Source: an optimization exercise on an open RTL-to-GDS flow (aim: small area, a short achievable clock period and few clock cycles). Production flows keep margins and buffers that such runs may drop.
Where RTL was checked, it was by simulation tests only, not by an equivalence proof against the original.
Not every run is shown, and edits may drop behaviour that the tests do not exercise.
Only the layout flow was run in runs 2 and 3; the RTL was not checked for function there.

==> design/flow/design.v <==
`timescale 1ns / 1ps
`default_nettype none
/*verilator lint_off UNUSEDPARAM*/
module lif #(
    parameter integer INPUT_WIDTH   = 16,            
    parameter integer VMEM_WIDTH    = 16,            
    parameter integer THRESH_WIDTH  = 16,            
    parameter integer LEAK_WIDTH    = 16,            
    parameter integer REFRAC_WIDTH  = 4              
) (
    input  wire clk,
    input  wire rst_n,
    input  wire [THRESH_WIDTH-1:0]  cfg_threshold,        
    input  wire [LEAK_WIDTH-1:0]    cfg_leak,             
    input  wire [VMEM_WIDTH-1:0]    cfg_reset_potential,  
    input  wire [REFRAC_WIDTH-1:0]  cfg_refractory,       
    input  wire [INPUT_WIDTH-1:0]        synaptic_input,
    input  wire                          input_valid,      
    input  wire                          update_en,        
    output reg                           spike_out,        
    output reg  [VMEM_WIDTH-1:0]         vmem_out,         
    output wire                          in_refractory     
);
    localparam [15:0] FP16_ZERO     = 16'h0000;   
    localparam [15:0] FP16_NEG_ZERO = 16'h8000;   
    reg [VMEM_WIDTH-1:0] vmem;               
    reg [REFRAC_WIDTH-1:0] refrac_cnt;       
    assign in_refractory = (refrac_cnt != 0);
    function [15:0] fp16_add;
        input [15:0] a;
        input [15:0] b;
        reg        sign_a, sign_b;
        reg [4:0]  exp_a, exp_b;
        reg [9:0]  mant_a, mant_b;
        reg        a_is_zero, b_is_zero;
        reg [4:0]  exp_diff;
        reg        a_larger;
        reg [11:0] full_mant_a, full_mant_b;
        reg [11:0] mant_large, mant_small;
        reg        sign_large, sign_small;
        reg [4:0]  result_exp;
        reg        effective_sub;
        reg [12:0] mant_sum;
        reg        result_sign;
        reg [12:0] mant_abs;
        reg [11:0] mant_norm;
        reg [5:0]  exp_adj;
        reg [9:0]  final_mant;
        reg [4:0]  final_exp;
        begin
            sign_a = a[15];
            sign_b = b[15];
            exp_a  = a[14:10];
            exp_b  = b[14:10];
            mant_a = a[9:0];
            mant_b = b[9:0];
            a_is_zero = (exp_a == 5'd0) && (mant_a == 10'd0);
            b_is_zero = (exp_b == 5'd0) && (mant_b == 10'd0);
            if (a_is_zero && b_is_zero) begin
                fp16_add = FP16_ZERO;
            end else if (a_is_zero) begin
                fp16_add = b;
            end else if (b_is_zero) begin
                fp16_add = a;
            end else begin
                if (exp_a == 5'd0) begin
                    full_mant_a = {1'b0, mant_a, 1'b0};   
                end else begin
                    full_mant_a = {1'b1, mant_a, 1'b0};   
                end
                if (exp_b == 5'd0) begin
                    full_mant_b = {1'b0, mant_b, 1'b0};   
                end else begin
                    full_mant_b = {1'b1, mant_b, 1'b0};   
                end
                if (exp_a > exp_b) begin
                    a_larger = 1'b1;
                end else if (exp_a < exp_b) begin
                    a_larger = 1'b0;
                end else begin
                    a_larger = (full_mant_a >= full_mant_b);
                end
                if (a_larger) begin
                    exp_diff   = (exp_a == 5'd0 ? 5'd1 : exp_a) - (exp_b == 5'd0 ? 5'd1 : exp_b);
                    mant_large = full_mant_a;
                    mant_small = (exp_diff > 5'd11) ? 12'd0 : (full_mant_b >> exp_diff);
                    sign_large = sign_a;
                    sign_small = sign_b;
                    result_exp = exp_a;
                end else begin
                    exp_diff   = (exp_b == 5'd0 ? 5'd1 : exp_b) - (exp_a == 5'd0 ? 5'd1 : exp_a);
                    mant_large = full_mant_b;
                    mant_small = (exp_diff > 5'd11) ? 12'd0 : (full_mant_a >> exp_diff);
                    sign_large = sign_b;
                    sign_small = sign_a;
                    result_exp = exp_b;
                end
                effective_sub = sign_large ^ sign_small;
                if (effective_sub) begin
                    mant_sum = {1'b0, mant_large} - {1'b0, mant_small};
                    result_sign = sign_large;
                end else begin
                    mant_sum = {1'b0, mant_large} + {1'b0, mant_small};
                    result_sign = sign_large;
                end
                mant_abs = mant_sum;
                if (mant_abs == 13'd0) begin
                    fp16_add = FP16_ZERO;
                end else begin
                    if (mant_abs[12]) begin
                        mant_norm = mant_abs[12:1];
                        exp_adj = {1'b0, result_exp} + 6'd1;
                    end else if (mant_abs[11]) begin
                        mant_norm = mant_abs[11:0];
                        exp_adj = {1'b0, result_exp};
                    end else if (mant_abs[10]) begin
                        mant_norm = {mant_abs[10:0], 1'b0};
                        exp_adj = {1'b0, result_exp} - 6'd1;
                    end else if (mant_abs[9]) begin
                        mant_norm = {mant_abs[9:0], 2'b0};
                        exp_adj = {1'b0, result_exp} - 6'd2;
                    end else if (mant_abs[8]) begin
                        mant_norm = {mant_abs[8:0], 3'b0};
                        exp_adj = {1'b0, result_exp} - 6'd3;
                    end else if (mant_abs[7]) begin
                        mant_norm = {mant_abs[7:0], 4'b0};
                        exp_adj = {1'b0, result_exp} - 6'd4;
                    end else if (mant_abs[6]) begin
                        mant_norm = {mant_abs[6:0], 5'b0};
                        exp_adj = {1'b0, result_exp} - 6'd5;
                    end else if (mant_abs[5]) begin
                        mant_norm = {mant_abs[5:0], 6'b0};
                        exp_adj = {1'b0, result_exp} - 6'd6;
                    end else if (mant_abs[4]) begin
                        mant_norm = {mant_abs[4:0], 7'b0};
                        exp_adj = {1'b0, result_exp} - 6'd7;
                    end else if (mant_abs[3]) begin
                        mant_norm = {mant_abs[3:0], 8'b0};
                        exp_adj = {1'b0, result_exp} - 6'd8;
                    end else if (mant_abs[2]) begin
                        mant_norm = {mant_abs[2:0], 9'b0};
                        exp_adj = {1'b0, result_exp} - 6'd9;
                    end else if (mant_abs[1]) begin
                        mant_norm = {mant_abs[1:0], 10'b0};
                        exp_adj = {1'b0, result_exp} - 6'd10;
                    end else begin
                        mant_norm = {mant_abs[0], 11'b0};
                        exp_adj = {1'b0, result_exp} - 6'd11;
                    end
                    final_mant = mant_norm[10:1];
                    if (exp_adj[5]) begin
                        fp16_add = FP16_ZERO;
                    end else if (exp_adj == 6'd0) begin
                        fp16_add = {result_sign, 5'd0, final_mant};
                    end else if (exp_adj >= 6'd31) begin
                        fp16_add = {result_sign, 5'b11111, 10'd0};
                    end else begin
                        final_exp = exp_adj[4:0];
                        fp16_add = {result_sign, final_exp, final_mant};
                    end
                end
            end
        end
    endfunction
    function [15:0] fp16_sub;
        input [15:0] a;
        input [15:0] b;
        reg [15:0] neg_b;
        begin
            neg_b = {~b[15], b[14:0]};
            fp16_sub = fp16_add(a, neg_b);
        end
    endfunction
    function fp16_gte;
        input [15:0] a;
        input [15:0] b;
        reg sign_a, sign_b;
        reg [4:0] exp_a, exp_b;
        reg [9:0] mant_a, mant_b;
        reg a_is_zero, b_is_zero;
        reg a_is_neg, b_is_neg;
        begin
            sign_a = a[15];
            sign_b = b[15];
            exp_a  = a[14:10];
            exp_b  = b[14:10];
            mant_a = a[9:0];
            mant_b = b[9:0];
            a_is_zero = (exp_a == 5'd0) && (mant_a == 10'd0);
            b_is_zero = (exp_b == 5'd0) && (mant_b == 10'd0);
            a_is_neg = sign_a && !a_is_zero;
            b_is_neg = sign_b && !b_is_zero;
            if (a_is_zero && b_is_zero) begin
                fp16_gte = 1'b1;
            end
            else if (!a_is_neg && b_is_neg) begin
                fp16_gte = 1'b1;
            end
            else if (a_is_neg && !b_is_neg) begin
                fp16_gte = 1'b0;
            end
            else if (!a_is_neg && !b_is_neg) begin
                if (exp_a > exp_b) begin
                    fp16_gte = 1'b1;
                end else if (exp_a < exp_b) begin
                    fp16_gte = 1'b0;
                end else begin
                    fp16_gte = (mant_a >= mant_b);
                end
            end
            else begin
                if (exp_a > exp_b) begin
                    fp16_gte = 1'b0;
                end else if (exp_a < exp_b) begin
                    fp16_gte = 1'b1;
                end else begin
                    fp16_gte = (mant_a <= mant_b);
                end
            end
        end
    endfunction
    function fp16_is_negative;
        input [15:0] a;
        reg [4:0] exp_a;
        reg [9:0] mant_a;
        begin
            exp_a = a[14:10];
            mant_a = a[9:0];
            fp16_is_negative = a[15] && !((exp_a == 5'd0) && (mant_a == 10'd0));
        end
    endfunction
    reg [15:0] vmem_after_leak;
    reg [15:0] vmem_after_input;
    always @(posedge clk) begin
        if (!rst_n) begin
            vmem <= FP16_ZERO;
            refrac_cnt <= {REFRAC_WIDTH{1'b0}};
            spike_out <= 1'b0;
        end else if (update_en) begin
            spike_out <= 1'b0;
            if (refrac_cnt != 0) begin
                refrac_cnt <= refrac_cnt - 1'b1;
            end else begin
                vmem_after_leak = fp16_sub(vmem, cfg_leak);
                if (fp16_is_negative(vmem_after_leak)) begin
                    vmem_after_leak = FP16_ZERO;
                end
                if (input_valid) begin
                    vmem_after_input = fp16_add(vmem_after_leak, synaptic_input);
                end else begin
                    vmem_after_input = vmem_after_leak;
                end
                if (fp16_is_negative(vmem_after_input)) begin
                    vmem_after_input = FP16_ZERO;
                end
                if (fp16_gte(vmem_after_input, cfg_threshold)) begin
                    spike_out <= 1'b1;
                    vmem <= cfg_reset_potential;
                    refrac_cnt <= cfg_refractory;
                end else begin
                    vmem <= vmem_after_input;
                end
            end
        end
    end
    always @(*) begin
        vmem_out = vmem;
    end
endmodule
`default_nettype wire
`timescale 1ns / 1ps
/*verilator lint_off WIDTHEXPAND*/
/*verilator lint_off UNUSEDPARAM*/
/*verilator lint_off UNUSEDSIGNAL*/
module processor #(
    parameter ROWS        = 256,       
    parameter SPIKES      = 16,        
    parameter PE_COUNT    = 16,        
    parameter WEIGHT_WIDTH = 16,       
    parameter ACC_WIDTH   = 16,        
    parameter NO_WIDTH    = 8,         
    parameter VMEM_WIDTH    = 16,      
    parameter THRESH_WIDTH  = 16,      
    parameter LEAK_WIDTH    = 16,      
    parameter REFRAC_WIDTH  = 4        
) (
    input  wire clk,
    input  wire rst_n,
    input  wire                        task_valid,
    output wire                        task_ready,
    input  wire [$clog2(ROWS)-1:0]     task_row_id,
    input  wire [$clog2(ROWS)-1:0]     task_prefix_id, 
    input  wire [SPIKES-1:0]           task_pattern,     
    output wire [$clog2(SPIKES*PE_COUNT)-1:0] weight_addr,     
    input  wire [WEIGHT_WIDTH-1:0] weight_data,               
    output wire                    weight_rd_en,
    output wire [$clog2(ROWS)-1:0]     output_rd_addr,
    output wire [$clog2(ROWS)-1:0]     output_wr_addr,
    input  wire [PE_COUNT*ACC_WIDTH-1:0] output_rd_data,
    output wire [PE_COUNT*ACC_WIDTH-1:0] output_wr_data,
    output wire                        output_wr_en,
    input  wire [THRESH_WIDTH-1:0]     cfg_threshold,         
    input  wire [LEAK_WIDTH-1:0]       cfg_leak,              
    input  wire [VMEM_WIDTH-1:0]       cfg_reset_potential,   
    input  wire [REFRAC_WIDTH-1:0]     cfg_refractory,        
    input  wire                        lif_enable,            
    input  wire                        timestep_end,          
    output wire [PE_COUNT-1:0]         spike_out,             
    output reg                         spike_valid,           
    input  wire [$clog2(PE_COUNT)-1:0] vmem_rd_idx,
    output wire [VMEM_WIDTH-1:0]       vmem_rd_data,
    output wire                        proc_busy,
    output wire                        proc_done
);
    localparam ST_IDLE       = 4'd0;
    localparam ST_LOAD_WEIGHTS = 4'd1;
    localparam ST_LOAD_PFX   = 4'd2;
    localparam ST_DECODE     = 4'd3;
    localparam ST_ACCUMULATE = 4'd4;
    localparam ST_CLEAR_BIT  = 4'd5;
    localparam ST_LIF_UPDATE = 4'd6;    
    localparam ST_WRITEBACK  = 4'd7;
    reg [3:0] state, next_state;
    reg [$clog2(ROWS)-1:0] current_row_id;
    reg [$clog2(ROWS)-1:0] current_prefix_id;
    reg [SPIKES-1:0] current_pattern;
    reg [SPIKES-1:0] pattern_working;   
    wire is_null_prefix;
    assign is_null_prefix = (current_prefix_id == current_row_id);
    reg [ACC_WIDTH-1:0] pe_partial_sum [0:PE_COUNT-1];
    reg [WEIGHT_WIDTH-1:0] pe_weight [0:PE_COUNT-1];   
    reg [WEIGHT_WIDTH-1:0] weight_buffer [0:PE_COUNT-1][0:SPIKES-1];  
    reg pe_accumulate_en;
    reg [$clog2(PE_COUNT)-1:0] weight_load_pe_idx;
    reg [$clog2(SPIKES)-1:0] weight_load_spike_idx;
    reg weight_loading;
    reg weights_loaded;
    reg [$clog2(PE_COUNT)-1:0] weight_store_pe_idx;
    reg [$clog2(SPIKES)-1:0] weight_store_spike_idx;
    reg weight_store_valid;
    reg [$clog2(SPIKES)-1:0] current_spike_idx;
    reg spike_valid_decode;
    wire pattern_empty;
    reg mac_accumulate;
    wire [PE_COUNT-1:0] lif_spike_out;
    wire [VMEM_WIDTH-1:0] lif_vmem_out [0:PE_COUNT-1];
    wire [PE_COUNT-1:0] lif_in_refractory;
    reg lif_update_en;
    reg lif_input_valid;
    reg [PE_COUNT*ACC_WIDTH-1:0] prefix_result;
    reg prefix_loaded;
    reg writeback_en;
    function [15:0] fp16_add;
        input [15:0] a;
        input [15:0] b;
        reg        sign_a, sign_b;
        reg [4:0]  exp_a, exp_b;
        reg [9:0]  mant_a, mant_b;
        reg        a_is_zero, b_is_zero;
        reg [4:0]  exp_diff;
        reg        a_larger;
        reg [11:0] full_mant_a, full_mant_b;   
        reg [11:0] mant_large, mant_small;
        reg        sign_large, sign_small;
        reg [4:0]  result_exp;
        reg        effective_sub;
        reg [12:0] mant_sum;       
        reg        result_sign;
        reg [12:0] mant_abs;
        reg [3:0]  lz;             
        reg [11:0] mant_norm;
        reg [5:0]  exp_adj;
        reg [9:0]  final_mant;
        reg [4:0]  final_exp;
        begin
            sign_a = a[15];
            sign_b = b[15];
            exp_a  = a[14:10];
            exp_b  = b[14:10];
            mant_a = a[9:0];
            mant_b = b[9:0];
            a_is_zero = (exp_a == 5'd0) && (mant_a == 10'd0);
            b_is_zero = (exp_b == 5'd0) && (mant_b == 10'd0);
            if (a_is_zero && b_is_zero) begin
                fp16_add = 16'h0000;
            end else if (a_is_zero) begin
                fp16_add = b;
            end else if (b_is_zero) begin
                fp16_add = a;
            end else begin
                if (exp_a == 5'd0) begin
                    full_mant_a = {1'b0, mant_a, 1'b0};   
                end else begin
                    full_mant_a = {1'b1, mant_a, 1'b0};   
                end
                if (exp_b == 5'd0) begin
                    full_mant_b = {1'b0, mant_b, 1'b0};   
                end else begin
                    full_mant_b = {1'b1, mant_b, 1'b0};   
                end
                if (exp_a > exp_b) begin
                    a_larger = 1'b1;
                end else if (exp_a < exp_b) begin
                    a_larger = 1'b0;
                end else begin
                    a_larger = (full_mant_a >= full_mant_b);
                end
                if (a_larger) begin
                    exp_diff   = (exp_a == 5'd0 ? 5'd1 : exp_a) - (exp_b == 5'd0 ? 5'd1 : exp_b);
                    mant_large = full_mant_a;
                    mant_small = (exp_diff > 5'd11) ? 12'd0 : (full_mant_b >> exp_diff);
                    sign_large = sign_a;
                    sign_small = sign_b;
                    result_exp = exp_a;
                end else begin
                    exp_diff   = (exp_b == 5'd0 ? 5'd1 : exp_b) - (exp_a == 5'd0 ? 5'd1 : exp_a);
                    mant_large = full_mant_b;
                    mant_small = (exp_diff > 5'd11) ? 12'd0 : (full_mant_a >> exp_diff);
                    sign_large = sign_b;
                    sign_small = sign_a;
                    result_exp = exp_b;
                end
                effective_sub = sign_large ^ sign_small;
                if (effective_sub) begin
                    mant_sum = {1'b0, mant_large} - {1'b0, mant_small};
                    result_sign = sign_large;
                end else begin
                    mant_sum = {1'b0, mant_large} + {1'b0, mant_small};
                    result_sign = sign_large;
                end
                mant_abs = mant_sum;
                if (mant_abs == 13'd0) begin
                    fp16_add = 16'h0000;
                end else begin
                    if (mant_abs[12]) begin
                        mant_norm = mant_abs[12:1];
                        exp_adj = {1'b0, result_exp} + 6'd1;
                    end else if (mant_abs[11]) begin
                        mant_norm = mant_abs[11:0];
                        exp_adj = {1'b0, result_exp};
                    end else if (mant_abs[10]) begin
                        mant_norm = {mant_abs[10:0], 1'b0};
                        exp_adj = {1'b0, result_exp} - 6'd1;
                    end else if (mant_abs[9]) begin
                        mant_norm = {mant_abs[9:0], 2'b0};
                        exp_adj = {1'b0, result_exp} - 6'd2;
                    end else if (mant_abs[8]) begin
                        mant_norm = {mant_abs[8:0], 3'b0};
                        exp_adj = {1'b0, result_exp} - 6'd3;
                    end else if (mant_abs[7]) begin
                        mant_norm = {mant_abs[7:0], 4'b0};
                        exp_adj = {1'b0, result_exp} - 6'd4;
                    end else if (mant_abs[6]) begin
                        mant_norm = {mant_abs[6:0], 5'b0};
                        exp_adj = {1'b0, result_exp} - 6'd5;
                    end else if (mant_abs[5]) begin
                        mant_norm = {mant_abs[5:0], 6'b0};
                        exp_adj = {1'b0, result_exp} - 6'd6;
                    end else if (mant_abs[4]) begin
                        mant_norm = {mant_abs[4:0], 7'b0};
                        exp_adj = {1'b0, result_exp} - 6'd7;
                    end else if (mant_abs[3]) begin
                        mant_norm = {mant_abs[3:0], 8'b0};
                        exp_adj = {1'b0, result_exp} - 6'd8;
                    end else if (mant_abs[2]) begin
                        mant_norm = {mant_abs[2:0], 9'b0};
                        exp_adj = {1'b0, result_exp} - 6'd9;
                    end else if (mant_abs[1]) begin
                        mant_norm = {mant_abs[1:0], 10'b0};
                        exp_adj = {1'b0, result_exp} - 6'd10;
                    end else begin
                        mant_norm = {mant_abs[0], 11'b0};
                        exp_adj = {1'b0, result_exp} - 6'd11;
                    end
                    final_mant = mant_norm[10:1];
                    if (exp_adj[5]) begin
                        fp16_add = 16'h0000;
                    end else if (exp_adj == 6'd0) begin
                        fp16_add = {result_sign, 5'd0, final_mant};
                    end else if (exp_adj >= 6'd31) begin
                        fp16_add = {result_sign, 5'b11111, 10'd0};
                    end else begin
                        final_exp = exp_adj[4:0];
                        fp16_add = {result_sign, final_exp, final_mant};
                    end
                end
            end
        end
    endfunction
    assign weight_addr = weight_loading ? (($clog2(SPIKES*PE_COUNT))'(weight_load_pe_idx) * SPIKES + ($clog2(SPIKES*PE_COUNT))'(weight_load_spike_idx)) : 
                                         {($clog2(SPIKES*PE_COUNT)){1'b0}};  
    assign weight_rd_en = weight_loading;  
    reg [$clog2(PE_COUNT)-1:0] weight_pipe_pe_idx;
    reg [$clog2(SPIKES)-1:0] weight_pipe_spike_idx;
    reg weight_pipe_valid;
    reg [WEIGHT_WIDTH-1:0] weight_data_reg;
    reg [WEIGHT_WIDTH-1:0] weight_data_reg2;
    always @(posedge clk) begin
        if (!rst_n) begin
            weight_data_reg <= {WEIGHT_WIDTH{1'b0}};
            weight_data_reg2 <= {WEIGHT_WIDTH{1'b0}};
            weight_pipe_pe_idx <= 0;
            weight_pipe_spike_idx <= 0;
            weight_pipe_valid <= 1'b0;
        end else begin
            weight_data_reg <= weight_data;
            weight_pipe_pe_idx <= weight_load_pe_idx;
            weight_pipe_spike_idx <= weight_load_spike_idx;
            weight_pipe_valid <= weight_loading;
            weight_data_reg2 <= weight_data_reg;
        end
    end
    always @(posedge clk) begin
        if (!rst_n) begin
            weight_loading <= 1'b0;
            weights_loaded <= 1'b0;
            weight_load_pe_idx <= 0;
            weight_load_spike_idx <= 0;
            weight_store_pe_idx <= 0;
            weight_store_spike_idx <= 0;
            weight_store_valid <= 1'b0;
        end else begin
            weight_store_pe_idx <= weight_pipe_pe_idx;
            weight_store_spike_idx <= weight_pipe_spike_idx;
            weight_store_valid <= weight_pipe_valid;
            if (weight_store_valid) begin
                weight_buffer[weight_store_pe_idx][weight_store_spike_idx] <= weight_data_reg;
            end
            if (state == ST_LOAD_WEIGHTS && !weights_loaded) begin
                if (weight_loading) begin
                    if (weight_load_spike_idx == ($clog2(SPIKES))'(SPIKES-1)) begin
                        weight_load_spike_idx <= 0;
                        if (weight_load_pe_idx == ($clog2(PE_COUNT))'(PE_COUNT-1)) begin
                            weight_load_pe_idx <= 0;
                            weight_loading <= 1'b0;
                            weights_loaded <= 1'b1;
                        end else begin
                            weight_load_pe_idx <= weight_load_pe_idx + 1;
                        end
                    end else begin
                        weight_load_spike_idx <= weight_load_spike_idx + 1;
                    end
                end else begin
                    weight_loading <= 1'b1;
                end
            end
        end
    end
    genvar i;
    generate
        for (i = 0; i < PE_COUNT; i = i + 1) begin : pe_array
            always @(*) begin
                if (spike_valid_decode)
                    pe_weight[i] = weight_buffer[i][current_spike_idx];
                else
                    pe_weight[i] = 16'h0000;   
            end
            wire [15:0] fp16_sum;
            assign fp16_sum = fp16_add(pe_partial_sum[i], pe_weight[i]);
            always @(posedge clk) begin
                if (!rst_n) begin
                    pe_partial_sum[i] <= 16'h0000;   
                end else if (state == ST_LOAD_PFX) begin
                    if (is_null_prefix) begin
                        pe_partial_sum[i] <= 16'h0000;   
                    end else begin
                        pe_partial_sum[i] <= output_rd_data[(i+1)*ACC_WIDTH-1:i*ACC_WIDTH];
                    end
                end else if (mac_accumulate && state != ST_CLEAR_BIT) begin
                    pe_partial_sum[i] <= fp16_sum;
                end
            end
            lif #(
                .INPUT_WIDTH  (ACC_WIDTH),
                .VMEM_WIDTH   (VMEM_WIDTH),
                .THRESH_WIDTH (THRESH_WIDTH),
                .LEAK_WIDTH   (LEAK_WIDTH),
                .REFRAC_WIDTH (REFRAC_WIDTH)
            ) u_lif (
                .clk                (clk),
                .rst_n              (rst_n),
                .cfg_threshold      (cfg_threshold),
                .cfg_leak           (cfg_leak),
                .cfg_reset_potential(cfg_reset_potential),
                .cfg_refractory     (cfg_refractory),
                .synaptic_input     (pe_partial_sum[i]),
                .input_valid        (lif_input_valid),
                .update_en          (lif_update_en),
                .spike_out          (lif_spike_out[i]),
                .vmem_out           (lif_vmem_out[i]),
                .in_refractory      (lif_in_refractory[i])
            );
        end
    endgenerate
    assign spike_out = lif_spike_out;
    assign vmem_rd_data = lif_vmem_out[vmem_rd_idx];
    integer bit_idx;
    always @(*) begin
        current_spike_idx = {$clog2(SPIKES){1'b0}};
        spike_valid_decode = 1'b0;
        for (bit_idx = 0; bit_idx < SPIKES; bit_idx = bit_idx + 1) begin
            if (pattern_working[bit_idx] && !spike_valid_decode) begin
                current_spike_idx = bit_idx[$clog2(SPIKES)-1:0];
                spike_valid_decode = 1'b1;
            end
        end
    end
    assign pattern_empty = (pattern_working == 0);
    assign output_rd_addr = current_prefix_id;   
    assign output_wr_addr = current_row_id;      
    genvar j;
    generate
        for (j = 0; j < PE_COUNT; j = j + 1) begin : output_pack
            assign output_wr_data[(j+1)*ACC_WIDTH-1:j*ACC_WIDTH] = pe_partial_sum[j];
        end
    endgenerate
    assign output_wr_en = writeback_en;
    always @(posedge clk) begin
        if (!rst_n) begin
            state <= ST_IDLE;
        end else begin
            state <= next_state;
        end
    end
    always @(*) begin
        next_state = state;
        case (state)
            ST_IDLE: begin
                if (task_valid) begin
                    next_state = weights_loaded ? ST_LOAD_PFX : ST_LOAD_WEIGHTS;
                end
            end
            ST_LOAD_WEIGHTS: begin
                if (weights_loaded) begin
                    next_state = ST_LOAD_PFX;
                end
            end
            ST_LOAD_PFX: begin
                next_state = ST_DECODE;
            end
            ST_DECODE: begin
                if (pattern_empty) begin
                    next_state = lif_enable ? ST_LIF_UPDATE : ST_WRITEBACK;
                end else if (spike_valid_decode) begin
                    next_state = ST_ACCUMULATE;
                end
            end
            ST_ACCUMULATE: begin
                next_state = ST_CLEAR_BIT;
            end
            ST_CLEAR_BIT: begin
                next_state = ST_DECODE;
            end
            ST_LIF_UPDATE: begin
                next_state = ST_WRITEBACK;
            end
            ST_WRITEBACK: begin
                next_state = ST_IDLE;
            end
            default: next_state = ST_IDLE;
        endcase
    end
    always @(posedge clk) begin
        if (!rst_n) begin
            current_row_id <= 0;
            current_prefix_id <= 0;
            current_pattern <= 0;
            pattern_working <= 0;
            prefix_result <= 0;
            prefix_loaded <= 1'b0;
            pe_accumulate_en <= 1'b0;
            writeback_en <= 1'b0;
            lif_update_en <= 1'b0;
            lif_input_valid <= 1'b0;
            spike_valid <= 1'b0;
            mac_accumulate <= 1'b0;
        end else begin
            lif_update_en <= 1'b0;
            lif_input_valid <= 1'b0;
            spike_valid <= 1'b0;
            case (state)
                ST_IDLE: begin
                    if (task_valid) begin
                        current_row_id <= task_row_id;
                        current_prefix_id <= task_prefix_id;
                        current_pattern <= task_pattern;
                        pattern_working <= task_pattern;
                        prefix_loaded <= 1'b0;
                    end
                    pe_accumulate_en <= 1'b0;
                    writeback_en <= 1'b0;
                end
                ST_LOAD_WEIGHTS: begin
                    pe_accumulate_en <= 1'b0;
                    writeback_en <= 1'b0;
                end
                ST_LOAD_PFX: begin
                    if (!prefix_loaded) begin
                        prefix_result <= output_rd_data;
                        prefix_loaded <= 1'b1;
                    end
                end
                ST_DECODE: begin
                    pe_accumulate_en <= 1'b0;
                    mac_accumulate <= 1'b0;   
                    if (spike_valid_decode && !pattern_empty) begin
                        mac_accumulate <= 1'b1;
                    end
                end
                ST_ACCUMULATE: begin
                    pe_accumulate_en <= 1'b1;
                end
                ST_CLEAR_BIT: begin
                    pe_accumulate_en <= 1'b0;
                    mac_accumulate <= 1'b0;   
                    if (current_spike_idx < SPIKES && pattern_working[current_spike_idx]) begin
                        pattern_working[current_spike_idx] <= 1'b0;
                    end
                end
                ST_LIF_UPDATE: begin
                    lif_update_en <= 1'b1;
                    lif_input_valid <= 1'b1;
                    spike_valid <= 1'b0;   
                end
                ST_WRITEBACK: begin
                    writeback_en <= 1'b1;
                    pe_accumulate_en <= 1'b0;
                    lif_update_en <= 1'b0;   
                    lif_input_valid <= 1'b0;
                    spike_valid <= lif_enable;   
                end
                default: begin
                    pe_accumulate_en <= 1'b0;
                    writeback_en <= 1'b0;
                end
            endcase
            if (timestep_end && lif_enable && state != ST_LIF_UPDATE) begin
                lif_update_en <= 1'b1;
                lif_input_valid <= 1'b0;   
            end
        end
    end
    assign task_ready = (state == ST_IDLE);
    assign proc_busy = (state != ST_IDLE);
    assign proc_done = (state == ST_WRITEBACK);
endmodule
==> design/flow/run.sh <==
#!/bin/bash
# synth_recipe.tcl (not shown) runs the flow's synth.tcl, then flattens the netlist and writes it again
# the make line also repeats each setting of config.mk as NAME=value (left out here)
make -C /OpenROAD-flow-scripts/flow DESIGN_CONFIG=/design/flow/config.mk WORK_HOME=/design/flow/orfs CLKGATE_MAP_FILE= SYNTH_SCRIPT=/design/flow/synth_recipe.tcl finish
==> design/flow/config.mk <==
export PLATFORM = sky130hd
export DESIGN_NAME = processor
export DESIGN_NICKNAME = processor
export VERILOG_FILES = /design/flow/design.v
export SDC_FILE = /design/flow/constraint.sdc
export NUM_CORES = 8
export LEC_CHECK = 0
export CAP_MARGIN = 20
export CORE_MARGIN = 2
export CORE_UTILIZATION = 40
export SETUP_SLACK_MARGIN = 2.0
export SLEW_MARGIN = 20
==> design/flow/constraint.sdc <==
create_clock -name core_clock -period 28.0 [get_ports {clk}]
set_input_delay 5.6000 -clock core_clock [delete_from_list [all_inputs] [get_ports {clk}]]
set_output_delay 5.6000 -clock core_clock [all_outputs]
set_load 0.01 [all_outputs]
**Run 1: signal wires on met1**

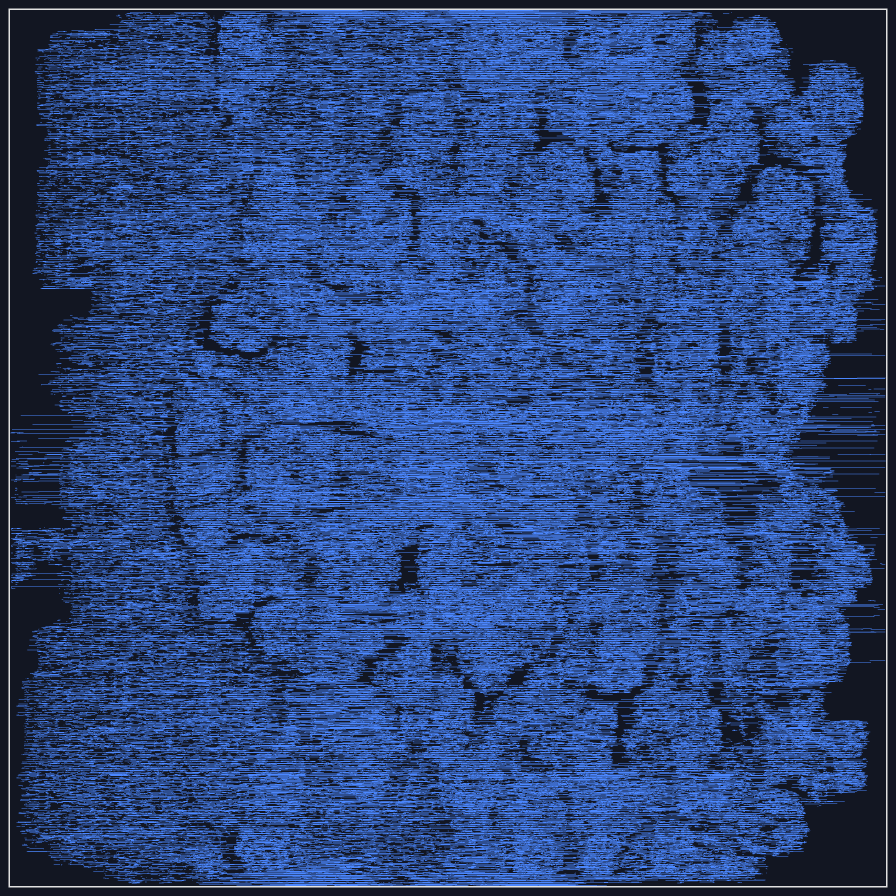
nets with wire on the layer: 52,223
main direction: horizontal
WL final: 2,350,000 um
Vias: 461,000

**Run 1: M2 wires**

Bar = 200 um.
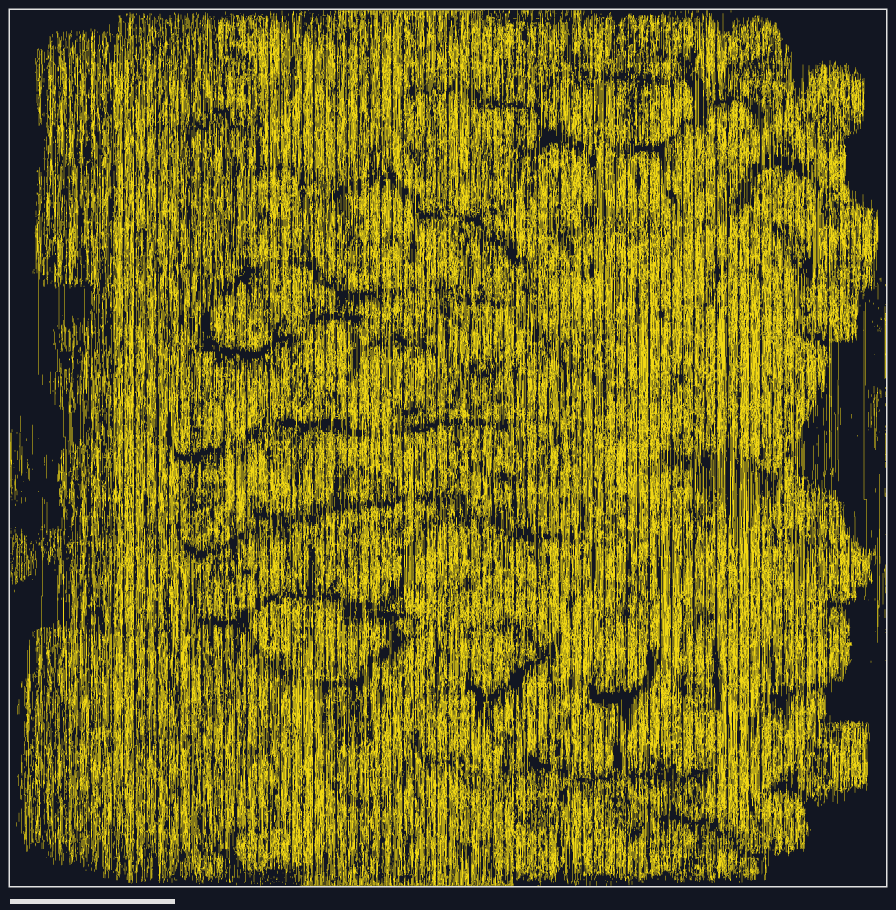
longest straight run: 229 um
main direction: vertical
share of all routed wire: 40%
nets with wire on the layer: 43,642
M2 GR Usage: 55.0%

==> impl_metrics.json, run 1 <==
{
  "status": "complete, no violations",
  "startpoint": "cfg_leak[11]",
  "syn_nets": 55000,
  "critPathCaptureType": "register",
  "crit_fanout": 25,
  "dp_slack_ns": 0.169,
  "r2r_start": "pe_array[3].u_lif.vmem[13]",
  "r2r_cells": 82,
  "synth_cells": 51600,
  "wl_per_cell_um": 34.9,
  "yosys_register_bits": 4772,
  "largestClassByArea": "multi-input gates",
  "cts_buffer_depth": 5,
  "slowest_stage": "or4_1",
  "grt_busiest_layer": "met2",
  "top_layer_used": "met5",
  "tightest_slew_ns": 1.38,
  "buffer_area_share_pct": 5.84,
  "wl_met3_um": 299000,
  "die_area_um2": 1130000,
  "yosysSeqAreaShare_pct": 30.4,
  "ys_top_cells_by_area": "edfxtp_1 27%, ha_1 7.9%, mux4_2 4.5%, a21oi_1 4.2%, o21ai_0 4.1%",
  "synth_top_area_share_pct": 27.4,
  "syn_avg_cell_area_um2": 8.69,
  "port_buffers": 682,
  "dpl.hpwl_um": 1750000,
  "synth_edf_count": 4096,
  "hold_ws_ns": 0.428,
  "min_period_ns": 25.28,
  "synthMuxAreaShare_pct": 8.92,
  "worst_setup_path_start_kind": "input pin",
  "setup_viol": 0,
  "grt_pass1_vias": 414000,
  "clk_share_pct": 3.50,
  "hold_viol_final": 0,
  "taps": 14900,
  "wl_met1_um": 939000,
  "final_cells": 67400,
  "min_path_type": "register to register",
  "worst-setup-path-type": "input pin to register",
  "layout_common_cells": "4,677 x nand2_1, 4,096 x edfxtp_1, 3,924 x nor2_1, 3,753 x a21oi_1, 3,616 x o21ai_0",
  "viasPerCell": 6.83,
  "synth_area_um2": 449000,
  "synth_xor_area_share_pct": 4.33,
  "inverters": 1945,
  "r2r-end": "pe_array[3].u_lif.vmem[14]",
  "synth_top_family_by_area": "compound AO/OA/AOI/OAI gates",
  "multi_input_gates": 41000,
  "clk_pin_slew_ns": 0.06,
  "cts.htree.levels": 6,
  "cp_num_cells": 85,
  "place_area_um2": 481000,
  "maxCapViolCount": 0,
  "critical_path.max_stage_delay_ns": 0.61,
  "ant_nets": 0,
  "layout-drive-gt1-share_pct": 12.0,
  "layout_setup_ws_ns": 2.72,
  "slew_violations": 0,
  "regArea_um2": 137000,
  "hold_end": "weight_store_pe_idx[0]",
  "placed_cells": 66100,
  "buffers": 3611,
  "synth_flop_cell": "edfxtp_1",
  "synth_compound_area_share_pct": 26.7,
  "largest_reg_flops": 4096,
  "r2r_slack_ns": 6.30,
  "boundaryPins": 683,
  "drc": 0,
  "gr-total-overflow": 0,
  "multi_input_area_um2": 293000,
  "grt.total_usage_pct": 39.2,
  "cp.required_ns": 29.09,
  "grt_max_degree": 134,
  "gp_congestion": 1.07,
  "postCtsSetupBuffers": 4,
  "nets": 55200,
  "insertion_delay_ns": 1.18,
  "synth-simple-area-share_pct": 15.9,
  "synthMostInstantiatedCell": "nand2_1",
  "cp.arrival_ns": 26.37,
  "max_freq_mhz": 39.6,
  "cts_resized": 55,
  "regMostFlops": "weight_buffer",
  "area.growth.synth_to_final_pct": 12.1
}
Testbench counts for the RTL of run 1, summed over its fixed seeds: cycles 44,698.
**Run 1: met3 routing**

Bar = 200 um.
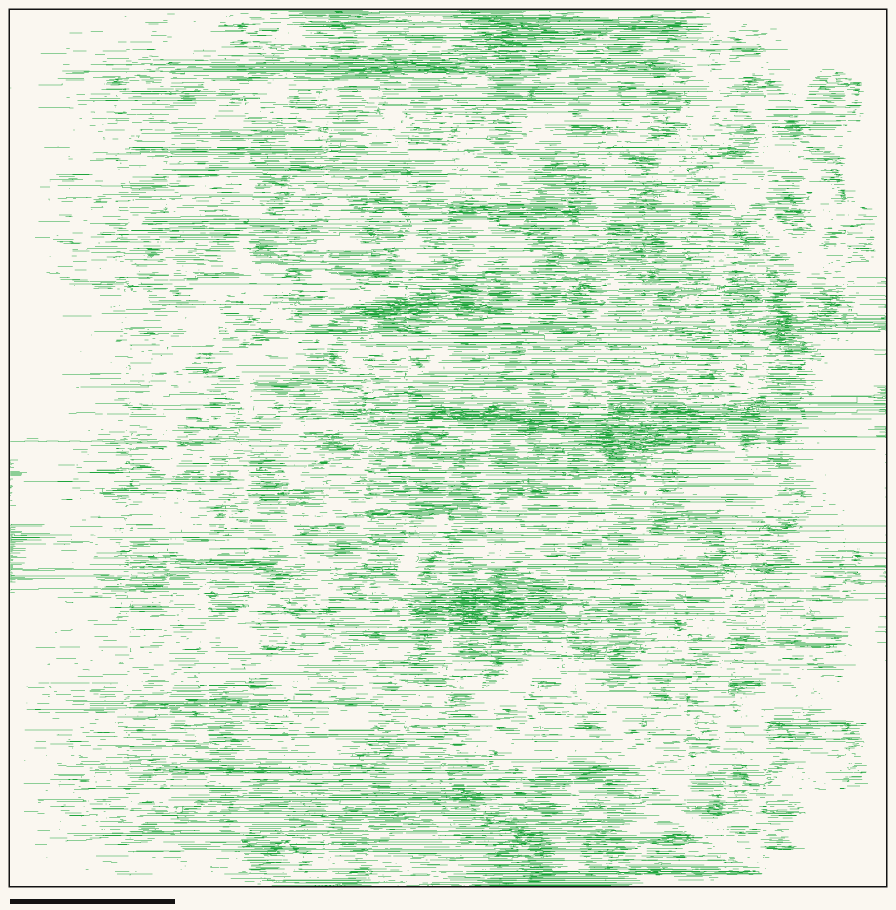
wire length on this layer: 299 mm
longest straight run: 450 um
met3 GRT Util: 12.4%

**Run 1: wires after detailed routing**

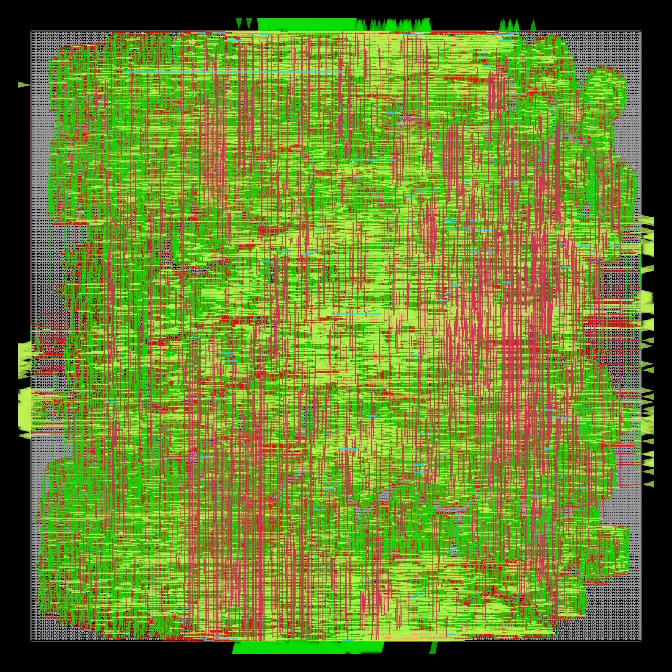

--- run 2 (changed files replaced; the others as in run 1) ---
removed: design/flow/run.sh
==> design/flow/design.v <==
`timescale 1ns / 1ps
`default_nettype none
module fpadd (
    input  wire [15:0] a,
    input  wire [15:0] b,
    input  wire        byp,
    output wire [15:0] y
);
    wire za = ~|a[14:0];
    wire zb = ~|b[14:0];
    wire swap = a[14:0] < b[14:0];
    wire [14:0] L = swap ? b[14:0] : a[14:0];
    wire [14:0] S = swap ? a[14:0] : b[14:0];
    wire sL = swap ? b[15] : a[15];
    wire sub = a[15] ^ b[15];
    wire [4:0] eL = L[14:10];
    wire [4:0] eS = S[14:10];
    wire hL = |eL;
    wire hS = |eS;
    wire [4:0] d = {eL[4:1], eL[0] | ~hL} - {eS[4:1], eS[0] | ~hS};
    wire [11:0] mS0 = {hS, S[9:0], 1'b0};
    wire [11:0] mS = d[4] ? 12'd0 : (mS0 >> d[3:0]);
    wire [12:0] mL = {1'b0, hL, L[9:0], 1'b0};
    wire [12:0] sum = sub ? (mL - {1'b0, mS}) : (mL + {1'b0, mS});
    wire z8 = ~|sum[12:5];
    wire [12:0] s1 = z8 ? {sum[4:0], 8'b0} : sum;
    wire z4 = ~|s1[12:9];
    wire [12:0] s2 = z4 ? {s1[8:0], 4'b0} : s1;
    wire z2 = ~|s2[12:11];
    wire [12:0] s3 = z2 ? {s2[10:0], 2'b0} : s2;
    wire z1 = ~s3[12];
    wire [12:0] s4 = z1 ? {s3[11:0], 1'b0} : s3;
    wire [5:0] ea = {1'b0, eL} + 6'd1 - {2'b0, z8, z4, z2, z1};
    wire flush = (~|sum) | ea[5];
    wire ovf = &ea[4:0];
    wire [15:0] r = flush ? 16'h0000 : ovf ? {sL, 5'b11111, 10'd0} : {sL, ea[4:0], s4[11:2]};
    assign y = zb ? ((za & ~byp) ? 16'h0000 : a) : za ? b : r;
endmodule
module fpgte (
    input  wire [15:0] a,
    input  wire [15:0] b,
    output reg         ge
);
    wire a_is_zero = ~|a[14:0];
    wire b_is_zero = ~|b[14:0];
    wire a_is_neg = a[15] & ~a_is_zero;
    wire b_is_neg = b[15] & ~b_is_zero;
    always @(*) begin
        if (a_is_zero && b_is_zero) ge = 1'b1;
        else if (!a_is_neg && b_is_neg) ge = 1'b1;
        else if (a_is_neg && !b_is_neg) ge = 1'b0;
        else if (!a_is_neg) ge = (a[14:0] >= b[14:0]);
        else ge = (a[14:0] <= b[14:0]);
    end
endmodule
module lif (
    input  wire        clk,
    input  wire        rst_n,
    input  wire [15:0] cfg_threshold,
    input  wire [15:0] cfg_nleak,           
    input  wire [15:0] cfg_reset_potential,
    input  wire [15:0] cfg_rp_leak,
    input  wire [3:0]  cfg_refractory,
    input  wire [15:0] synaptic_input,
    input  wire        op_leak1,
    input  wire        op_input,
    input  wire        op_check,
    output wire        spike_out,
    output wire [15:0] vmem_out
);
    reg [15:0] vmem;
    reg [3:0]  refrac_cnt;
    reg        pend;
    wire ge;
    fpgte u_gte (.a(vmem), .b(cfg_threshold), .ge(ge));
    wire fire = pend & ge;
    assign spike_out = fire;
    assign vmem_out  = fire ? cfg_reset_potential : vmem;
    wire [3:0] refrac_eff = fire ? cfg_refractory : refrac_cnt;
    wire active_eff = (refrac_eff == 4'd0);
    wire active_raw = (refrac_cnt == 4'd0);
    wire [15:0] sum;
    fpadd u_add (.a(vmem), .b(op_input ? synaptic_input : cfg_nleak), .byp(1'b0), .y(sum));
    wire [15:0] v = (sum[15] && (|sum[14:0])) ? 16'h0000 : sum;
    wire [15:0] v_leak = fire ? cfg_rp_leak : v;
    always @(posedge clk) begin
        if (!rst_n) begin
            vmem       <= 16'h0000;
            refrac_cnt <= 4'd0;
            pend       <= 1'b0;
        end else if (op_input) begin
            if (active_raw) begin
                vmem <= v;
                pend <= 1'b1;
            end else begin
                refrac_cnt <= refrac_cnt - 4'd1;
            end
        end else if (op_leak1 || op_check) begin
            if (active_eff) begin
                vmem       <= v_leak;
                refrac_cnt <= 4'd0;
                pend       <= op_check;
            end else begin
                vmem       <= vmem_out;
                refrac_cnt <= refrac_eff - (op_check ? 4'd1 : 4'd0);
                pend       <= 1'b0;
            end
        end else if (pend) begin
            vmem       <= vmem_out;
            refrac_cnt <= refrac_eff;
            pend       <= 1'b0;
        end
    end
endmodule
`default_nettype wire
`timescale 1ns / 1ps
`default_nettype none
module processor #(
    parameter ROWS        = 256,
    parameter SPIKES      = 16,
    parameter PE_COUNT    = 16,
    parameter WEIGHT_WIDTH = 16,
    parameter ACC_WIDTH   = 16,
    parameter NO_WIDTH    = 8,
    parameter VMEM_WIDTH    = 16,
    parameter THRESH_WIDTH  = 16,
    parameter LEAK_WIDTH    = 16,
    parameter REFRAC_WIDTH  = 4
) (
    input  wire clk,
    input  wire rst_n,
    input  wire                        task_valid,
    output wire                        task_ready,
    input  wire [$clog2(ROWS)-1:0]     task_row_id,
    input  wire [$clog2(ROWS)-1:0]     task_prefix_id,
    input  wire [SPIKES-1:0]           task_pattern,
    output wire [$clog2(SPIKES*PE_COUNT)-1:0] weight_addr,
    input  wire [WEIGHT_WIDTH-1:0] weight_data,
    output wire                    weight_rd_en,
    output wire [$clog2(ROWS)-1:0]     output_rd_addr,
    output wire [$clog2(ROWS)-1:0]     output_wr_addr,
    input  wire [PE_COUNT*ACC_WIDTH-1:0] output_rd_data,
    output wire [PE_COUNT*ACC_WIDTH-1:0] output_wr_data,
    output wire                        output_wr_en,
    input  wire [THRESH_WIDTH-1:0]     cfg_threshold,
    input  wire [LEAK_WIDTH-1:0]       cfg_leak,
    input  wire [VMEM_WIDTH-1:0]       cfg_reset_potential,
    input  wire [REFRAC_WIDTH-1:0]     cfg_refractory,
    input  wire                        lif_enable,
    input  wire                        timestep_end,
    output wire [PE_COUNT-1:0]         spike_out,
    output reg                         spike_valid,
    input  wire [$clog2(PE_COUNT)-1:0] vmem_rd_idx,
    output wire [VMEM_WIDTH-1:0]       vmem_rd_data,
    output wire                        proc_busy,
    output wire                        proc_done
);
    reg [15:0] th_r, nleak_r, rp_r;
    reg [3:0]  ref_r;
    reg        le_r;
    always @(posedge clk) begin
        th_r    <= cfg_threshold;
        nleak_r <= {~cfg_leak[15], cfg_leak[14:0]};
        rp_r    <= cfg_reset_potential;
        ref_r   <= cfg_refractory;
        le_r    <= lif_enable;
    end
    reg  [15:0] rpl_r;
    reg [3:0] ph;
    reg [8:0] ld_cnt;
    reg       ld_dv;
    reg [3:0] ld_dn;
    always @(posedge clk) begin
        if (!rst_n) begin
            ph     <= 4'd0;
            ld_cnt <= 9'd0;
            ld_dv  <= 1'b0;
            ld_dn  <= 4'd0;
        end else begin
            ph     <= ph + 4'd1;
            ld_dv  <= ~ld_cnt[8];
            ld_dn  <= ld_cnt[7:4];
            if (!ld_cnt[8]) ld_cnt <= ld_cnt + 9'd1;
        end
    end
    wire wready = ld_cnt[8] & ~ld_dv;
    wire rpl_cap = (ld_cnt == 9'd32);    
    reg  rpl_add, rpl_st;
    always @(posedge clk) begin
        rpl_add <= rst_n & rpl_cap;
        rpl_st  <= rst_n & rpl_add;
    end
    assign weight_addr  = {ld_cnt[7:4], ph + 4'd1};
    assign weight_rd_en = ~ld_cnt[8];
    genvar gn;
    reg        q_v;
    reg [7:0]  q_row, q_pid;
    reg [15:0] q_pat;
    reg        q_null;
    reg        a_v;
    reg [15:0] a_pat;           
    reg        a_patz;          
    reg [7:0]  a_row;           
    reg        a_rowv;
    reg        use_acc, use_pfx, byp;
    reg        h_v;
    reg [7:0]  h_row;
    reg        r_v;
    reg [7:0]  sl_row;
    reg        l1_done;
    reg        do_l2;           
    reg        op_l1, op_in, op_lk, op_chk;
    reg  [255:0] acc, slot, pfx;
    wire a_last  = a_v & a_patz;
    wire       h_nx       = (h_v & ~do_l2) | a_last;
    wire       l1_done_nx = op_l1 | (l1_done & ~do_l2);
    wire       do_l2_nx   = h_nx & (l1_done_nx | (~le_r & ~do_l2));
    wire       q_go       = q_v & wready & (~a_v | a_last) & (~h_nx | do_l2_nx);
    wire       a_v_nx     = q_go | (a_v & ~a_last);
    assign task_ready = ~q_v | q_go;
    wire   accept     = task_valid & task_ready;
    wire   q_v_nx     = accept | (q_v & ~q_go);
    wire lk_nx      = timestep_end & le_r;
    wire do_l1_nx   = ~l1_done_nx & le_r & ~lk_nx & (q_v_nx | a_v_nx | h_nx);
    wire [15:0] a_pat_rest = a_pat & (a_pat - 16'd1);
    wire [15:0] np_src = q_go ? q_pat : (a_v ? a_pat : 16'd0);
    wire [15:0] np_low = np_src & (~np_src + 16'd1);
    wire [31:0] np_dbl = {np_low, np_low} >> ph;
    wire [15:0] sel_rd = np_dbl[15:0];
    wire [15:0] np_rest = np_src & (np_src - 16'd1);
    wire        fwd_nx = a_rowv & (a_row == q_pid) & ~q_null;
    always @(posedge clk) begin
        if (!rst_n) begin
            q_v     <= 1'b0;
            a_v     <= 1'b0;
            a_rowv  <= 1'b0;
            use_acc <= 1'b1;
            use_pfx <= 1'b0;
            byp     <= 1'b1;
            h_v     <= 1'b0;
            r_v     <= 1'b0;
            l1_done <= 1'b0;
            do_l2   <= 1'b0;
            op_l1   <= 1'b0;
            op_in   <= 1'b0;
            op_lk   <= 1'b0;
            op_chk  <= 1'b0;
        end else begin
            q_v <= q_v_nx;
            if (accept) begin
                q_row  <= task_row_id;
                q_pid  <= task_prefix_id;
                q_pat  <= task_pattern;
                q_null <= (task_prefix_id == task_row_id);
            end
            a_v     <= a_v_nx;
            byp     <= ~|np_src & ~rpl_cap;
            use_acc <= (~q_go | fwd_nx) & ~rpl_cap;
            use_pfx <= (q_go & ~fwd_nx & ~q_null) | rpl_cap;
            if (q_go) begin
                a_row  <= q_row;
                a_rowv <= 1'b1;
                a_pat  <= np_rest;
                a_patz <= ~|np_rest;
            end else begin
                a_pat  <= a_pat_rest;
                a_patz <= ~|a_pat_rest;
            end
            h_v <= h_nx;
            if (a_last) h_row <= a_row;
            r_v <= do_l2;
            if (do_l2) sl_row <= h_row;
            l1_done <= l1_done_nx;
            do_l2   <= do_l2_nx;
            op_l1   <= do_l1_nx;
            op_in   <= do_l2_nx & le_r;
            op_lk   <= lk_nx;
            op_chk  <= (do_l2_nx & le_r) | lk_nx;
        end
    end
    wire fwd_slot = r_v & (sl_row == q_pid);
    always @(posedge clk) begin
        pfx <= fwd_slot ? slot : output_rd_data;
        if (rpl_cap) pfx[15:0] <= rp_r;
        if (rpl_st) rpl_r <= (acc[15] && (|acc[14:0])) ? 16'h0000 : acc[15:0];
        if (do_l2) slot <= acc;
    end
    wire [PE_COUNT-1:0] spk;
    wire [15:0] vm [0:PE_COUNT-1];
    generate
        for (gn = 0; gn < PE_COUNT; gn = gn + 1) begin : pe
            reg [255:0] ring;
            always @(posedge clk)
                ring <= {(ld_dv && ld_dn == gn) ? weight_data : ring[15:0], ring[255:16]};
            wire [15:0] src = ({16{use_acc}} & acc[16*gn +: 16]) | ({16{use_pfx}} & pfx[16*gn +: 16]);
            reg  [15:0] w_rd, w;
            integer j;
            always @(*) begin
                w_rd = 16'd0;
                for (j = 0; j < 16; j = j + 1)
                    w_rd = w_rd | ({16{sel_rd[j]}} & ring[16*j +: 16]);
                if (gn == 0) w_rd = w_rd | ({16{rpl_cap}} & nleak_r);
            end
            always @(posedge clk) w <= w_rd;
            wire [15:0] sum;
            fpadd u_acc (.a(src), .b(w), .byp(byp), .y(sum));
            always @(posedge clk) acc[16*gn +: 16] <= sum;
            lif u_lif (
                .clk                (clk),
                .rst_n              (rst_n),
                .cfg_threshold      (th_r),
                .cfg_nleak          (nleak_r),
                .cfg_reset_potential(rp_r),
                .cfg_rp_leak        (rpl_r),
                .cfg_refractory     (ref_r),
                .synaptic_input     (acc[16*gn +: 16]),
                .op_leak1           (op_l1),
                .op_input           (op_in),
                .op_check           (op_chk),
                .spike_out          (spk[gn]),
                .vmem_out           (vm[gn])
            );
        end
    endgenerate
    assign output_rd_addr = q_pid;
    assign output_wr_addr = sl_row;
    assign output_wr_data = slot;
    assign output_wr_en   = r_v;
    always @(*) spike_valid = r_v & le_r;
    assign spike_out    = spk;
    assign vmem_rd_data = vm[vmem_rd_idx];
    assign proc_done    = do_l2;
    assign proc_busy    = q_v | a_v | h_v;
endmodule
`default_nettype wire
==> design/flow/flow/run.sh <==
#!/bin/bash
# Own flow: the standard ORFS flow (standard.sh, unchanged synthesis),
# with repair_timing asked for extra setup slack so that it shortens the
# critical paths below the clock period that the constraints give.
set -euo pipefail
MARGIN=$(cat flow/margin.txt)
bash standard.sh SETUP_SLACK_MARGIN=$MARGIN finish > standard_flow.log 2>&1
==> design/flow/flow/margin.txt <==
15
==> design/flow/standard.sh <==
#!/bin/bash
# synth_recipe.tcl (not shown) runs the flow's synth.tcl, then flattens the netlist and writes it again
# the make line also repeats each setting of config.mk as NAME=value (left out here)
make -C /OpenROAD-flow-scripts/flow DESIGN_CONFIG=/design/flow/config.mk WORK_HOME=/design/flow/orfs CLKGATE_MAP_FILE= SYNTH_SCRIPT=/design/flow/synth_recipe.tcl "${@:-finish}"
==> design/flow/config.mk <==
export PLATFORM = sky130hd
export DESIGN_NAME = processor
export DESIGN_NICKNAME = processor
export VERILOG_FILES = /design/flow/design.v
export SDC_FILE = /design/flow/constraint.sdc
export NUM_CORES = 8
export LEC_CHECK = 0
export ABC_AREA = 1
export CAP_MARGIN = 20
export CORE_MARGIN = 2
export CORE_UTILIZATION = 55
export PLACE_DENSITY = 0.65
export SETUP_SLACK_MARGIN = 2.0
export SLEW_MARGIN = 20
**Run 2: wires after detailed routing**

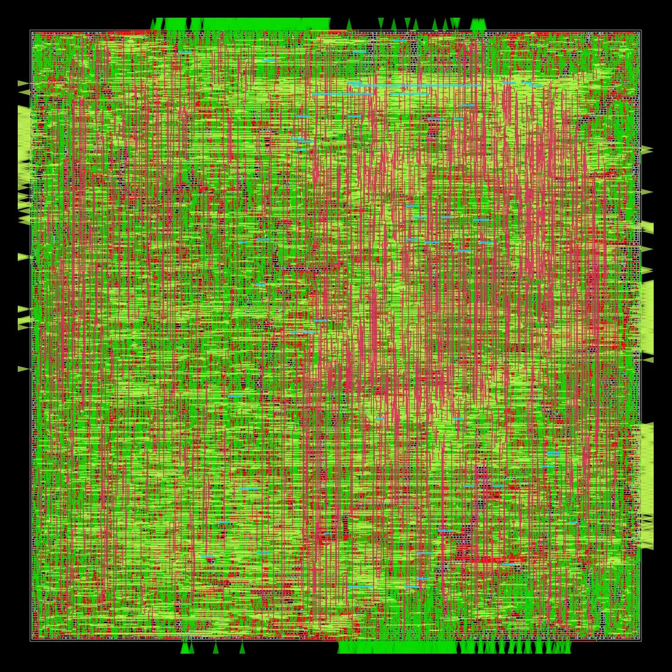
routed wire length per instance: 26.3 um
DR WL met2: 521,000 um
met3 WL: 167,000 um

**Run 2: met3 routing**

Bar = 200 um.
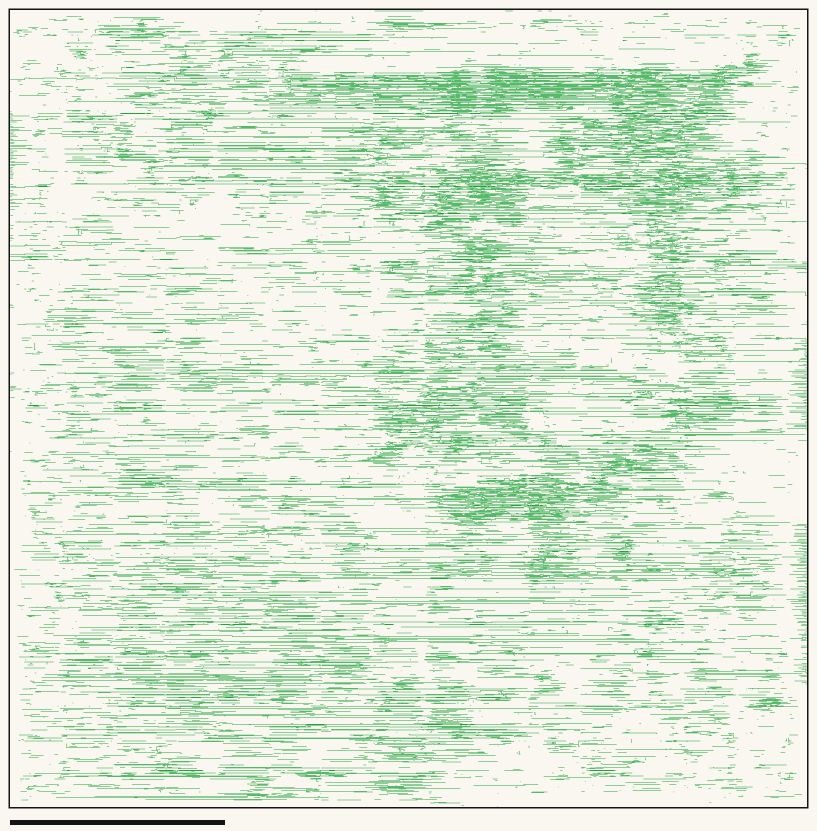
main direction: horizontal
longest straight run: 428 um
nets with wire on the layer: 5,206
wire length on this layer: 167 mm
share of all routed wire: 13%
Vias: 301,000
met3 GRT Util: 14.5%
WL final: 1,280,000 um

**Run 2: metal 4**

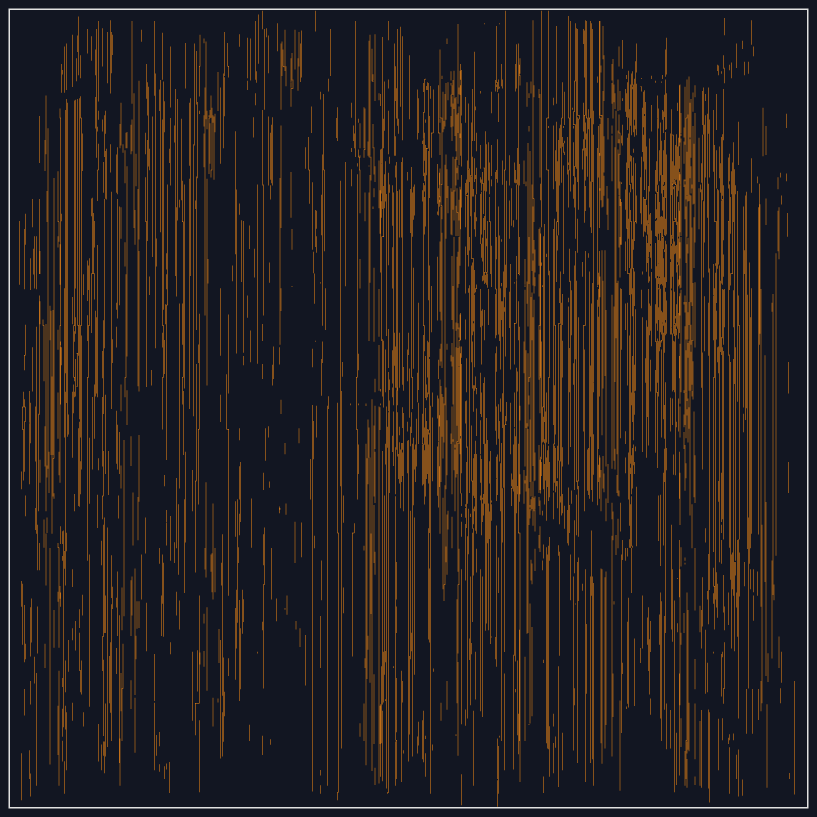
share of all routed wire: 8.3%
wire length on this layer: 106 mm
longest straight run: 361 um
nets with wire on the layer: 1,164

==> impl_metrics.json, run 2 <==
{
  "status": "finished with violations",
  "failed_checks": "antenna violations",
  "worst_setup_path_start_kind": "register",
  "setup_viol": 0,
  "max_freq_mhz": 76.3,
  "cts_resized": 340,
  "r2r_start": "op_in",
  "crit_fanout": 32,
  "placed_cells": 47400,
  "area.growth.synth_to_final_pct": 12.1,
  "gr-usage-met2_pct": 62.9,
  "synth-simple-area-share_pct": 26.5,
  "ant_nets": 1,
  "cts_tree": "yes",
  "max-slew-margin-rel_pct": 0.407,
  "buffers": 1281,
  "finish.utilization_pct": 61.8,
  "grt.total_usage_pct": 43.9,
  "endpoint": "vmem_rd_data[1]",
  "drtIter0Drc": 40600,
  "cts_buffer_depth": 4,
  "async_flop_share_pct": 0,
  "clock-sinks": 5631,
  "synth_edf_count": 345,
  "synthMuxAreaShare_pct": 1.08,
  "synth_compound_area_share_pct": 16.1,
  "place_area_um2": 310000,
  "startpoint": "th_r[0]",
  "period_share_pct": 46.8,
  "inverters": 4436,
  "clock_buffers": 762,
  "cp_cell_sequence": "buf_4 > nor3_1 > nand4_1 > buf_4 > inv_1 > nor2_2 > buf_4 > nand2_1 > o211ai_1 > nand2_1 > buf_4 > o21ai_0 > o22ai_1 > nor4_4 > o2111ai_4 > buf_6",
  "slew_violations": 0,
  "regArea_um2": 116000,
  "synthTopCellsByCount": "10,800 x nand2_1, 5,286 x dfxtp_1, 4,282 x inv_1, 3,128 x o21ai_0, 3,009 x nand3_1",
  "num_rows": 271,
  "crit_family": "buffers and inverters",
  "die_area_um2": 551000,
  "layout_commonest_cell": "nand2_1",
  "cts_made_buffers": 556,
  "cts_root_buf": "clkbuf_16",
  "drt_pass1_iterations": 18,
  "postCtsSetupBuffers": 37,
  "synth_top_family_by_area": "simple AND/OR/NAND/NOR gates",
  "cp_num_cells": 16,
  "min_period_ns": 13.10,
  "cp.arrival_ns": 7.50,
  "tightest_slew_ns": 1.49,
  "multi_input_area_share_pct": 48.0,
  "core_area_um2": 544000,
  "grt_use_met1_pct": 55.4,
  "setup_tns_ns": 0,
  "grt_pass1_vias": 272000,
  "fin_area_um2": 336000,
  "synth_area_um2": 300000,
  "die_x_um": 742,
  "cp.required_ns": 22.40,
  "grt_max_degree": 131,
  "drc": 0,
  "cpMostUsedCell": "buf_4",
  "synth_fa_ha_area_share_pct": 7.93,
  "synth_xor_area_share_pct": 1.20,
  "fill_cells": 48600,
  "top_layer_used": "met5",
  "buffer_area_share_pct": 3.71,
  "taps": 7234,
  "sh_seq_area_pct": 34.6,
  "min_path_type": "register to register",
  "synth_cells": 40800,
  "rsz0062_at_grt": "true",
  "syn_nets": 43000,
  "dpl.hpwl_um": 918000,
  "synth_top_area_share_pct": 35.3,
  "whs_path_depth": 0,
  "clk_share_pct": 5.71,
  "layout-drive-gt1-share_pct": 8.09,
  "yosysTopAreaCell": "dfxtp_1",
  "largest_reg_flops": 4096,
  "insertion_delay_ns": 1.16,
  "hold_ws_ns": 0.269,
  "layout_common_cells": "10,700 x nand2_1, 5,254 x dfxtp_1, 4,223 x inv_1, 3,018 x o21ai_0, 3,006 x nand3_1",
  "r2r_slack_ns": 15.58,
  "gp_congestion": 1.07,
  "yosys_register_bits": 5631,
  "grt_busiest_layer": "met2",
  "dp_slack_ns": 12.53,
  "start_util_pct": 55.1,
  "synthMostInstantiatedCell": "nand2_1",
  "layout_setup_ws_ns": 14.90,
  "antenna_cells": 249,
  "grt_pass1_wl_um": 1810000,
  "gr-total-overflow": 0,
  "ctsHoldBuffers": 0,
  "port_buffers": 682,
  "seq_cells": 5631,
  "synth_flop_cell": "dfxtp_1",
  "worst-setup-path-type": "register to output port",
  "maxCapViolCount": 1,
  "syn_avg_cell_area_um2": 7.34,
  "boundaryPins": 683,
  "ys_top_cells_by_area": "dfxtp_1 35%, nand2_1 14%, ha_1 7.3%, inv_1 5.4%, o21ai_0 5.2%",
  "critical_path.max_stage_delay_ns": 0.78,
  "multi_input_gates": 29000,
  "r2r-end": "pe[5].u_lif.vmem[11]",
  "cts.htree.levels": 6,
  "regMostFlops": "pe.ring",
  "r2r_cells": 72,
  "wl_met1_um": 490000,
  "yosys.cell_types.count": 97,
  "finalClockSkew_ns": 0.123,
  "critPathBufInv": 6,
  "slowest_stage": "o21ai_0",
  "min_from": "pe[8].ring[203]",
  "final_cells": 48900,
  "critPathCaptureType": "output port",
  "multi_input_area_um2": 162000,
  "die_y_um": 742,
  "nets": 43100,
  "largestClassByArea": "multi-input gates",
  "antenna_found_initial": 191,
  "yosysSeqAreaShare_pct": 38.7,
  "hold_viol_final": 0,
  "viasPerCell": 6.15,
  "clk_pin_slew_ns": 0.07,
  "hold_end": "pe[8].ring[187]"
}
**Run 2: signal wires on met1**

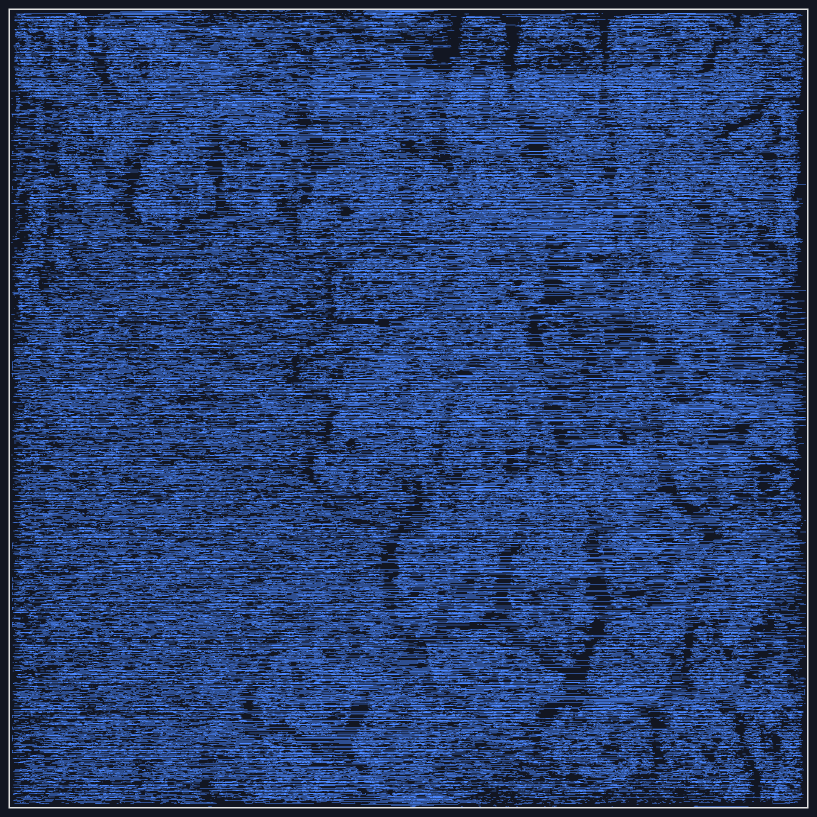

## Run 3: what changed since run 2
--- a/design/flow/design.v
+++ b/design/flow/design.v
@@ -6,22 +6,56 @@
     input  wire        byp,
     output wire [15:0] y
 );
+    function lt_r;
+        input [9:0] x, z;
+        integer i;
+        reg c;
+        begin
+            c = 1'b0;
+            for (i = 0; i < 10; i = i + 1) c = (~x[i] & z[i]) | (~(x[i] ^ z[i]) & c);
+            lt_r = c;
+        end
+    endfunction
+    function [12:0] addsub13;
+        input [12:0] x, z;
+        input s;
+        integer i;
+        reg c, zz;
+        begin
+            c = s;
+            for (i = 0; i < 13; i = i + 1) begin
+                zz = z[i] ^ s;
+                addsub13[i] = x[i] ^ zz ^ c;
+                c = (x[i] & zz) | ((x[i] ^ zz) & c);
+            end
+        end
+    endfunction
     wire za = ~|a[14:0];
     wire zb = ~|b[14:0];
-    wire swap = a[14:0] < b[14:0];
+    wire elt = lt_r({5'd0, a[14:10]}, {5'd0, b[14:10]});
+    wire eeq = (a[14:10] == b[14:10]);
+    wire mlt = lt_r(a[9:0], b[9:0]);
+    wire swap = elt | (eeq & mlt);
     wire [14:0] L = swap ? b[14:0] : a[14:0];
     wire [14:0] S = swap ? a[14:0] : b[14:0];
     wire sL = swap ? b[15] : a[15];
     wire sub = a[15] ^ b[15];
     wire [4:0] eL = L[14:10];
-    wire [4:0] eS = S[14:10];
     wire hL = |eL;
-    wire hS = |eS;
-    wire [4:0] d = {eL[4:1], eL[0] | ~hL} - {eS[4:1], eS[0] | ~hS};
+    wire hS = |S[14:10];
+    wire [4:0] ea1 = {a[14:11], a[10] | ~|a[14:10]};
+    wire [4:0] eb1 = {b[14:11], b[10] | ~|b[14:10]};
+    wire [4:0] dab = ea1 - eb1;
+    wire [4:0] dba = eb1 - ea1;
+    wire [4:0] d = swap ? dba : dab;
     wire [11:0] mS0 = {hS, S[9:0], 1'b0};
-    wire [11:0] mS = d[4] ? 12'd0 : (mS0 >> d[3:0]);
+    wire [11:0] t1 = d[0] ? {1'b0, mS0[11:1]} : mS0;
+    wire [11:0] t2 = d[1] ? {2'b0, t1[11:2]} : t1;
+    wire [11:0] t3 = d[2] ? {4'b0, t2[11:4]} : t2;
+    wire [11:0] t4 = d[3] ? {8'b0, t3[11:8]} : t3;
+    wire [11:0] mS = d[4] ? 12'd0 : t4;
     wire [12:0] mL = {1'b0, hL, L[9:0], 1'b0};
-    wire [12:0] sum = sub ? (mL - {1'b0, mS}) : (mL + {1'b0, mS});
+    wire [12:0] sum = addsub13(mL, {1'b0, mS}, sub);
     wire z8 = ~|sum[12:5];
     wire [12:0] s1 = z8 ? {sum[4:0], 8'b0} : sum;
     wire z4 = ~|s1[12:9];
**Run 3: signal wires on met1**

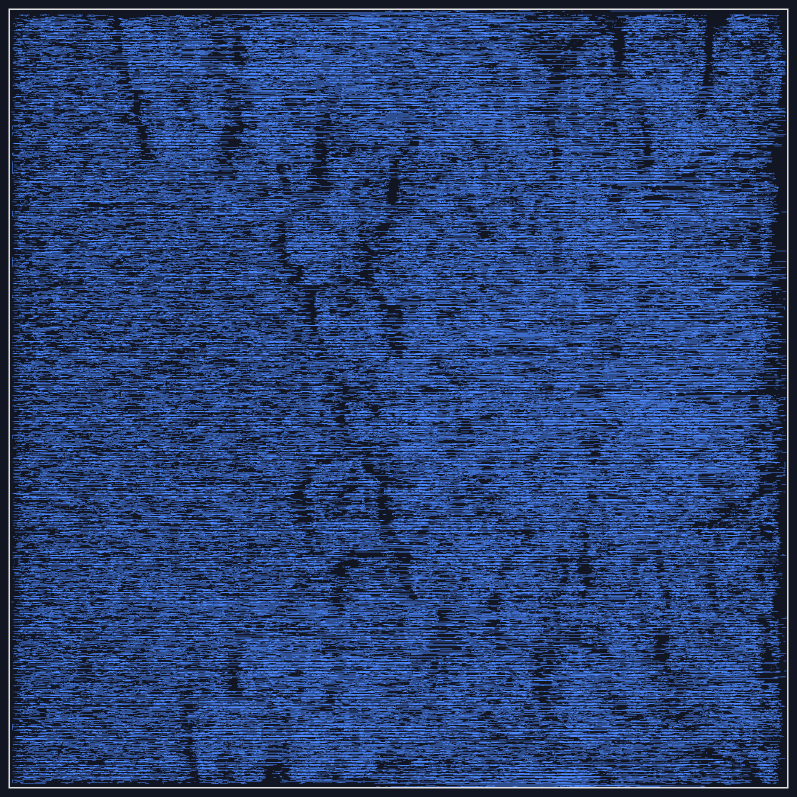
wire length on this layer: 484 mm
share of all routed wire: 37%
nets with wire on the layer: 39,986
main direction: horizontal
longest straight run: 230 um
WL final: 1,320,000 um
Vias: 297,000
met1 Resource Use GR: 59.0%

**Run 3: M2 wires**

Bar = 200 um.
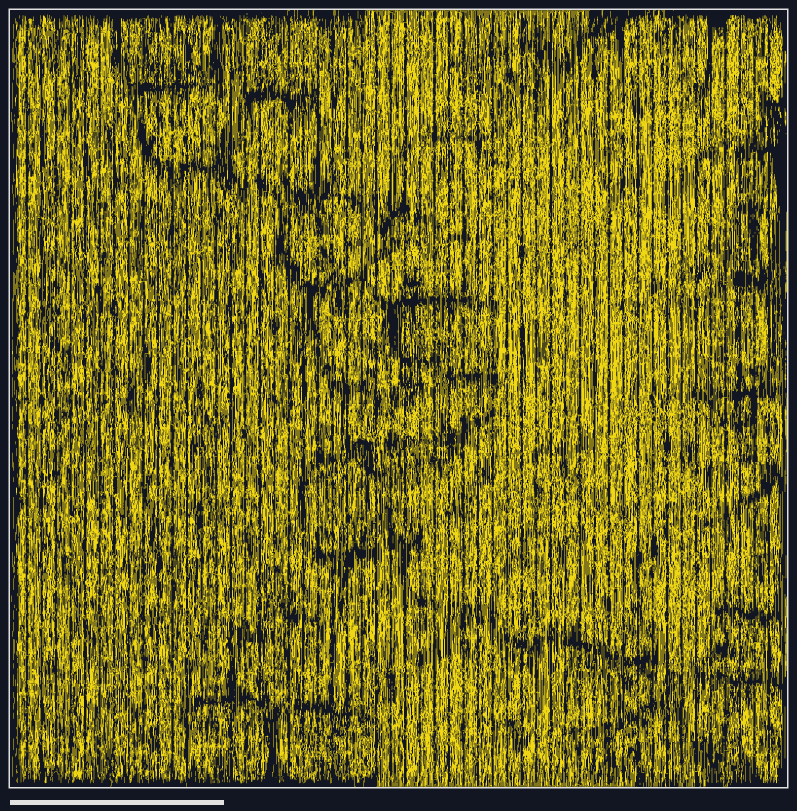
wire length on this layer: 526 mm
nets with wire on the layer: 34,254
M2 GR Usage: 65.5%

**Run 3: metal 4**

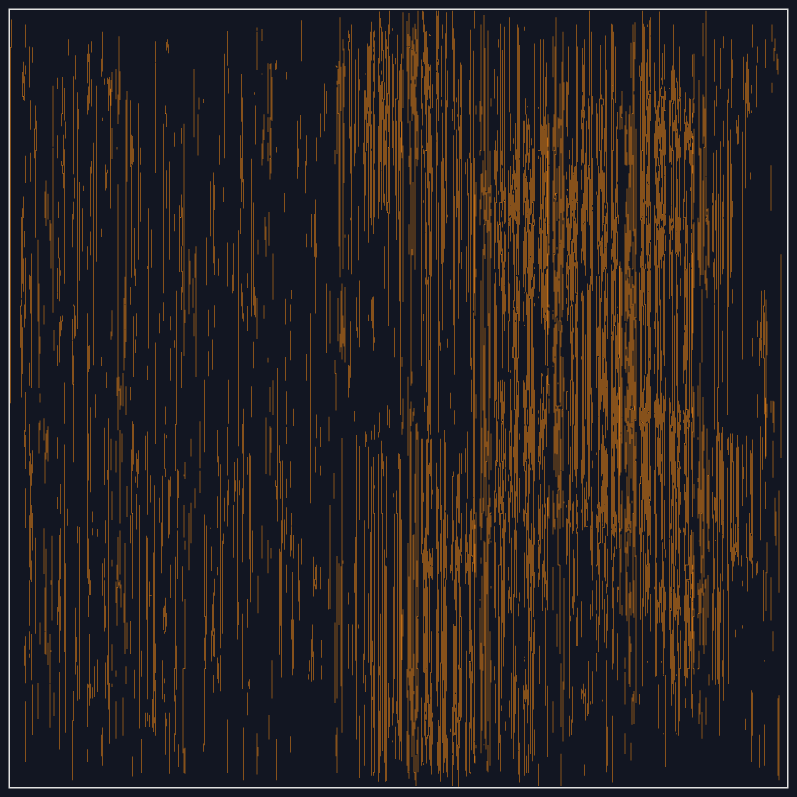
main direction: vertical
share of all routed wire: 8.8%
wire length on this layer: 117 mm
nets with wire on the layer: 1,468

==> impl_metrics.json, run 3 <==
{
  "status": "finished with violations",
  "failed_checks": "max-capacitance violations, max-slew violations",
  "tightest_slew_ns": 1.58,
  "setup_tns_ns": 0,
  "ys_top_cells_by_area": "dfxtp_1 37%, nand2_1 15%, nand3_1 8.5%, ha_1 5.5%, inv_1 5.1%",
  "die_area_um2": 525000,
  "slowest_stage": "o21ai_4",
  "syn_avg_cell_area_um2": 7.28,
  "yosysTopAreaCell": "dfxtp_1",
  "wl_met2_um": 526000,
  "top_layer_used": "met5",
  "r2r-end": "pe[1].u_lif.vmem[7]",
  "synth_flop_cell": "dfxtp_1",
  "critPathBufInv": 8,
  "cp.required_ns": 22.40,
  "endpoint": "vmem_rd_data[13]",
  "area.growth.synth_to_final_pct": 17.4,
  "cts_buffer_depth": 4,
  "critical_path.max_stage_delay_ns": 0.46,
  "die_y_um": 725,
  "boundaryPins": 683,
  "min_from": "pe[14].ring[95]",
  "die_x_um": 725,
  "clk_share_pct": 5.84,
  "inverters": 4019,
  "slew_violations": 6,
  "viasPerCell": 6.24,
  "cp_num_cells": 13,
  "buffer_area_share_pct": 5.97,
  "synth_top_family_by_area": "simple AND/OR/NAND/NOR gates",
  "multi_input_area_um2": 155000,
  "antenna_found_initial": 214,
  "maxCapViolCount": 2,
  "port_buffers": 682,
  "placed_cells": 45400,
  "setup_viol": 0,
  "fin_area_um2": 335000,
  "postCtsSetupBuffers": 161,
  "yosysSeqAreaShare_pct": 40.7,
  "buffers": 2030,
  "grt_pass1_vias": 265000,
  "cp_cell_sequence": "buf_12 > nor2_4 > inv_2 > buf_12 > buf_12 > nor2_4 > clkinvlp_4 > buf_12 > buf_16 > o21ai_4 > nor4_2 > nand4_1 > buf_2",
  "dp_slack_ns": 11.86,
  "synth_xor_area_share_pct": 1.62,
  "final_cells": 47700,
  "largest_reg_flops": 4096,
  "ant_nets": 0,
  "cpMostUsedCell": "buf_12",
  "startpoint": "vmem_rd_idx[3]",
  "synth_compound_area_share_pct": 9.36,
  "synthMostInstantiatedCell": "nand2_1",
  "drtIter0Drc": 44100,
  "dpl.hpwl_um": 913000
}
## Run 4: what changed since run 3
--- a/design/flow/design.v
+++ b/design/flow/design.v
@@ -6,56 +6,22 @@
     input  wire        byp,
     output wire [15:0] y
 );
-    function lt_r;
-        input [9:0] x, z;
-        integer i;
-        reg c;
-        begin
-            c = 1'b0;
-            for (i = 0; i < 10; i = i + 1) c = (~x[i] & z[i]) | (~(x[i] ^ z[i]) & c);
-            lt_r = c;
-        end
-    endfunction
-    function [12:0] addsub13;
-        input [12:0] x, z;
-        input s;
-        integer i;
-        reg c, zz;
-        begin
-            c = s;
-            for (i = 0; i < 13; i = i + 1) begin
-                zz = z[i] ^ s;
-                addsub13[i] = x[i] ^ zz ^ c;
-                c = (x[i] & zz) | ((x[i] ^ zz) & c);
-            end
-        end
-    endfunction
     wire za = ~|a[14:0];
     wire zb = ~|b[14:0];
-    wire elt = lt_r({5'd0, a[14:10]}, {5'd0, b[14:10]});
-    wire eeq = (a[14:10] == b[14:10]);
-    wire mlt = lt_r(a[9:0], b[9:0]);
-    wire swap = elt | (eeq & mlt);
+    wire swap = a[14:0] < b[14:0];
     wire [14:0] L = swap ? b[14:0] : a[14:0];
     wire [14:0] S = swap ? a[14:0] : b[14:0];
     wire sL = swap ? b[15] : a[15];
     wire sub = a[15] ^ b[15];
     wire [4:0] eL = L[14:10];
+    wire [4:0] eS = S[14:10];
     wire hL = |eL;
-    wire hS = |S[14:10];
-    wire [4:0] ea1 = {a[14:11], a[10] | ~|a[14:10]};
-    wire [4:0] eb1 = {b[14:11], b[10] | ~|b[14:10]};
-    wire [4:0] dab = ea1 - eb1;
-    wire [4:0] dba = eb1 - ea1;
-    wire [4:0] d = swap ? dba : dab;
+    wire hS = |eS;
+    wire [4:0] d = {eL[4:1], eL[0] | ~hL} - {eS[4:1], eS[0] | ~hS};
     wire [11:0] mS0 = {hS, S[9:0], 1'b0};
-    wire [11:0] t1 = d[0] ? {1'b0, mS0[11:1]} : mS0;
-    wire [11:0] t2 = d[1] ? {2'b0, t1[11:2]} : t1;
-    wire [11:0] t3 = d[2] ? {4'b0, t2[11:4]} : t2;
-    wire [11:0] t4 = d[3] ? {8'b0, t3[11:8]} : t3;
-    wire [11:0] mS = d[4] ? 12'd0 : t4;
+    wire [11:0] mS = d[4] ? 12'd0 : (mS0 >> d[3:0]);
     wire [12:0] mL = {1'b0, hL, L[9:0], 1'b0};
-    wire [12:0] sum = addsub13(mL, {1'b0, mS}, sub);
+    wire [12:0] sum = sub ? (mL - {1'b0, mS}) : (mL + {1'b0, mS});
     wire z8 = ~|sum[12:5];
     wire [12:0] s1 = z8 ? {sum[4:0], 8'b0} : sum;
     wire z4 = ~|s1[12:9];
@@ -200,32 +166,21 @@
         le_r    <= lif_enable;
     end
     reg  [15:0] rpl_r;
+    wire [15:0] rpl_acc;
+    wire [15:0] rpl_now;
     reg [3:0] ph;
-    reg [8:0] ld_cnt;
-    reg       ld_dv;
-    reg [3:0] ld_dn;
+    reg       first;            
     always @(posedge clk) begin
-        if (!rst_n) begin
-            ph     <= 4'd0;
-            ld_cnt <= 9'd0;
-            ld_dv  <= 1'b0;
-            ld_dn  <= 4'd0;
-        end else begin
-            ph     <= ph + 4'd1;
-            ld_dv  <= ~ld_cnt[8];
-            ld_dn  <= ld_cnt[7:4];
-            if (!ld_cnt[8]) ld_cnt <= ld_cnt + 9'd1;
-        end
+        first <= ~rst_n;
+        if (!rst_n) ph <= 4'd0;
+        else        ph <= ph + 4'd1;
     end
-    wire wready = ld_cnt[8] & ~ld_dv;
-    wire rpl_cap = (ld_cnt == 9'd32);    
+    wire rpl_cap = first;
     reg  rpl_add, rpl_st;
     always @(posedge clk) begin
         rpl_add <= rst_n & rpl_cap;
         rpl_st  <= rst_n & rpl_add;
     end
-    assign weight_addr  = {ld_cnt[7:4], ph + 4'd1};
-    assign weight_rd_en = ~ld_cnt[8];
     genvar gn;
     reg        q_v;
     reg [7:0]  q_row, q_pid;
@@ -244,6 +199,54 @@
     reg        l1_done;
     reg        do_l2;           
     reg        op_l1, op_in, op_lk, op_chk;
+    reg        l_act;           
+    reg [3:0]  l_col, l_cnt;
+    reg [15:0] l_req;           
+    reg [15:0] l_done;          
+    reg        ld_dv;           
+    reg [3:0]  ld_dn;           
+    reg        d_last;          
+    reg [3:0]  d_col;
+    wire [3:0]  l_n     = l_col - ph - 4'd1;
+    wire        l_end   = ~l_act | (l_cnt == 4'd15);
+    wire [15:0] l_want  = q_v ? (q_pat & ~l_req) : 16'd0;
+    wire [15:0] l_want2 = task_valid ? (task_pattern & ~l_req) : 16'd0;
+    wire [15:0] l_cand  = (|l_want) ? l_want : (|l_want2) ? l_want2 : ~l_req;
+    reg  [3:0]  l_next;
+    integer li;
+    always @(*) begin
+        l_next = 4'd0;
+        for (li = 15; li >= 0; li = li - 1)
+            if (l_cand[li]) l_next = li[3:0];
+    end
+    wire l_start = l_end & ~&l_req;
+    always @(posedge clk) begin
+        if (!rst_n) begin
+            l_act  <= 1'b0;
+            l_req  <= 16'd0;
+            l_done <= 16'd0;
+            ld_dv  <= 1'b0;
+            d_last <= 1'b0;
+        end else begin
+            ld_dv  <= l_act;
+            ld_dn  <= l_n;
+            d_last <= l_act & (l_cnt == 4'd15);
+            d_col  <= l_col;
+            if (d_last) l_done[d_col] <= 1'b1;
+            if (l_start) begin
+                l_act <= 1'b1;
+                l_col <= l_next;
+                l_cnt <= 4'd0;
+                l_req[l_next] <= 1'b1;
+            end else begin
+                if (l_end) l_act <= 1'b0;
+                l_cnt <= l_cnt + 4'd1;
+            end
+        end
+    end
+    assign weight_addr  = {l_n, l_col};
+    assign weight_rd_en = l_act;
+    wire wready = ~|(q_pat & ~l_done);
     reg  [255:0] acc, slot, pfx;
     wire a_last  = a_v & a_patz;
     wire       h_nx       = (h_v & ~do_l2) | a_last;
@@ -312,11 +315,13 @@
             op_chk  <= (do_l2_nx & le_r) | lk_nx;
         end
     end
+    assign rpl_acc = (acc[15] && (|acc[14:0])) ? 16'h0000 : acc[15:0];
+    assign rpl_now = rpl_st ? rpl_acc : rpl_r;
     wire fwd_slot = r_v & (sl_row == q_pid);
     always @(posedge clk) begin
         pfx <= fwd_slot ? slot : output_rd_data;
-        if (rpl_cap) pfx[15:0] <= rp_r;
-        if (rpl_st) rpl_r <= (acc[15] && (|acc[14:0])) ? 16'h0000 : acc[15:0];
+        if (rpl_cap) pfx[15:0] <= cfg_reset_potential;
+        if (rpl_st) rpl_r <= rpl_acc;
         if (do_l2) slot <= acc;
     end
     wire [PE_COUNT-1:0] spk;
@@ -332,8 +337,8 @@
             always @(*) begin
                 w_rd = 16'd0;
                 for (j = 0; j < 16; j = j + 1)
-                    w_rd = w_rd | ({16{sel_rd[j]}} & ring[16*j +: 16]);
-                if (gn == 0) w_rd = w_rd | ({16{rpl_cap}} & nleak_r);
+                    w_rd = w_rd | ({16{sel_rd[(j + gn) % 16]}} & ring[16*j +: 16]);
+                if (gn == 0) w_rd = w_rd | ({16{rpl_cap}} & {~cfg_leak[15], cfg_leak[14:0]});
             end
             always @(posedge clk) w <= w_rd;
             wire [15:0] sum;
@@ -345,7 +350,7 @@
                 .cfg_threshold      (th_r),
                 .cfg_nleak          (nleak_r),
                 .cfg_reset_potential(rp_r),
-                .cfg_rp_leak        (rpl_r),
+                .cfg_rp_leak        (rpl_now),
                 .cfg_refractory     (ref_r),
                 .synaptic_input     (acc[16*gn +: 16]),
                 .op_leak1           (op_l1),
==> design/flow/flow/run.sh (replaced) <==
#!/bin/bash
set -euo pipefail
bash standard.sh SETUP_SLACK_MARGIN=15.5 MAX_REPAIR_ANTENNAS_ITER_DRT=10 finish > standard_flow.log 2>&1
==> design/flow/config.mk (replaced) <==
export PLATFORM = sky130hd
export DESIGN_NAME = processor
export DESIGN_NICKNAME = processor
export VERILOG_FILES = /design/flow/design.v
export SDC_FILE = /design/flow/constraint.sdc
export NUM_CORES = 8
export LEC_CHECK = 0
export ABC_AREA = 1
export CAP_MARGIN = 40
export CORE_MARGIN = 2
export CORE_UTILIZATION = 65
export CTS_CLUSTER_DIAMETER = 100
export CTS_CLUSTER_SIZE = 30
export PLACE_DENSITY = 0.72
export SETUP_SLACK_MARGIN = 2.0
export SLEW_MARGIN = 40
removed: design/flow/flow/margin.txt
==> impl_metrics.json, run 4 <==
{
  "status": "did not finish",
  "lastStage": "global routing",
  "stop_error": "[ERROR GRT-0232] Routing congestion too high. Check the congestion heatmap in the GUI.",
  "yosys.cell_types.count": 90,
  "synth_cells": 41200,
  "postCtsSetupBuffers": 77,
  "gp_congestion": 1.11,
  "gr-usage-met2_pct": 86.4,
  "boundaryPins": 683,
  "synth_fa_ha_area_share_pct": 7.94,
  "clock-sinks": 5669,
  "use_met3_pct": 55.9,
  "synth_top_family_by_area": "simple AND/OR/NAND/NOR gates",
  "synth_edf_count": 345,
  "synthMostInstantiatedCell": "nand2_1",
  "yosysSeqAreaShare_pct": 38.8,
  "place_area_um2": 311000,
  "syn_avg_cell_area_um2": 7.32,
  "yosysTopAreaCell": "dfxtp_1",
  "grt_busiest_layer": "met2",
  "die_x_um": 685,
  "cts_root_buf": "clkbuf_16",
  "grt.total_usage_pct": 71.5,
  "ys.warnings.count": 3,
  "placed_cells": 46600,
  "synth_top_area_share_pct": 35.4,
  "grt_use_met1_pct": 75.1,
  "start_util_pct": 65.1,
  "dpl.hpwl_um": 934000,
  "synthMuxAreaShare_pct": 1.05,
  "syn_nets": 43400,
  "antenna_found_initial": 317,
  "port_buffers": 682,
  "grt_max_degree": 121,
  "cts_buffer_depth": 4,
  "yosys_register_bits": 5669,
  "synthTopCellsByCount": "10,800 x nand2_1, 5,324 x dfxtp_1, 4,373 x inv_1, 3,192 x o21ai_0, 3,105 x nand3_1",
  "synth_xor_area_share_pct": 1.24,
  "worst-ep-kind": "output port",
  "dp_slack_ns": 13.62,
  "gr-total-overflow": 561,
  "cts_resized": 442,
  "ctsHoldBuffers": 0,
  "die_y_um": 685,
  "synth-simple-area-share_pct": 26.3,
  "cts.htree.levels": 5,
  "cts_made_buffers": 266,
  "num_rows": 250,
  "async_flop_share_pct": 0,
  "ys_top_cells_by_area": "dfxtp_1 35%, nand2_1 13%, ha_1 7.3%, inv_1 5.4%, o21ai_0 5.3%",
  "synth_flop_cell": "dfxtp_1",
  "synth_compound_area_share_pct": 16.3,
  "synth_area_um2": 301000,
  "worst_endpoint": "vmem_rd_data[13]"
}
Testbench counts for the RTL of run 4, summed over its fixed seeds: cycles 12,290.
## Run 5: what changed since run 4
==> design/flow/flow/run.sh (replaced) <==
#!/bin/bash
set -euo pipefail
bash standard.sh SETUP_SLACK_MARGIN=15.5 MAX_REPAIR_ANTENNAS_ITER_DRT=10 \
  "BUFFER_PORTS_ARGS=-buffer_cell sky130_fd_sc_hd__buf_2" finish > standard_flow.log 2>&1
--- a/design/flow/config.mk
+++ b/design/flow/config.mk
@@ -8,9 +8,9 @@
 export ABC_AREA = 1
 export CAP_MARGIN = 40
 export CORE_MARGIN = 2
-export CORE_UTILIZATION = 65
+export CORE_UTILIZATION = 55
 export CTS_CLUSTER_DIAMETER = 100
 export CTS_CLUSTER_SIZE = 30
-export PLACE_DENSITY = 0.72
+export PLACE_DENSITY = 0.65
 export SETUP_SLACK_MARGIN = 2.0
 export SLEW_MARGIN = 40
**Run 5: met3 routing**

Bar = 200 um.
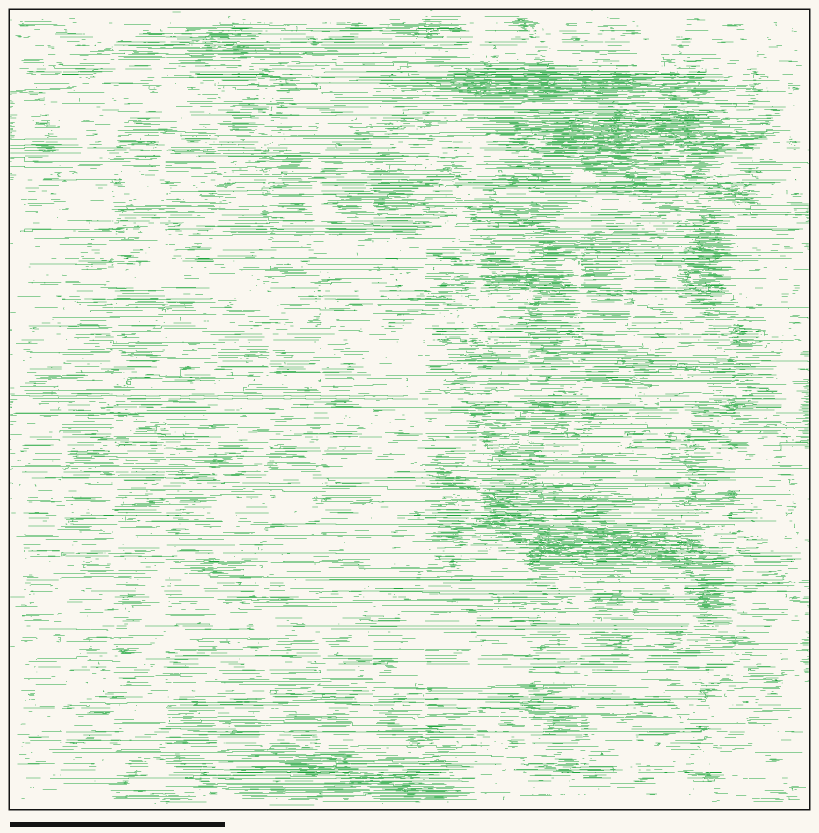
main direction: horizontal
longest straight run: 383 um
nets with wire on the layer: 5,136
met3 GRT Util: 11.9%
WL final: 1,270,000 um
Vias: 300,000

**Run 5: metal 4**

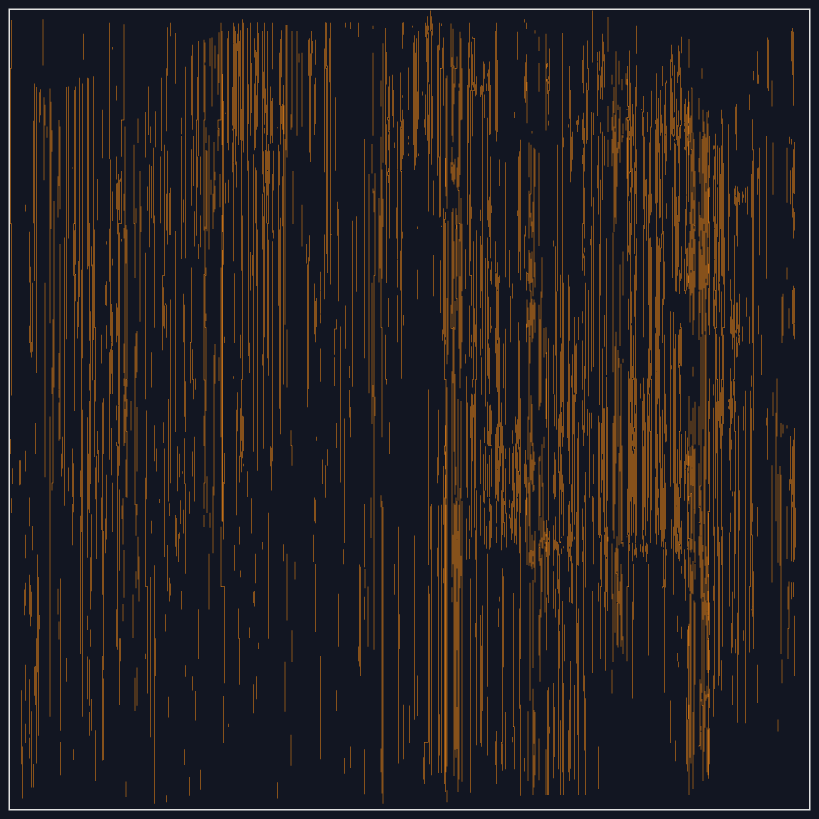
nets with wire on the layer: 1,140
main direction: vertical
share of all routed wire: 7.9%
wire length on this layer: 100 mm

==> impl_metrics.json, run 5 <==
{
  "startpoint": "th_r[12]",
  "hold_end": "pe[14].ring[164]",
  "clk_pin_slew_ns": 0.11,
  "multi_input_area_um2": 165000,
  "dp_slack_ns": 13.21,
  "gp_congestion": 1.07,
  "area.growth.synth_to_final_pct": 8.77,
  "crit_fanout": 34,
  "postCtsSetupBuffers": 71,
  "cp.required_ns": 22.40,
  "antenna_found_initial": 141,
  "min_from": "pe[14].ring[180]",
  "critical_path.max_stage_delay_ns": 0.72,
  "layout_setup_ws_ns": 14.83,
  "largestClassByArea": "multi-input gates",
  "clock-sinks": 5669,
  "layout_commonest_cell": "nand2_1",
  "seq_cells": 5669,
  "viasPerCell": 6.17,
  "cp_num_cells": 15,
  "synth_xor_area_share_pct": 1.24,
  "r2r_cells": 72,
  "min_path_type": "register to register",
  "regMostFlops": "pe.ring",
  "whs_path_depth": 0,
  "cp.arrival_ns": 7.57,
  "fin_area_um2": 328000,
  "critPathCaptureType": "output port",
  "status": "complete, no violations",
  "grt.total_usage_pct": 43.1,
  "buffer_area_share_pct": 3.40,
  "cts_tree": "yes",
  "core_area_um2": 545000,
  "r2r-end": "pe[0].u_lif.vmem[3]",
  "fill_cells": 50300,
  "synth_top_area_share_pct": 35.4,
  "multi_input_gates": 29200,
  "drtIter0Drc": 41000,
  "place_area_um2": 310000,
  "sh_seq_area_pct": 35.7,
  "num_rows": 271,
  "finish.utilization_pct": 60.1,
  "syn_nets": 43400,
  "hold_ws_ns": 0.274,
  "clock_buffers": 265,
  "inverters": 4536,
  "grt_busiest_layer": "met2",
  "grt_max_degree": 121,
  "cts_made_buffers": 245,
  "cp_cell_sequence": "inv_2 > buf_4 > nand4_1 > nor4_2 > buf_4 > clkinv_1 > buf_4 > o211ai_1 > nand2_2 > buf_4 > o21ai_0 > o22ai_1 > nor3_2 > o2111ai_2 > buf_2",
  "synth_cells": 41200,
  "synth_area_um2": 301000,
  "die_area_um2": 554000,
  "setup_viol": 0,
  "rsz0062_at_grt": "true",
  "clk_share_pct": 2.34,
  "insertion_delay_ns": 1.09,
  "ctsHoldBuffers": 0,
  "die_x_um": 744,
  "crit_family": "buffers and inverters",
  "ys_top_cells_by_area": "dfxtp_1 35%, nand2_1 13%, ha_1 7.3%, inv_1 5.4%, o21ai_0 5.3%",
  "maxCapViolCount": 0,
  "worst-setup-path-type": "register to output port",
  "synth_compound_area_share_pct": 16.3,
  "multi_input_area_share_pct": 50.3,
  "setup_tns_ns": 0,
  "grt_pass1_wl_um": 1790000,
  "gr-total-overflow": 0,
  "r2r_start": "op_in",
  "grt_pass1_vias": 267000,
  "yosysSeqAreaShare_pct": 38.8,
  "top_layer_used": "met5",
  "start_util_pct": 55.3,
  "grt_use_met1_pct": 56.1,
  "period_share_pct": 47.0,
  "dpl.hpwl_um": 921000,
  "max-slew-margin-rel_pct": 25.2,
  "cts_root_buf": "clkbuf_16",
  "endpoint": "vmem_rd_data[10]",
  "cts_buffer_depth": 4,
  "synth_flop_cell": "dfxtp_1",
  "slew_violations": 0,
  "synth-simple-area-share_pct": 26.3,
  "hold_viol_final": 0,
  "syn_avg_cell_area_um2": 7.32,
  "ant_nets": 0,
  "die_y_um": 744,
  "gr-usage-met2_pct": 62.2,
  "critPathBufInv": 7,
  "synthMostInstantiatedCell": "nand2_1",
  "synth_top_family_by_area": "simple AND/OR/NAND/NOR gates",
  "largest_reg_flops": 4096,
  "wl_per_cell_um": 26.1,
  "min_period_ns": 13.17,
  "taps": 7234,
  "synthTopCellsByCount": "10,800 x nand2_1, 5,324 x dfxtp_1, 4,373 x inv_1, 3,192 x o21ai_0, 3,105 x nand3_1",
  "tightest_slew_ns": 1.11,
  "cpMostUsedCell": "buf_4",
  "regArea_um2": 117000,
  "yosys.cell_types.count": 90,
  "r2r_slack_ns": 16.10,
  "cts.htree.levels": 4,
  "async_flop_share_pct": 0,
  "synthMuxAreaShare_pct": 1.05,
  "finalClockSkew_ns": 0.0965,
  "yosys_register_bits": 5669,
  "cts_resized": 496,
  "boundaryPins": 683,
  "synth_edf_count": 345,
  "buffers": 1490,
  "port_buffers": 682,
  "layout_common_cells": "10,700 x nand2_1, 5,297 x dfxtp_1, 4,251 x inv_1, 3,092 x nand3_1, 3,011 x o21ai_0",
  "layout-drive-gt1-share_pct": 9.40,
  "yosysTopAreaCell": "dfxtp_1",
  "ys.warnings.count": 3,
  "synth_fa_ha_area_share_pct": 7.94,
  "final_cells": 48700,
  "slowest_stage": "o21ai_0",
  "drt_pass1_iterations": 13,
  "antenna_cells": 201,
  "max_freq_mhz": 75.9,
  "nets": 43400,
  "drc": 0,
  "wl_met2_um": 520000,
  "worst_setup_path_start_kind": "register"
}
**Run 5: wires after detailed routing**

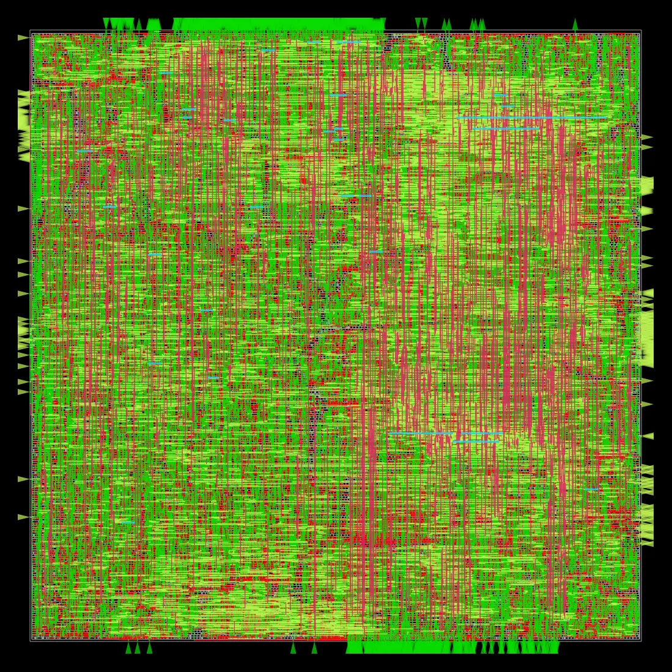
met3 WL: 153,000 um
M1 WL: 499,000 um

**Run 5: M2 wires**

Bar = 200 um.
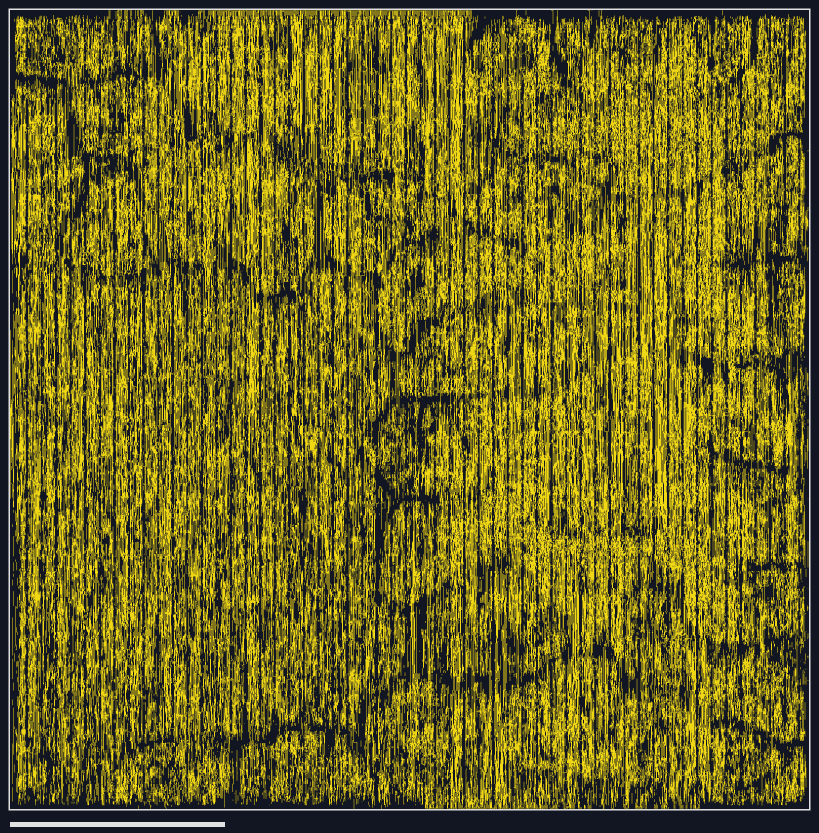

## Run 6: what changed since run 5
==> design/flow/flow/run.sh (replaced) <==
#!/bin/bash
set -euo pipefail
bash standard.sh SETUP_SLACK_MARGIN=15 MAX_REPAIR_ANTENNAS_ITER_DRT=10 finish > standard_flow.log 2>&1
--- a/design/flow/config.mk
+++ b/design/flow/config.mk
@@ -9,8 +9,6 @@
 export CAP_MARGIN = 40
 export CORE_MARGIN = 2
 export CORE_UTILIZATION = 55
-export CTS_CLUSTER_DIAMETER = 100
-export CTS_CLUSTER_SIZE = 30
 export PLACE_DENSITY = 0.65
 export SETUP_SLACK_MARGIN = 2.0
 export SLEW_MARGIN = 40
**Run 6: M2 wires**

Bar = 200 um.
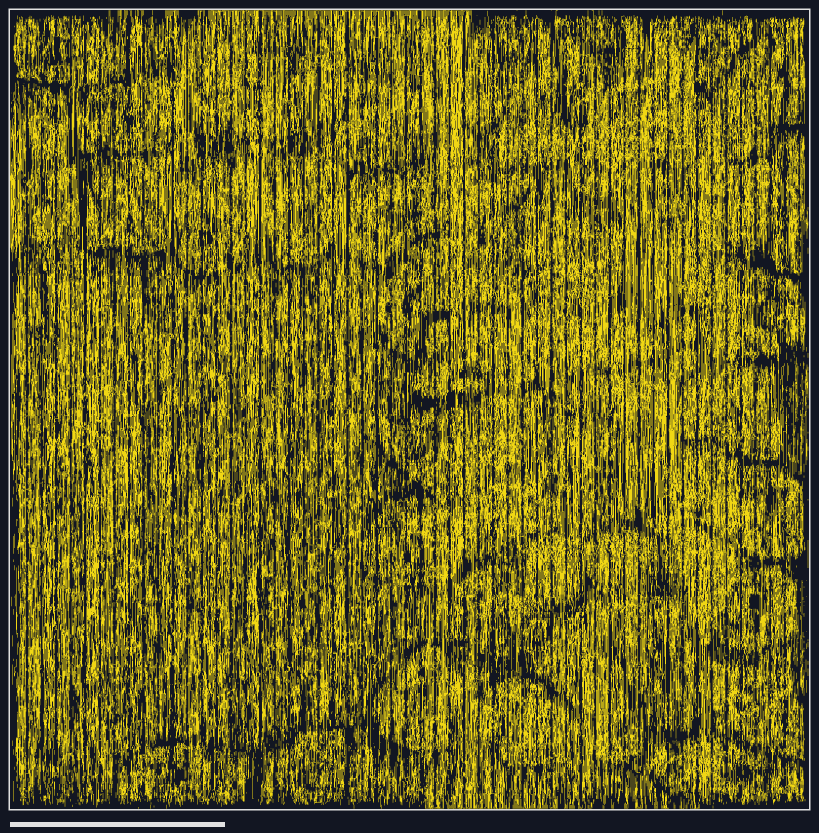
nets with wire on the layer: 35,069
longest straight run: 230 um
wire length on this layer: 520 mm
main direction: vertical
share of all routed wire: 41%
Vias: 300,000
WL final: 1,270,000 um

**Run 6: metal 4**

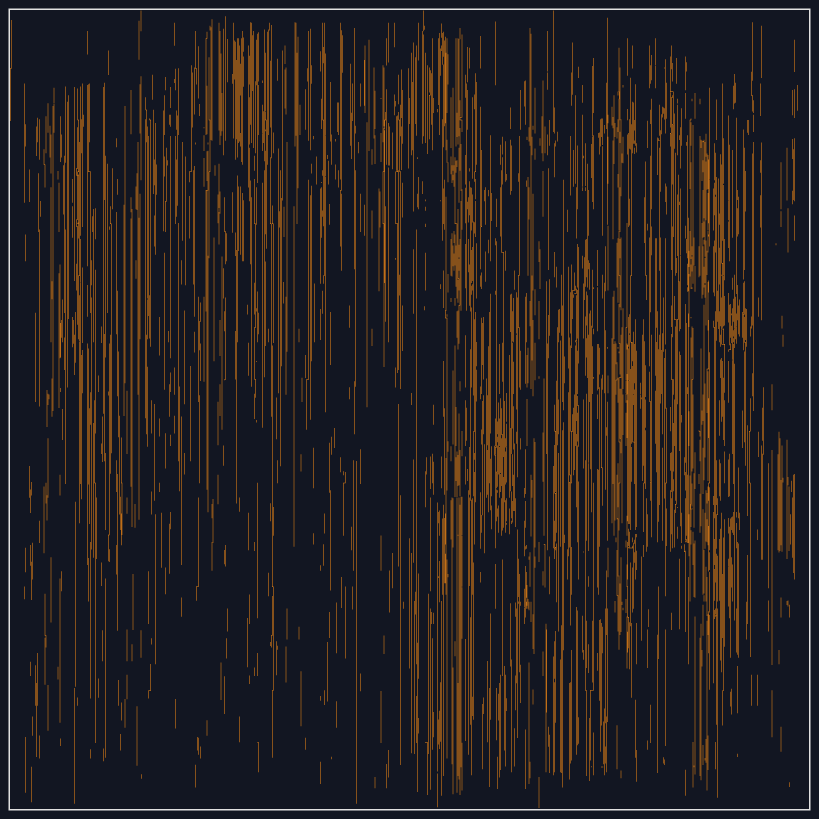
main direction: vertical
share of all routed wire: 8.0%
nets with wire on the layer: 1,117
wire length on this layer: 102 mm
longest straight run: 405 um

**Run 6: signal wires on met1**

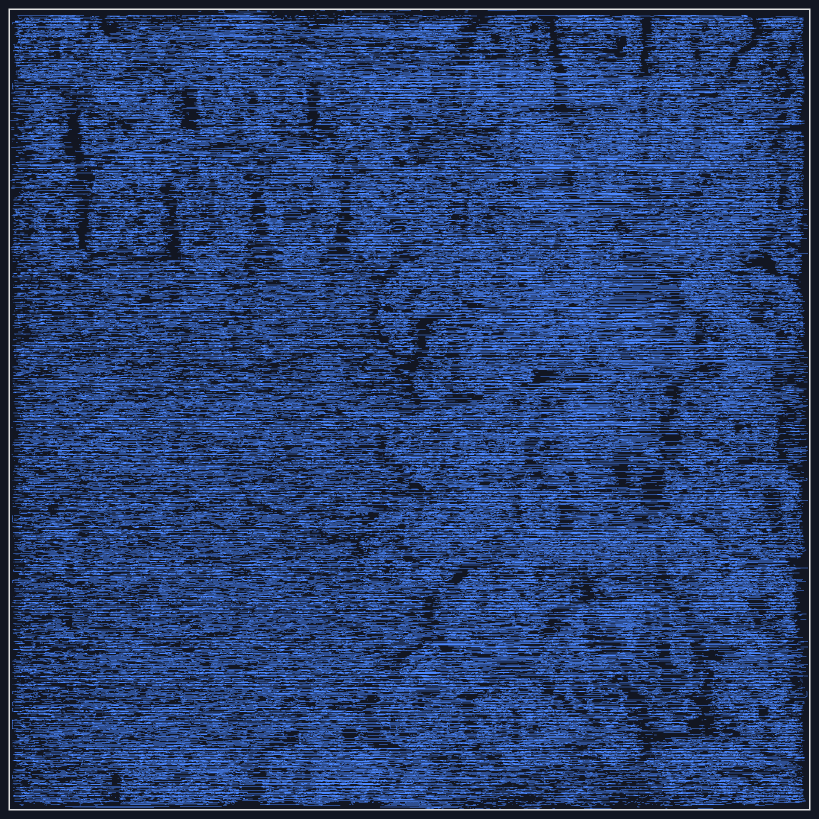
main direction: horizontal
longest straight run: 178 um
wire length on this layer: 490 mm
nets with wire on the layer: 41,364
met1 Resource Use GR: 55.4%

==> impl_metrics.json, run 6 <==
{
  "critPathCaptureType": "output port",
  "max-slew-margin-rel_pct": 30.8,
  "ys_top_cells_by_area": "dfxtp_1 35%, nand2_1 13%, ha_1 7.3%, inv_1 5.4%, o21ai_0 5.3%",
  "grt_pass1_wl_um": 1790000,
  "antenna_cells": 166,
  "yosysTopAreaCell": "dfxtp_1",
  "synth_fa_ha_area_share_pct": 7.94,
  "wl_met1_um": 490000,
  "buffer_area_share_pct": 3.65,
  "clk_pin_slew_ns": 0.07,
  "gr-usage-met2_pct": 62.5,
  "grt.total_usage_pct": 43.2,
  "cts_root_buf": "clkbuf_16",
  "postCtsSetupBuffers": 41,
  "critPathBufInv": 7,
  "setup_viol": 0,
  "wl_per_cell_um": 25.8,
  "top_layer_used": "met5",
  "area.growth.synth_to_final_pct": 12.1,
  "status": "complete, no violations",
  "async_flop_share_pct": 0,
  "start_util_pct": 55.3,
  "yosysSeqAreaShare_pct": 38.8,
  "antenna_found_initial": 174,
  "nets": 43500,
  "startpoint": "th_r[3]",
  "critical_path.max_stage_delay_ns": 0.80,
  "buffers": 1264,
  "largest_reg_flops": 4096,
  "hold_ws_ns": 0.267,
  "min_period_ns": 13.43,
  "regMostFlops": "pe.ring",
  "multi_input_area_share_pct": 48.1,
  "ctsHoldBuffers": 0,
  "die_area_um2": 554000,
  "wl_met2_um": 520000,
  "synth_edf_count": 345,
  "cp.arrival_ns": 7.83,
  "finalClockSkew_ns": 0.119,
  "max_freq_mhz": 74.5,
  "gp_congestion": 1.07,
  "dp_slack_ns": 13.08,
  "min_path_type": "register to register",
  "grt_busiest_layer": "met2",
  "synthMuxAreaShare_pct": 1.05,
  "period_share_pct": 48.0,
  "r2r_cells": 71,
  "placed_cells": 47700,
  "largestClassByArea": "multi-input gates",
  "crit_fanout": 52,
  "clk_share_pct": 5.65,
  "slowest_stage": "o21ai_0",
  "ys.warnings.count": 3,
  "worst-setup-path-type": "register to output port",
  "min_from": "pe[13].ring[16]",
  "core_area_um2": 545000,
  "cts_tree": "yes",
  "cts_resized": 279,
  "r2r_start": "op_in",
  "regArea_um2": 117000,
  "die_y_um": 744,
  "num_rows": 271,
  "hold_viol_final": 0,
  "port_buffers": 682,
  "synth_area_um2": 301000,
  "layout_common_cells": "10,700 x nand2_1, 5,298 x dfxtp_1, 4,276 x inv_1, 3,100 x nand3_1, 3,061 x o21ai_0",
  "synth_cells": 41200,
  "synthTopCellsByCount": "10,800 x nand2_1, 5,324 x dfxtp_1, 4,373 x inv_1, 3,192 x o21ai_0, 3,105 x nand3_1",
  "endpoint": "vmem_rd_data[10]",
  "clock_buffers": 789,
  "synth_compound_area_share_pct": 16.3,
  "cp.required_ns": 22.40,
  "gr-total-overflow": 0,
  "taps": 7234,
  "r2r-end": "pe[0].u_lif.vmem[13]",
  "synth-simple-area-share_pct": 26.3,
  "inverters": 4526,
  "synth_xor_area_share_pct": 1.24,
  "hold_end": "pe[13].ring[0]",
  "drc": 0,
  "slew_violations": 0,
  "synthMostInstantiatedCell": "nand2_1",
  "boundaryPins": 683
}
**Run 6: wires after detailed routing**

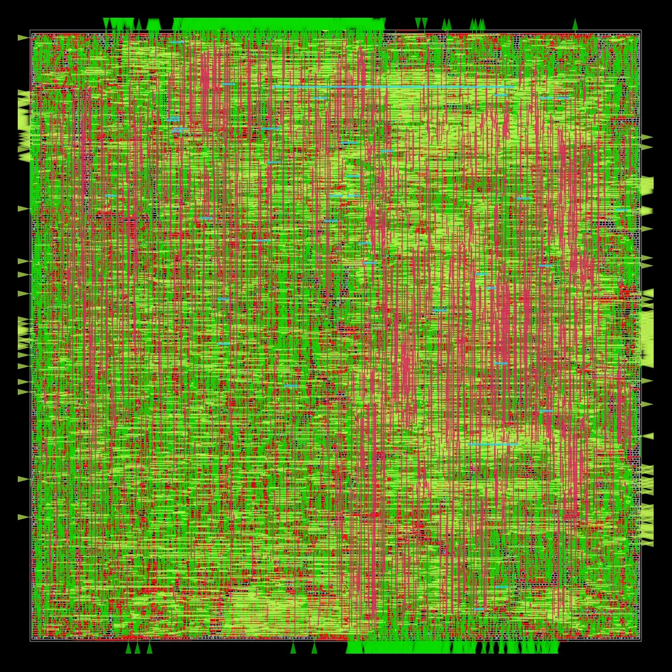

## Run 7: large edit since run 6, in outline
design/flow/design.v: 374 -> 401 lines; modules unchanged: 1
  lif: edited, 59 -> 66 lines
  processor: edited, 256 -> 293 lines
  removed: fpgte
==> module lif as of run 7 <==
module lif (
    input  wire        clk,
    input  wire        rst_n,
    input  wire [15:0] cfg_threshold,
    input  wire        cfg_th_neg,
    input  wire [15:0] cfg_nleak,           
    input  wire [15:0] cfg_reset_potential,
    input  wire [15:0] cfg_rp_leak,
    input  wire [3:0]  cfg_refractory,
    input  wire [15:0] synaptic_input,      
    input  wire [15:0] synaptic_alt,        
    input  wire        sel_syn,             
    input  wire        sel_alt,             
    input  wire        sel_leak,            
    output wire [15:0] operand,             
    input  wire        op_leak1,
    input  wire        op_input,
    input  wire        op_check,
    output wire        spike_out,
    output wire [15:0] vmem_out
);
    reg [15:0] vmem;
    reg [3:0]  refrac_cnt;
    reg        pend;
    wire ge = cfg_th_neg | (vmem[14:0] >= cfg_threshold[14:0]);
    wire fire = pend & ge;
    assign spike_out = fire;
    assign vmem_out  = fire ? cfg_reset_potential : vmem;
    wire [3:0] refrac_eff = fire ? cfg_refractory : refrac_cnt;
    wire active_eff = (refrac_eff == 4'd0);
    wire active_raw = (refrac_cnt == 4'd0);
    wire [15:0] sum;
    assign operand = ({16{sel_syn}} & synaptic_input) | ({16{sel_alt}} & synaptic_alt) |
                     ({16{sel_leak}} & cfg_nleak);
    fpadd u_add (.a(vmem), .b(operand), .byp(1'b0), .y(sum));
    wire [15:0] v = (sum[15] && (|sum[14:0])) ? 16'h0000 : sum;
    wire [15:0] v_leak = fire ? cfg_rp_leak : v;
    always @(posedge clk) begin
        if (!rst_n) begin
            vmem       <= 16'h0000;
            refrac_cnt <= 4'd0;
            pend       <= 1'b0;
        end else if (op_input) begin
            if (active_raw) begin
                vmem <= v;
                pend <= 1'b1;
            end else begin
                refrac_cnt <= refrac_cnt - 4'd1;
            end
        end else if (op_leak1 || op_check) begin
            if (active_eff) begin
                vmem       <= v_leak;
                refrac_cnt <= 4'd0;
                pend       <= op_check;
            end else begin
                vmem       <= vmem_out;
                refrac_cnt <= refrac_eff - (op_check ? 4'd1 : 4'd0);
                pend       <= 1'b0;
            end
        end else if (pend) begin
            vmem       <= vmem_out;
            refrac_cnt <= refrac_eff;
            pend       <= 1'b0;
        end
    end
endmodule
==> design/flow/flow/run.sh (replaced) <==
#!/bin/bash
set -euo pipefail
bash standard.sh SETUP_SLACK_MARGIN=15.5 MAX_REPAIR_ANTENNAS_ITER_DRT=10 \
  "BUFFER_PORTS_ARGS=-buffer_cell sky130_fd_sc_hd__buf_2" finish > standard_flow.log 2>&1
--- a/design/flow/config.mk
+++ b/design/flow/config.mk
@@ -10,4 +10,6 @@
 export CORE_MARGIN = 2
 export CORE_UTILIZATION = 55
+export CTS_CLUSTER_DIAMETER = 100
+export CTS_CLUSTER_SIZE = 26
 export PLACE_DENSITY = 0.65
 export SETUP_SLACK_MARGIN = 2.0
**Run 7: wires after detailed routing**

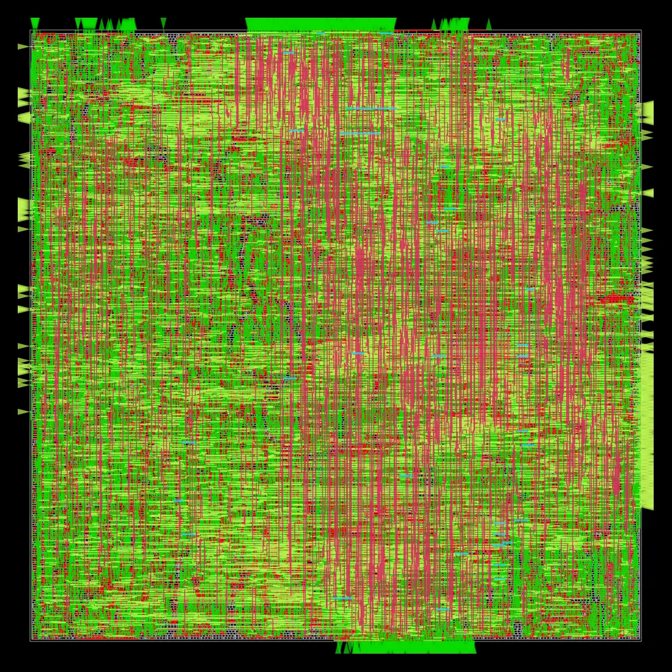
gr usage total: 45.5%
DR WL met2: 544,000 um
M1 WL: 509,000 um

**Run 7: met3 routing**

Bar = 200 um.
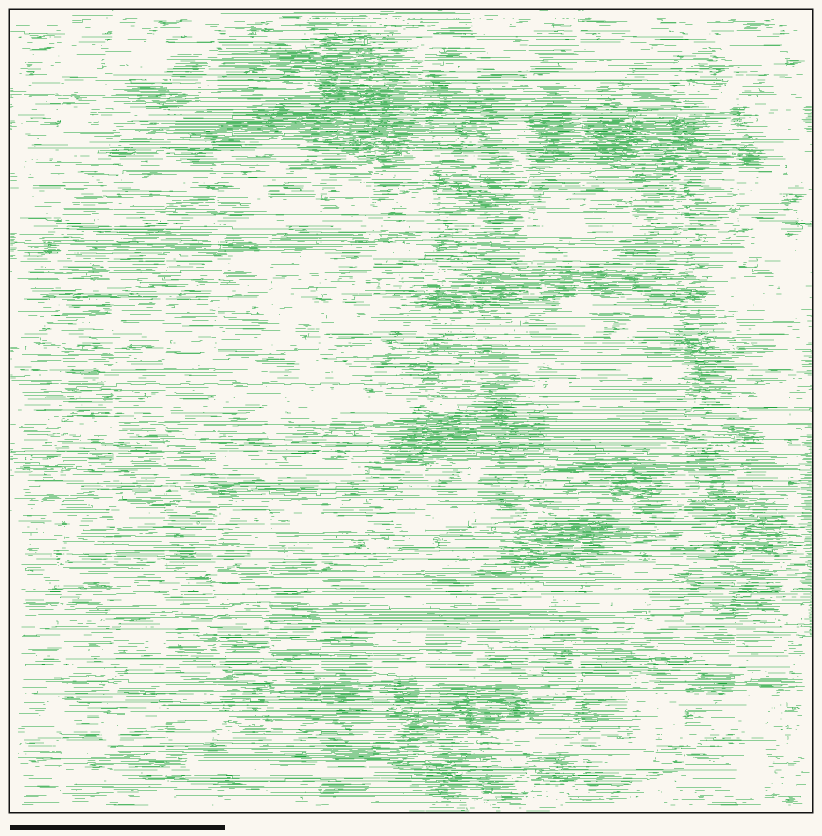
longest straight run: 355 um
nets with wire on the layer: 5,614
wire length on this layer: 181 mm
Vias: 309,000
met3 GRT Util: 14.2%
WL final: 1,360,000 um

==> impl_metrics.json, run 7 <==
{
  "slowest_stage": "a2111oi_4",
  "yosysSeqAreaShare_pct": 38.6,
  "multi_input_gates": 29200,
  "synth_edf_count": 353,
  "cts_buffer_depth": 4,
  "crit_family": "compound AO/OA/AOI/OAI gates",
  "tightest_slew_ns": 1.12,
  "critical_path.max_stage_delay_ns": 0.45,
  "min_from": "pe[4].ring[121]",
  "fin_area_um2": 334000,
  "final_cells": 49600,
  "area.growth.synth_to_final_pct": 10.0,
  "place_area_um2": 313000,
  "synthMuxAreaShare_pct": 0.178,
  "yosys_register_bits": 5682,
  "rsz0062_at_grt": "true",
  "clk_pin_slew_ns": 0.09,
  "dpl.hpwl_um": 994000,
  "inverters": 4998,
  "worst_setup_path_start_kind": "input pin",
  "die_area_um2": 558000,
  "critPathCaptureType": "output port",
  "cts_tree": "yes",
  "slew_violations": 0,
  "grt_busiest_layer": "met2",
  "cts_root_buf": "clkbuf_16",
  "maxCapViolCount": 0,
  "taps": 7261,
  "min_path_type": "register to register",
  "status": "complete, no violations",
  "largestClassByArea": "multi-input gates",
  "syn_avg_cell_area_um2": 7.29,
  "cp.arrival_ns": 7.41,
  "wl_met3_um": 181000,
  "grt_pass1_vias": 278000,
  "hold_end": "pe[4].ring[105]",
  "sh_seq_area_pct": 35.1,
  "postCtsSetupBuffers": 91,
  "regMostFlops": "pe.ring",
  "synth-simple-area-share_pct": 25.4,
  "async_flop_share_pct": 0,
  "largest_reg_flops": 4096,
  "synth_flop_cell": "dfxtp_1",
  "port_buffers": 682,
  "boundaryPins": 683,
  "syn_nets": 43900,
  "synth_top_area_share_pct": 35.1,
  "regArea_um2": 117000,
  "synth_area_um2": 304000,
  "max_freq_mhz": 76.9,
  "num_rows": 272,
  "max-slew-margin-rel_pct": 24.6,
  "clk_share_pct": 2.59,
  "drtIter0Drc": 43500,
  "ant_nets": 0,
  "synthMostInstantiatedCell": "nand2_1",
  "synth_fa_ha_area_share_pct": 8.05,
  "antenna_cells": 197,
  "hold_ws_ns": 0.287,
  "r2r-end": "pe[5].u_lif.vmem[2]",
  "start_util_pct": 55.3,
  "r2r_cells": 70,
  "yosys.cell_types.count": 98,
  "whs_path_depth": 0,
  "synthTopCellsByCount": "11,500 x nand2_1, 5,329 x dfxtp_1, 4,817 x inv_1, 3,475 x o21ai_0, 2,771 x nand3_1",
  "drc": 0,
  "clock_buffers": 317,
  "grt_pass1_wl_um": 1890000
}
Testbench counts for the RTL of run 7, summed over its fixed seeds: cycles 11,742.
**Run 7: M2 wires**

Bar = 200 um.
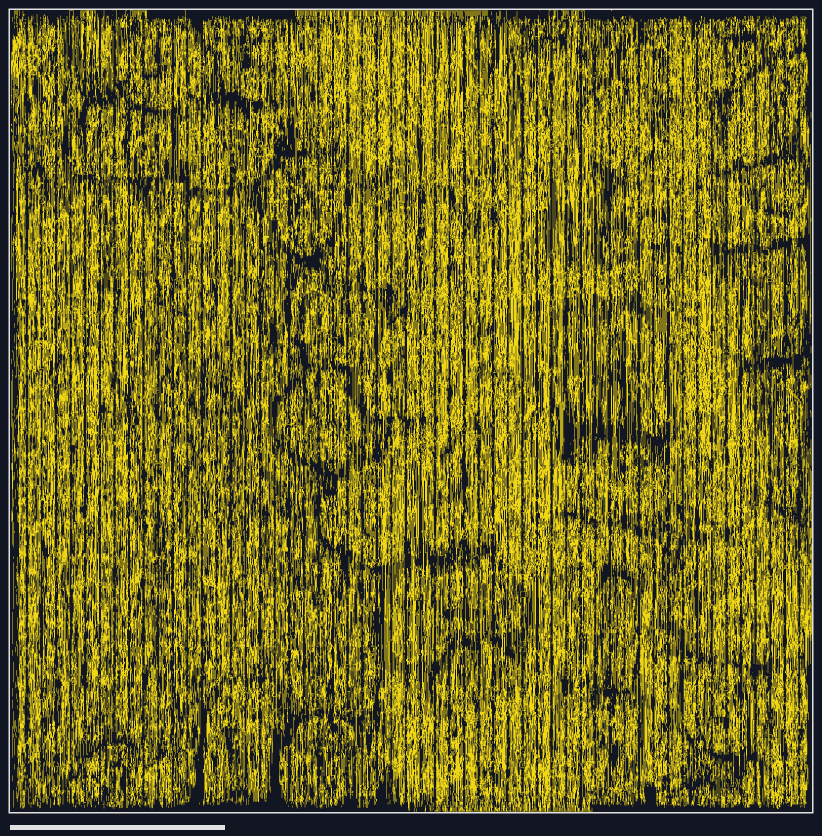
longest straight run: 205 um
share of all routed wire: 40%
main direction: vertical
M2 GR Usage: 65.4%

==> afterwards: timing with drivers on the ports <==
How much do the figures lean on ideal ports? The routed layouts below were timed once more, with nothing changed but the port constraints. Step 1 (the two cells are an assumption about what drives the block):
set clk [get_ports {clk}]
set_driving_cell -lib_cell sky130_fd_sc_hd__clkbuf_16 $clk
set_driving_cell -lib_cell sky130_fd_sc_hd__buf_2 [delete_from_list [all_inputs] $clk]
Step 2 also shifts input and output timing later by t, the mid clock arrival at the registers, as if the neighbouring blocks saw the same clock. Three values: ideal ports, drivers, drivers and shift; two values: the first two.
run | shift t [ns] | setup WS [ns] | worst setup path after step 2 | latest minus earliest clock arrival (ns) | worst data-port slew with drivers (ns)
run 1 | 1.272 | 2.716 / 2.791 / 1.519 | input to register | 0.147 / 0.146 | 0.58
run 2 | 1.231 | 14.899 / 14.766 / 14.766 | input to output | 0.124 / 0.123 | 0.21
run 3 | 1.215 | 14.580 / 14.357 / 14.357 | input to output | 0.166 / 0.167 | 0.24
run 5 | 1.154 | 14.827 / 14.689 / 14.804 | input to output | 0.144 / 0.144 | 0.25
run 6 | 1.232 | 14.573 / 14.418 / 14.755 | input to output | 0.122 / 0.121 | 0.18
run 7 | 1.170 | 14.991 / 14.782 / 14.782 | input to output | 0.128 / 0.128 | 0.21
The setup slack of run 1, which loses most, moves by +0.075 ns with the drivers and by -1.197 ns with both steps.
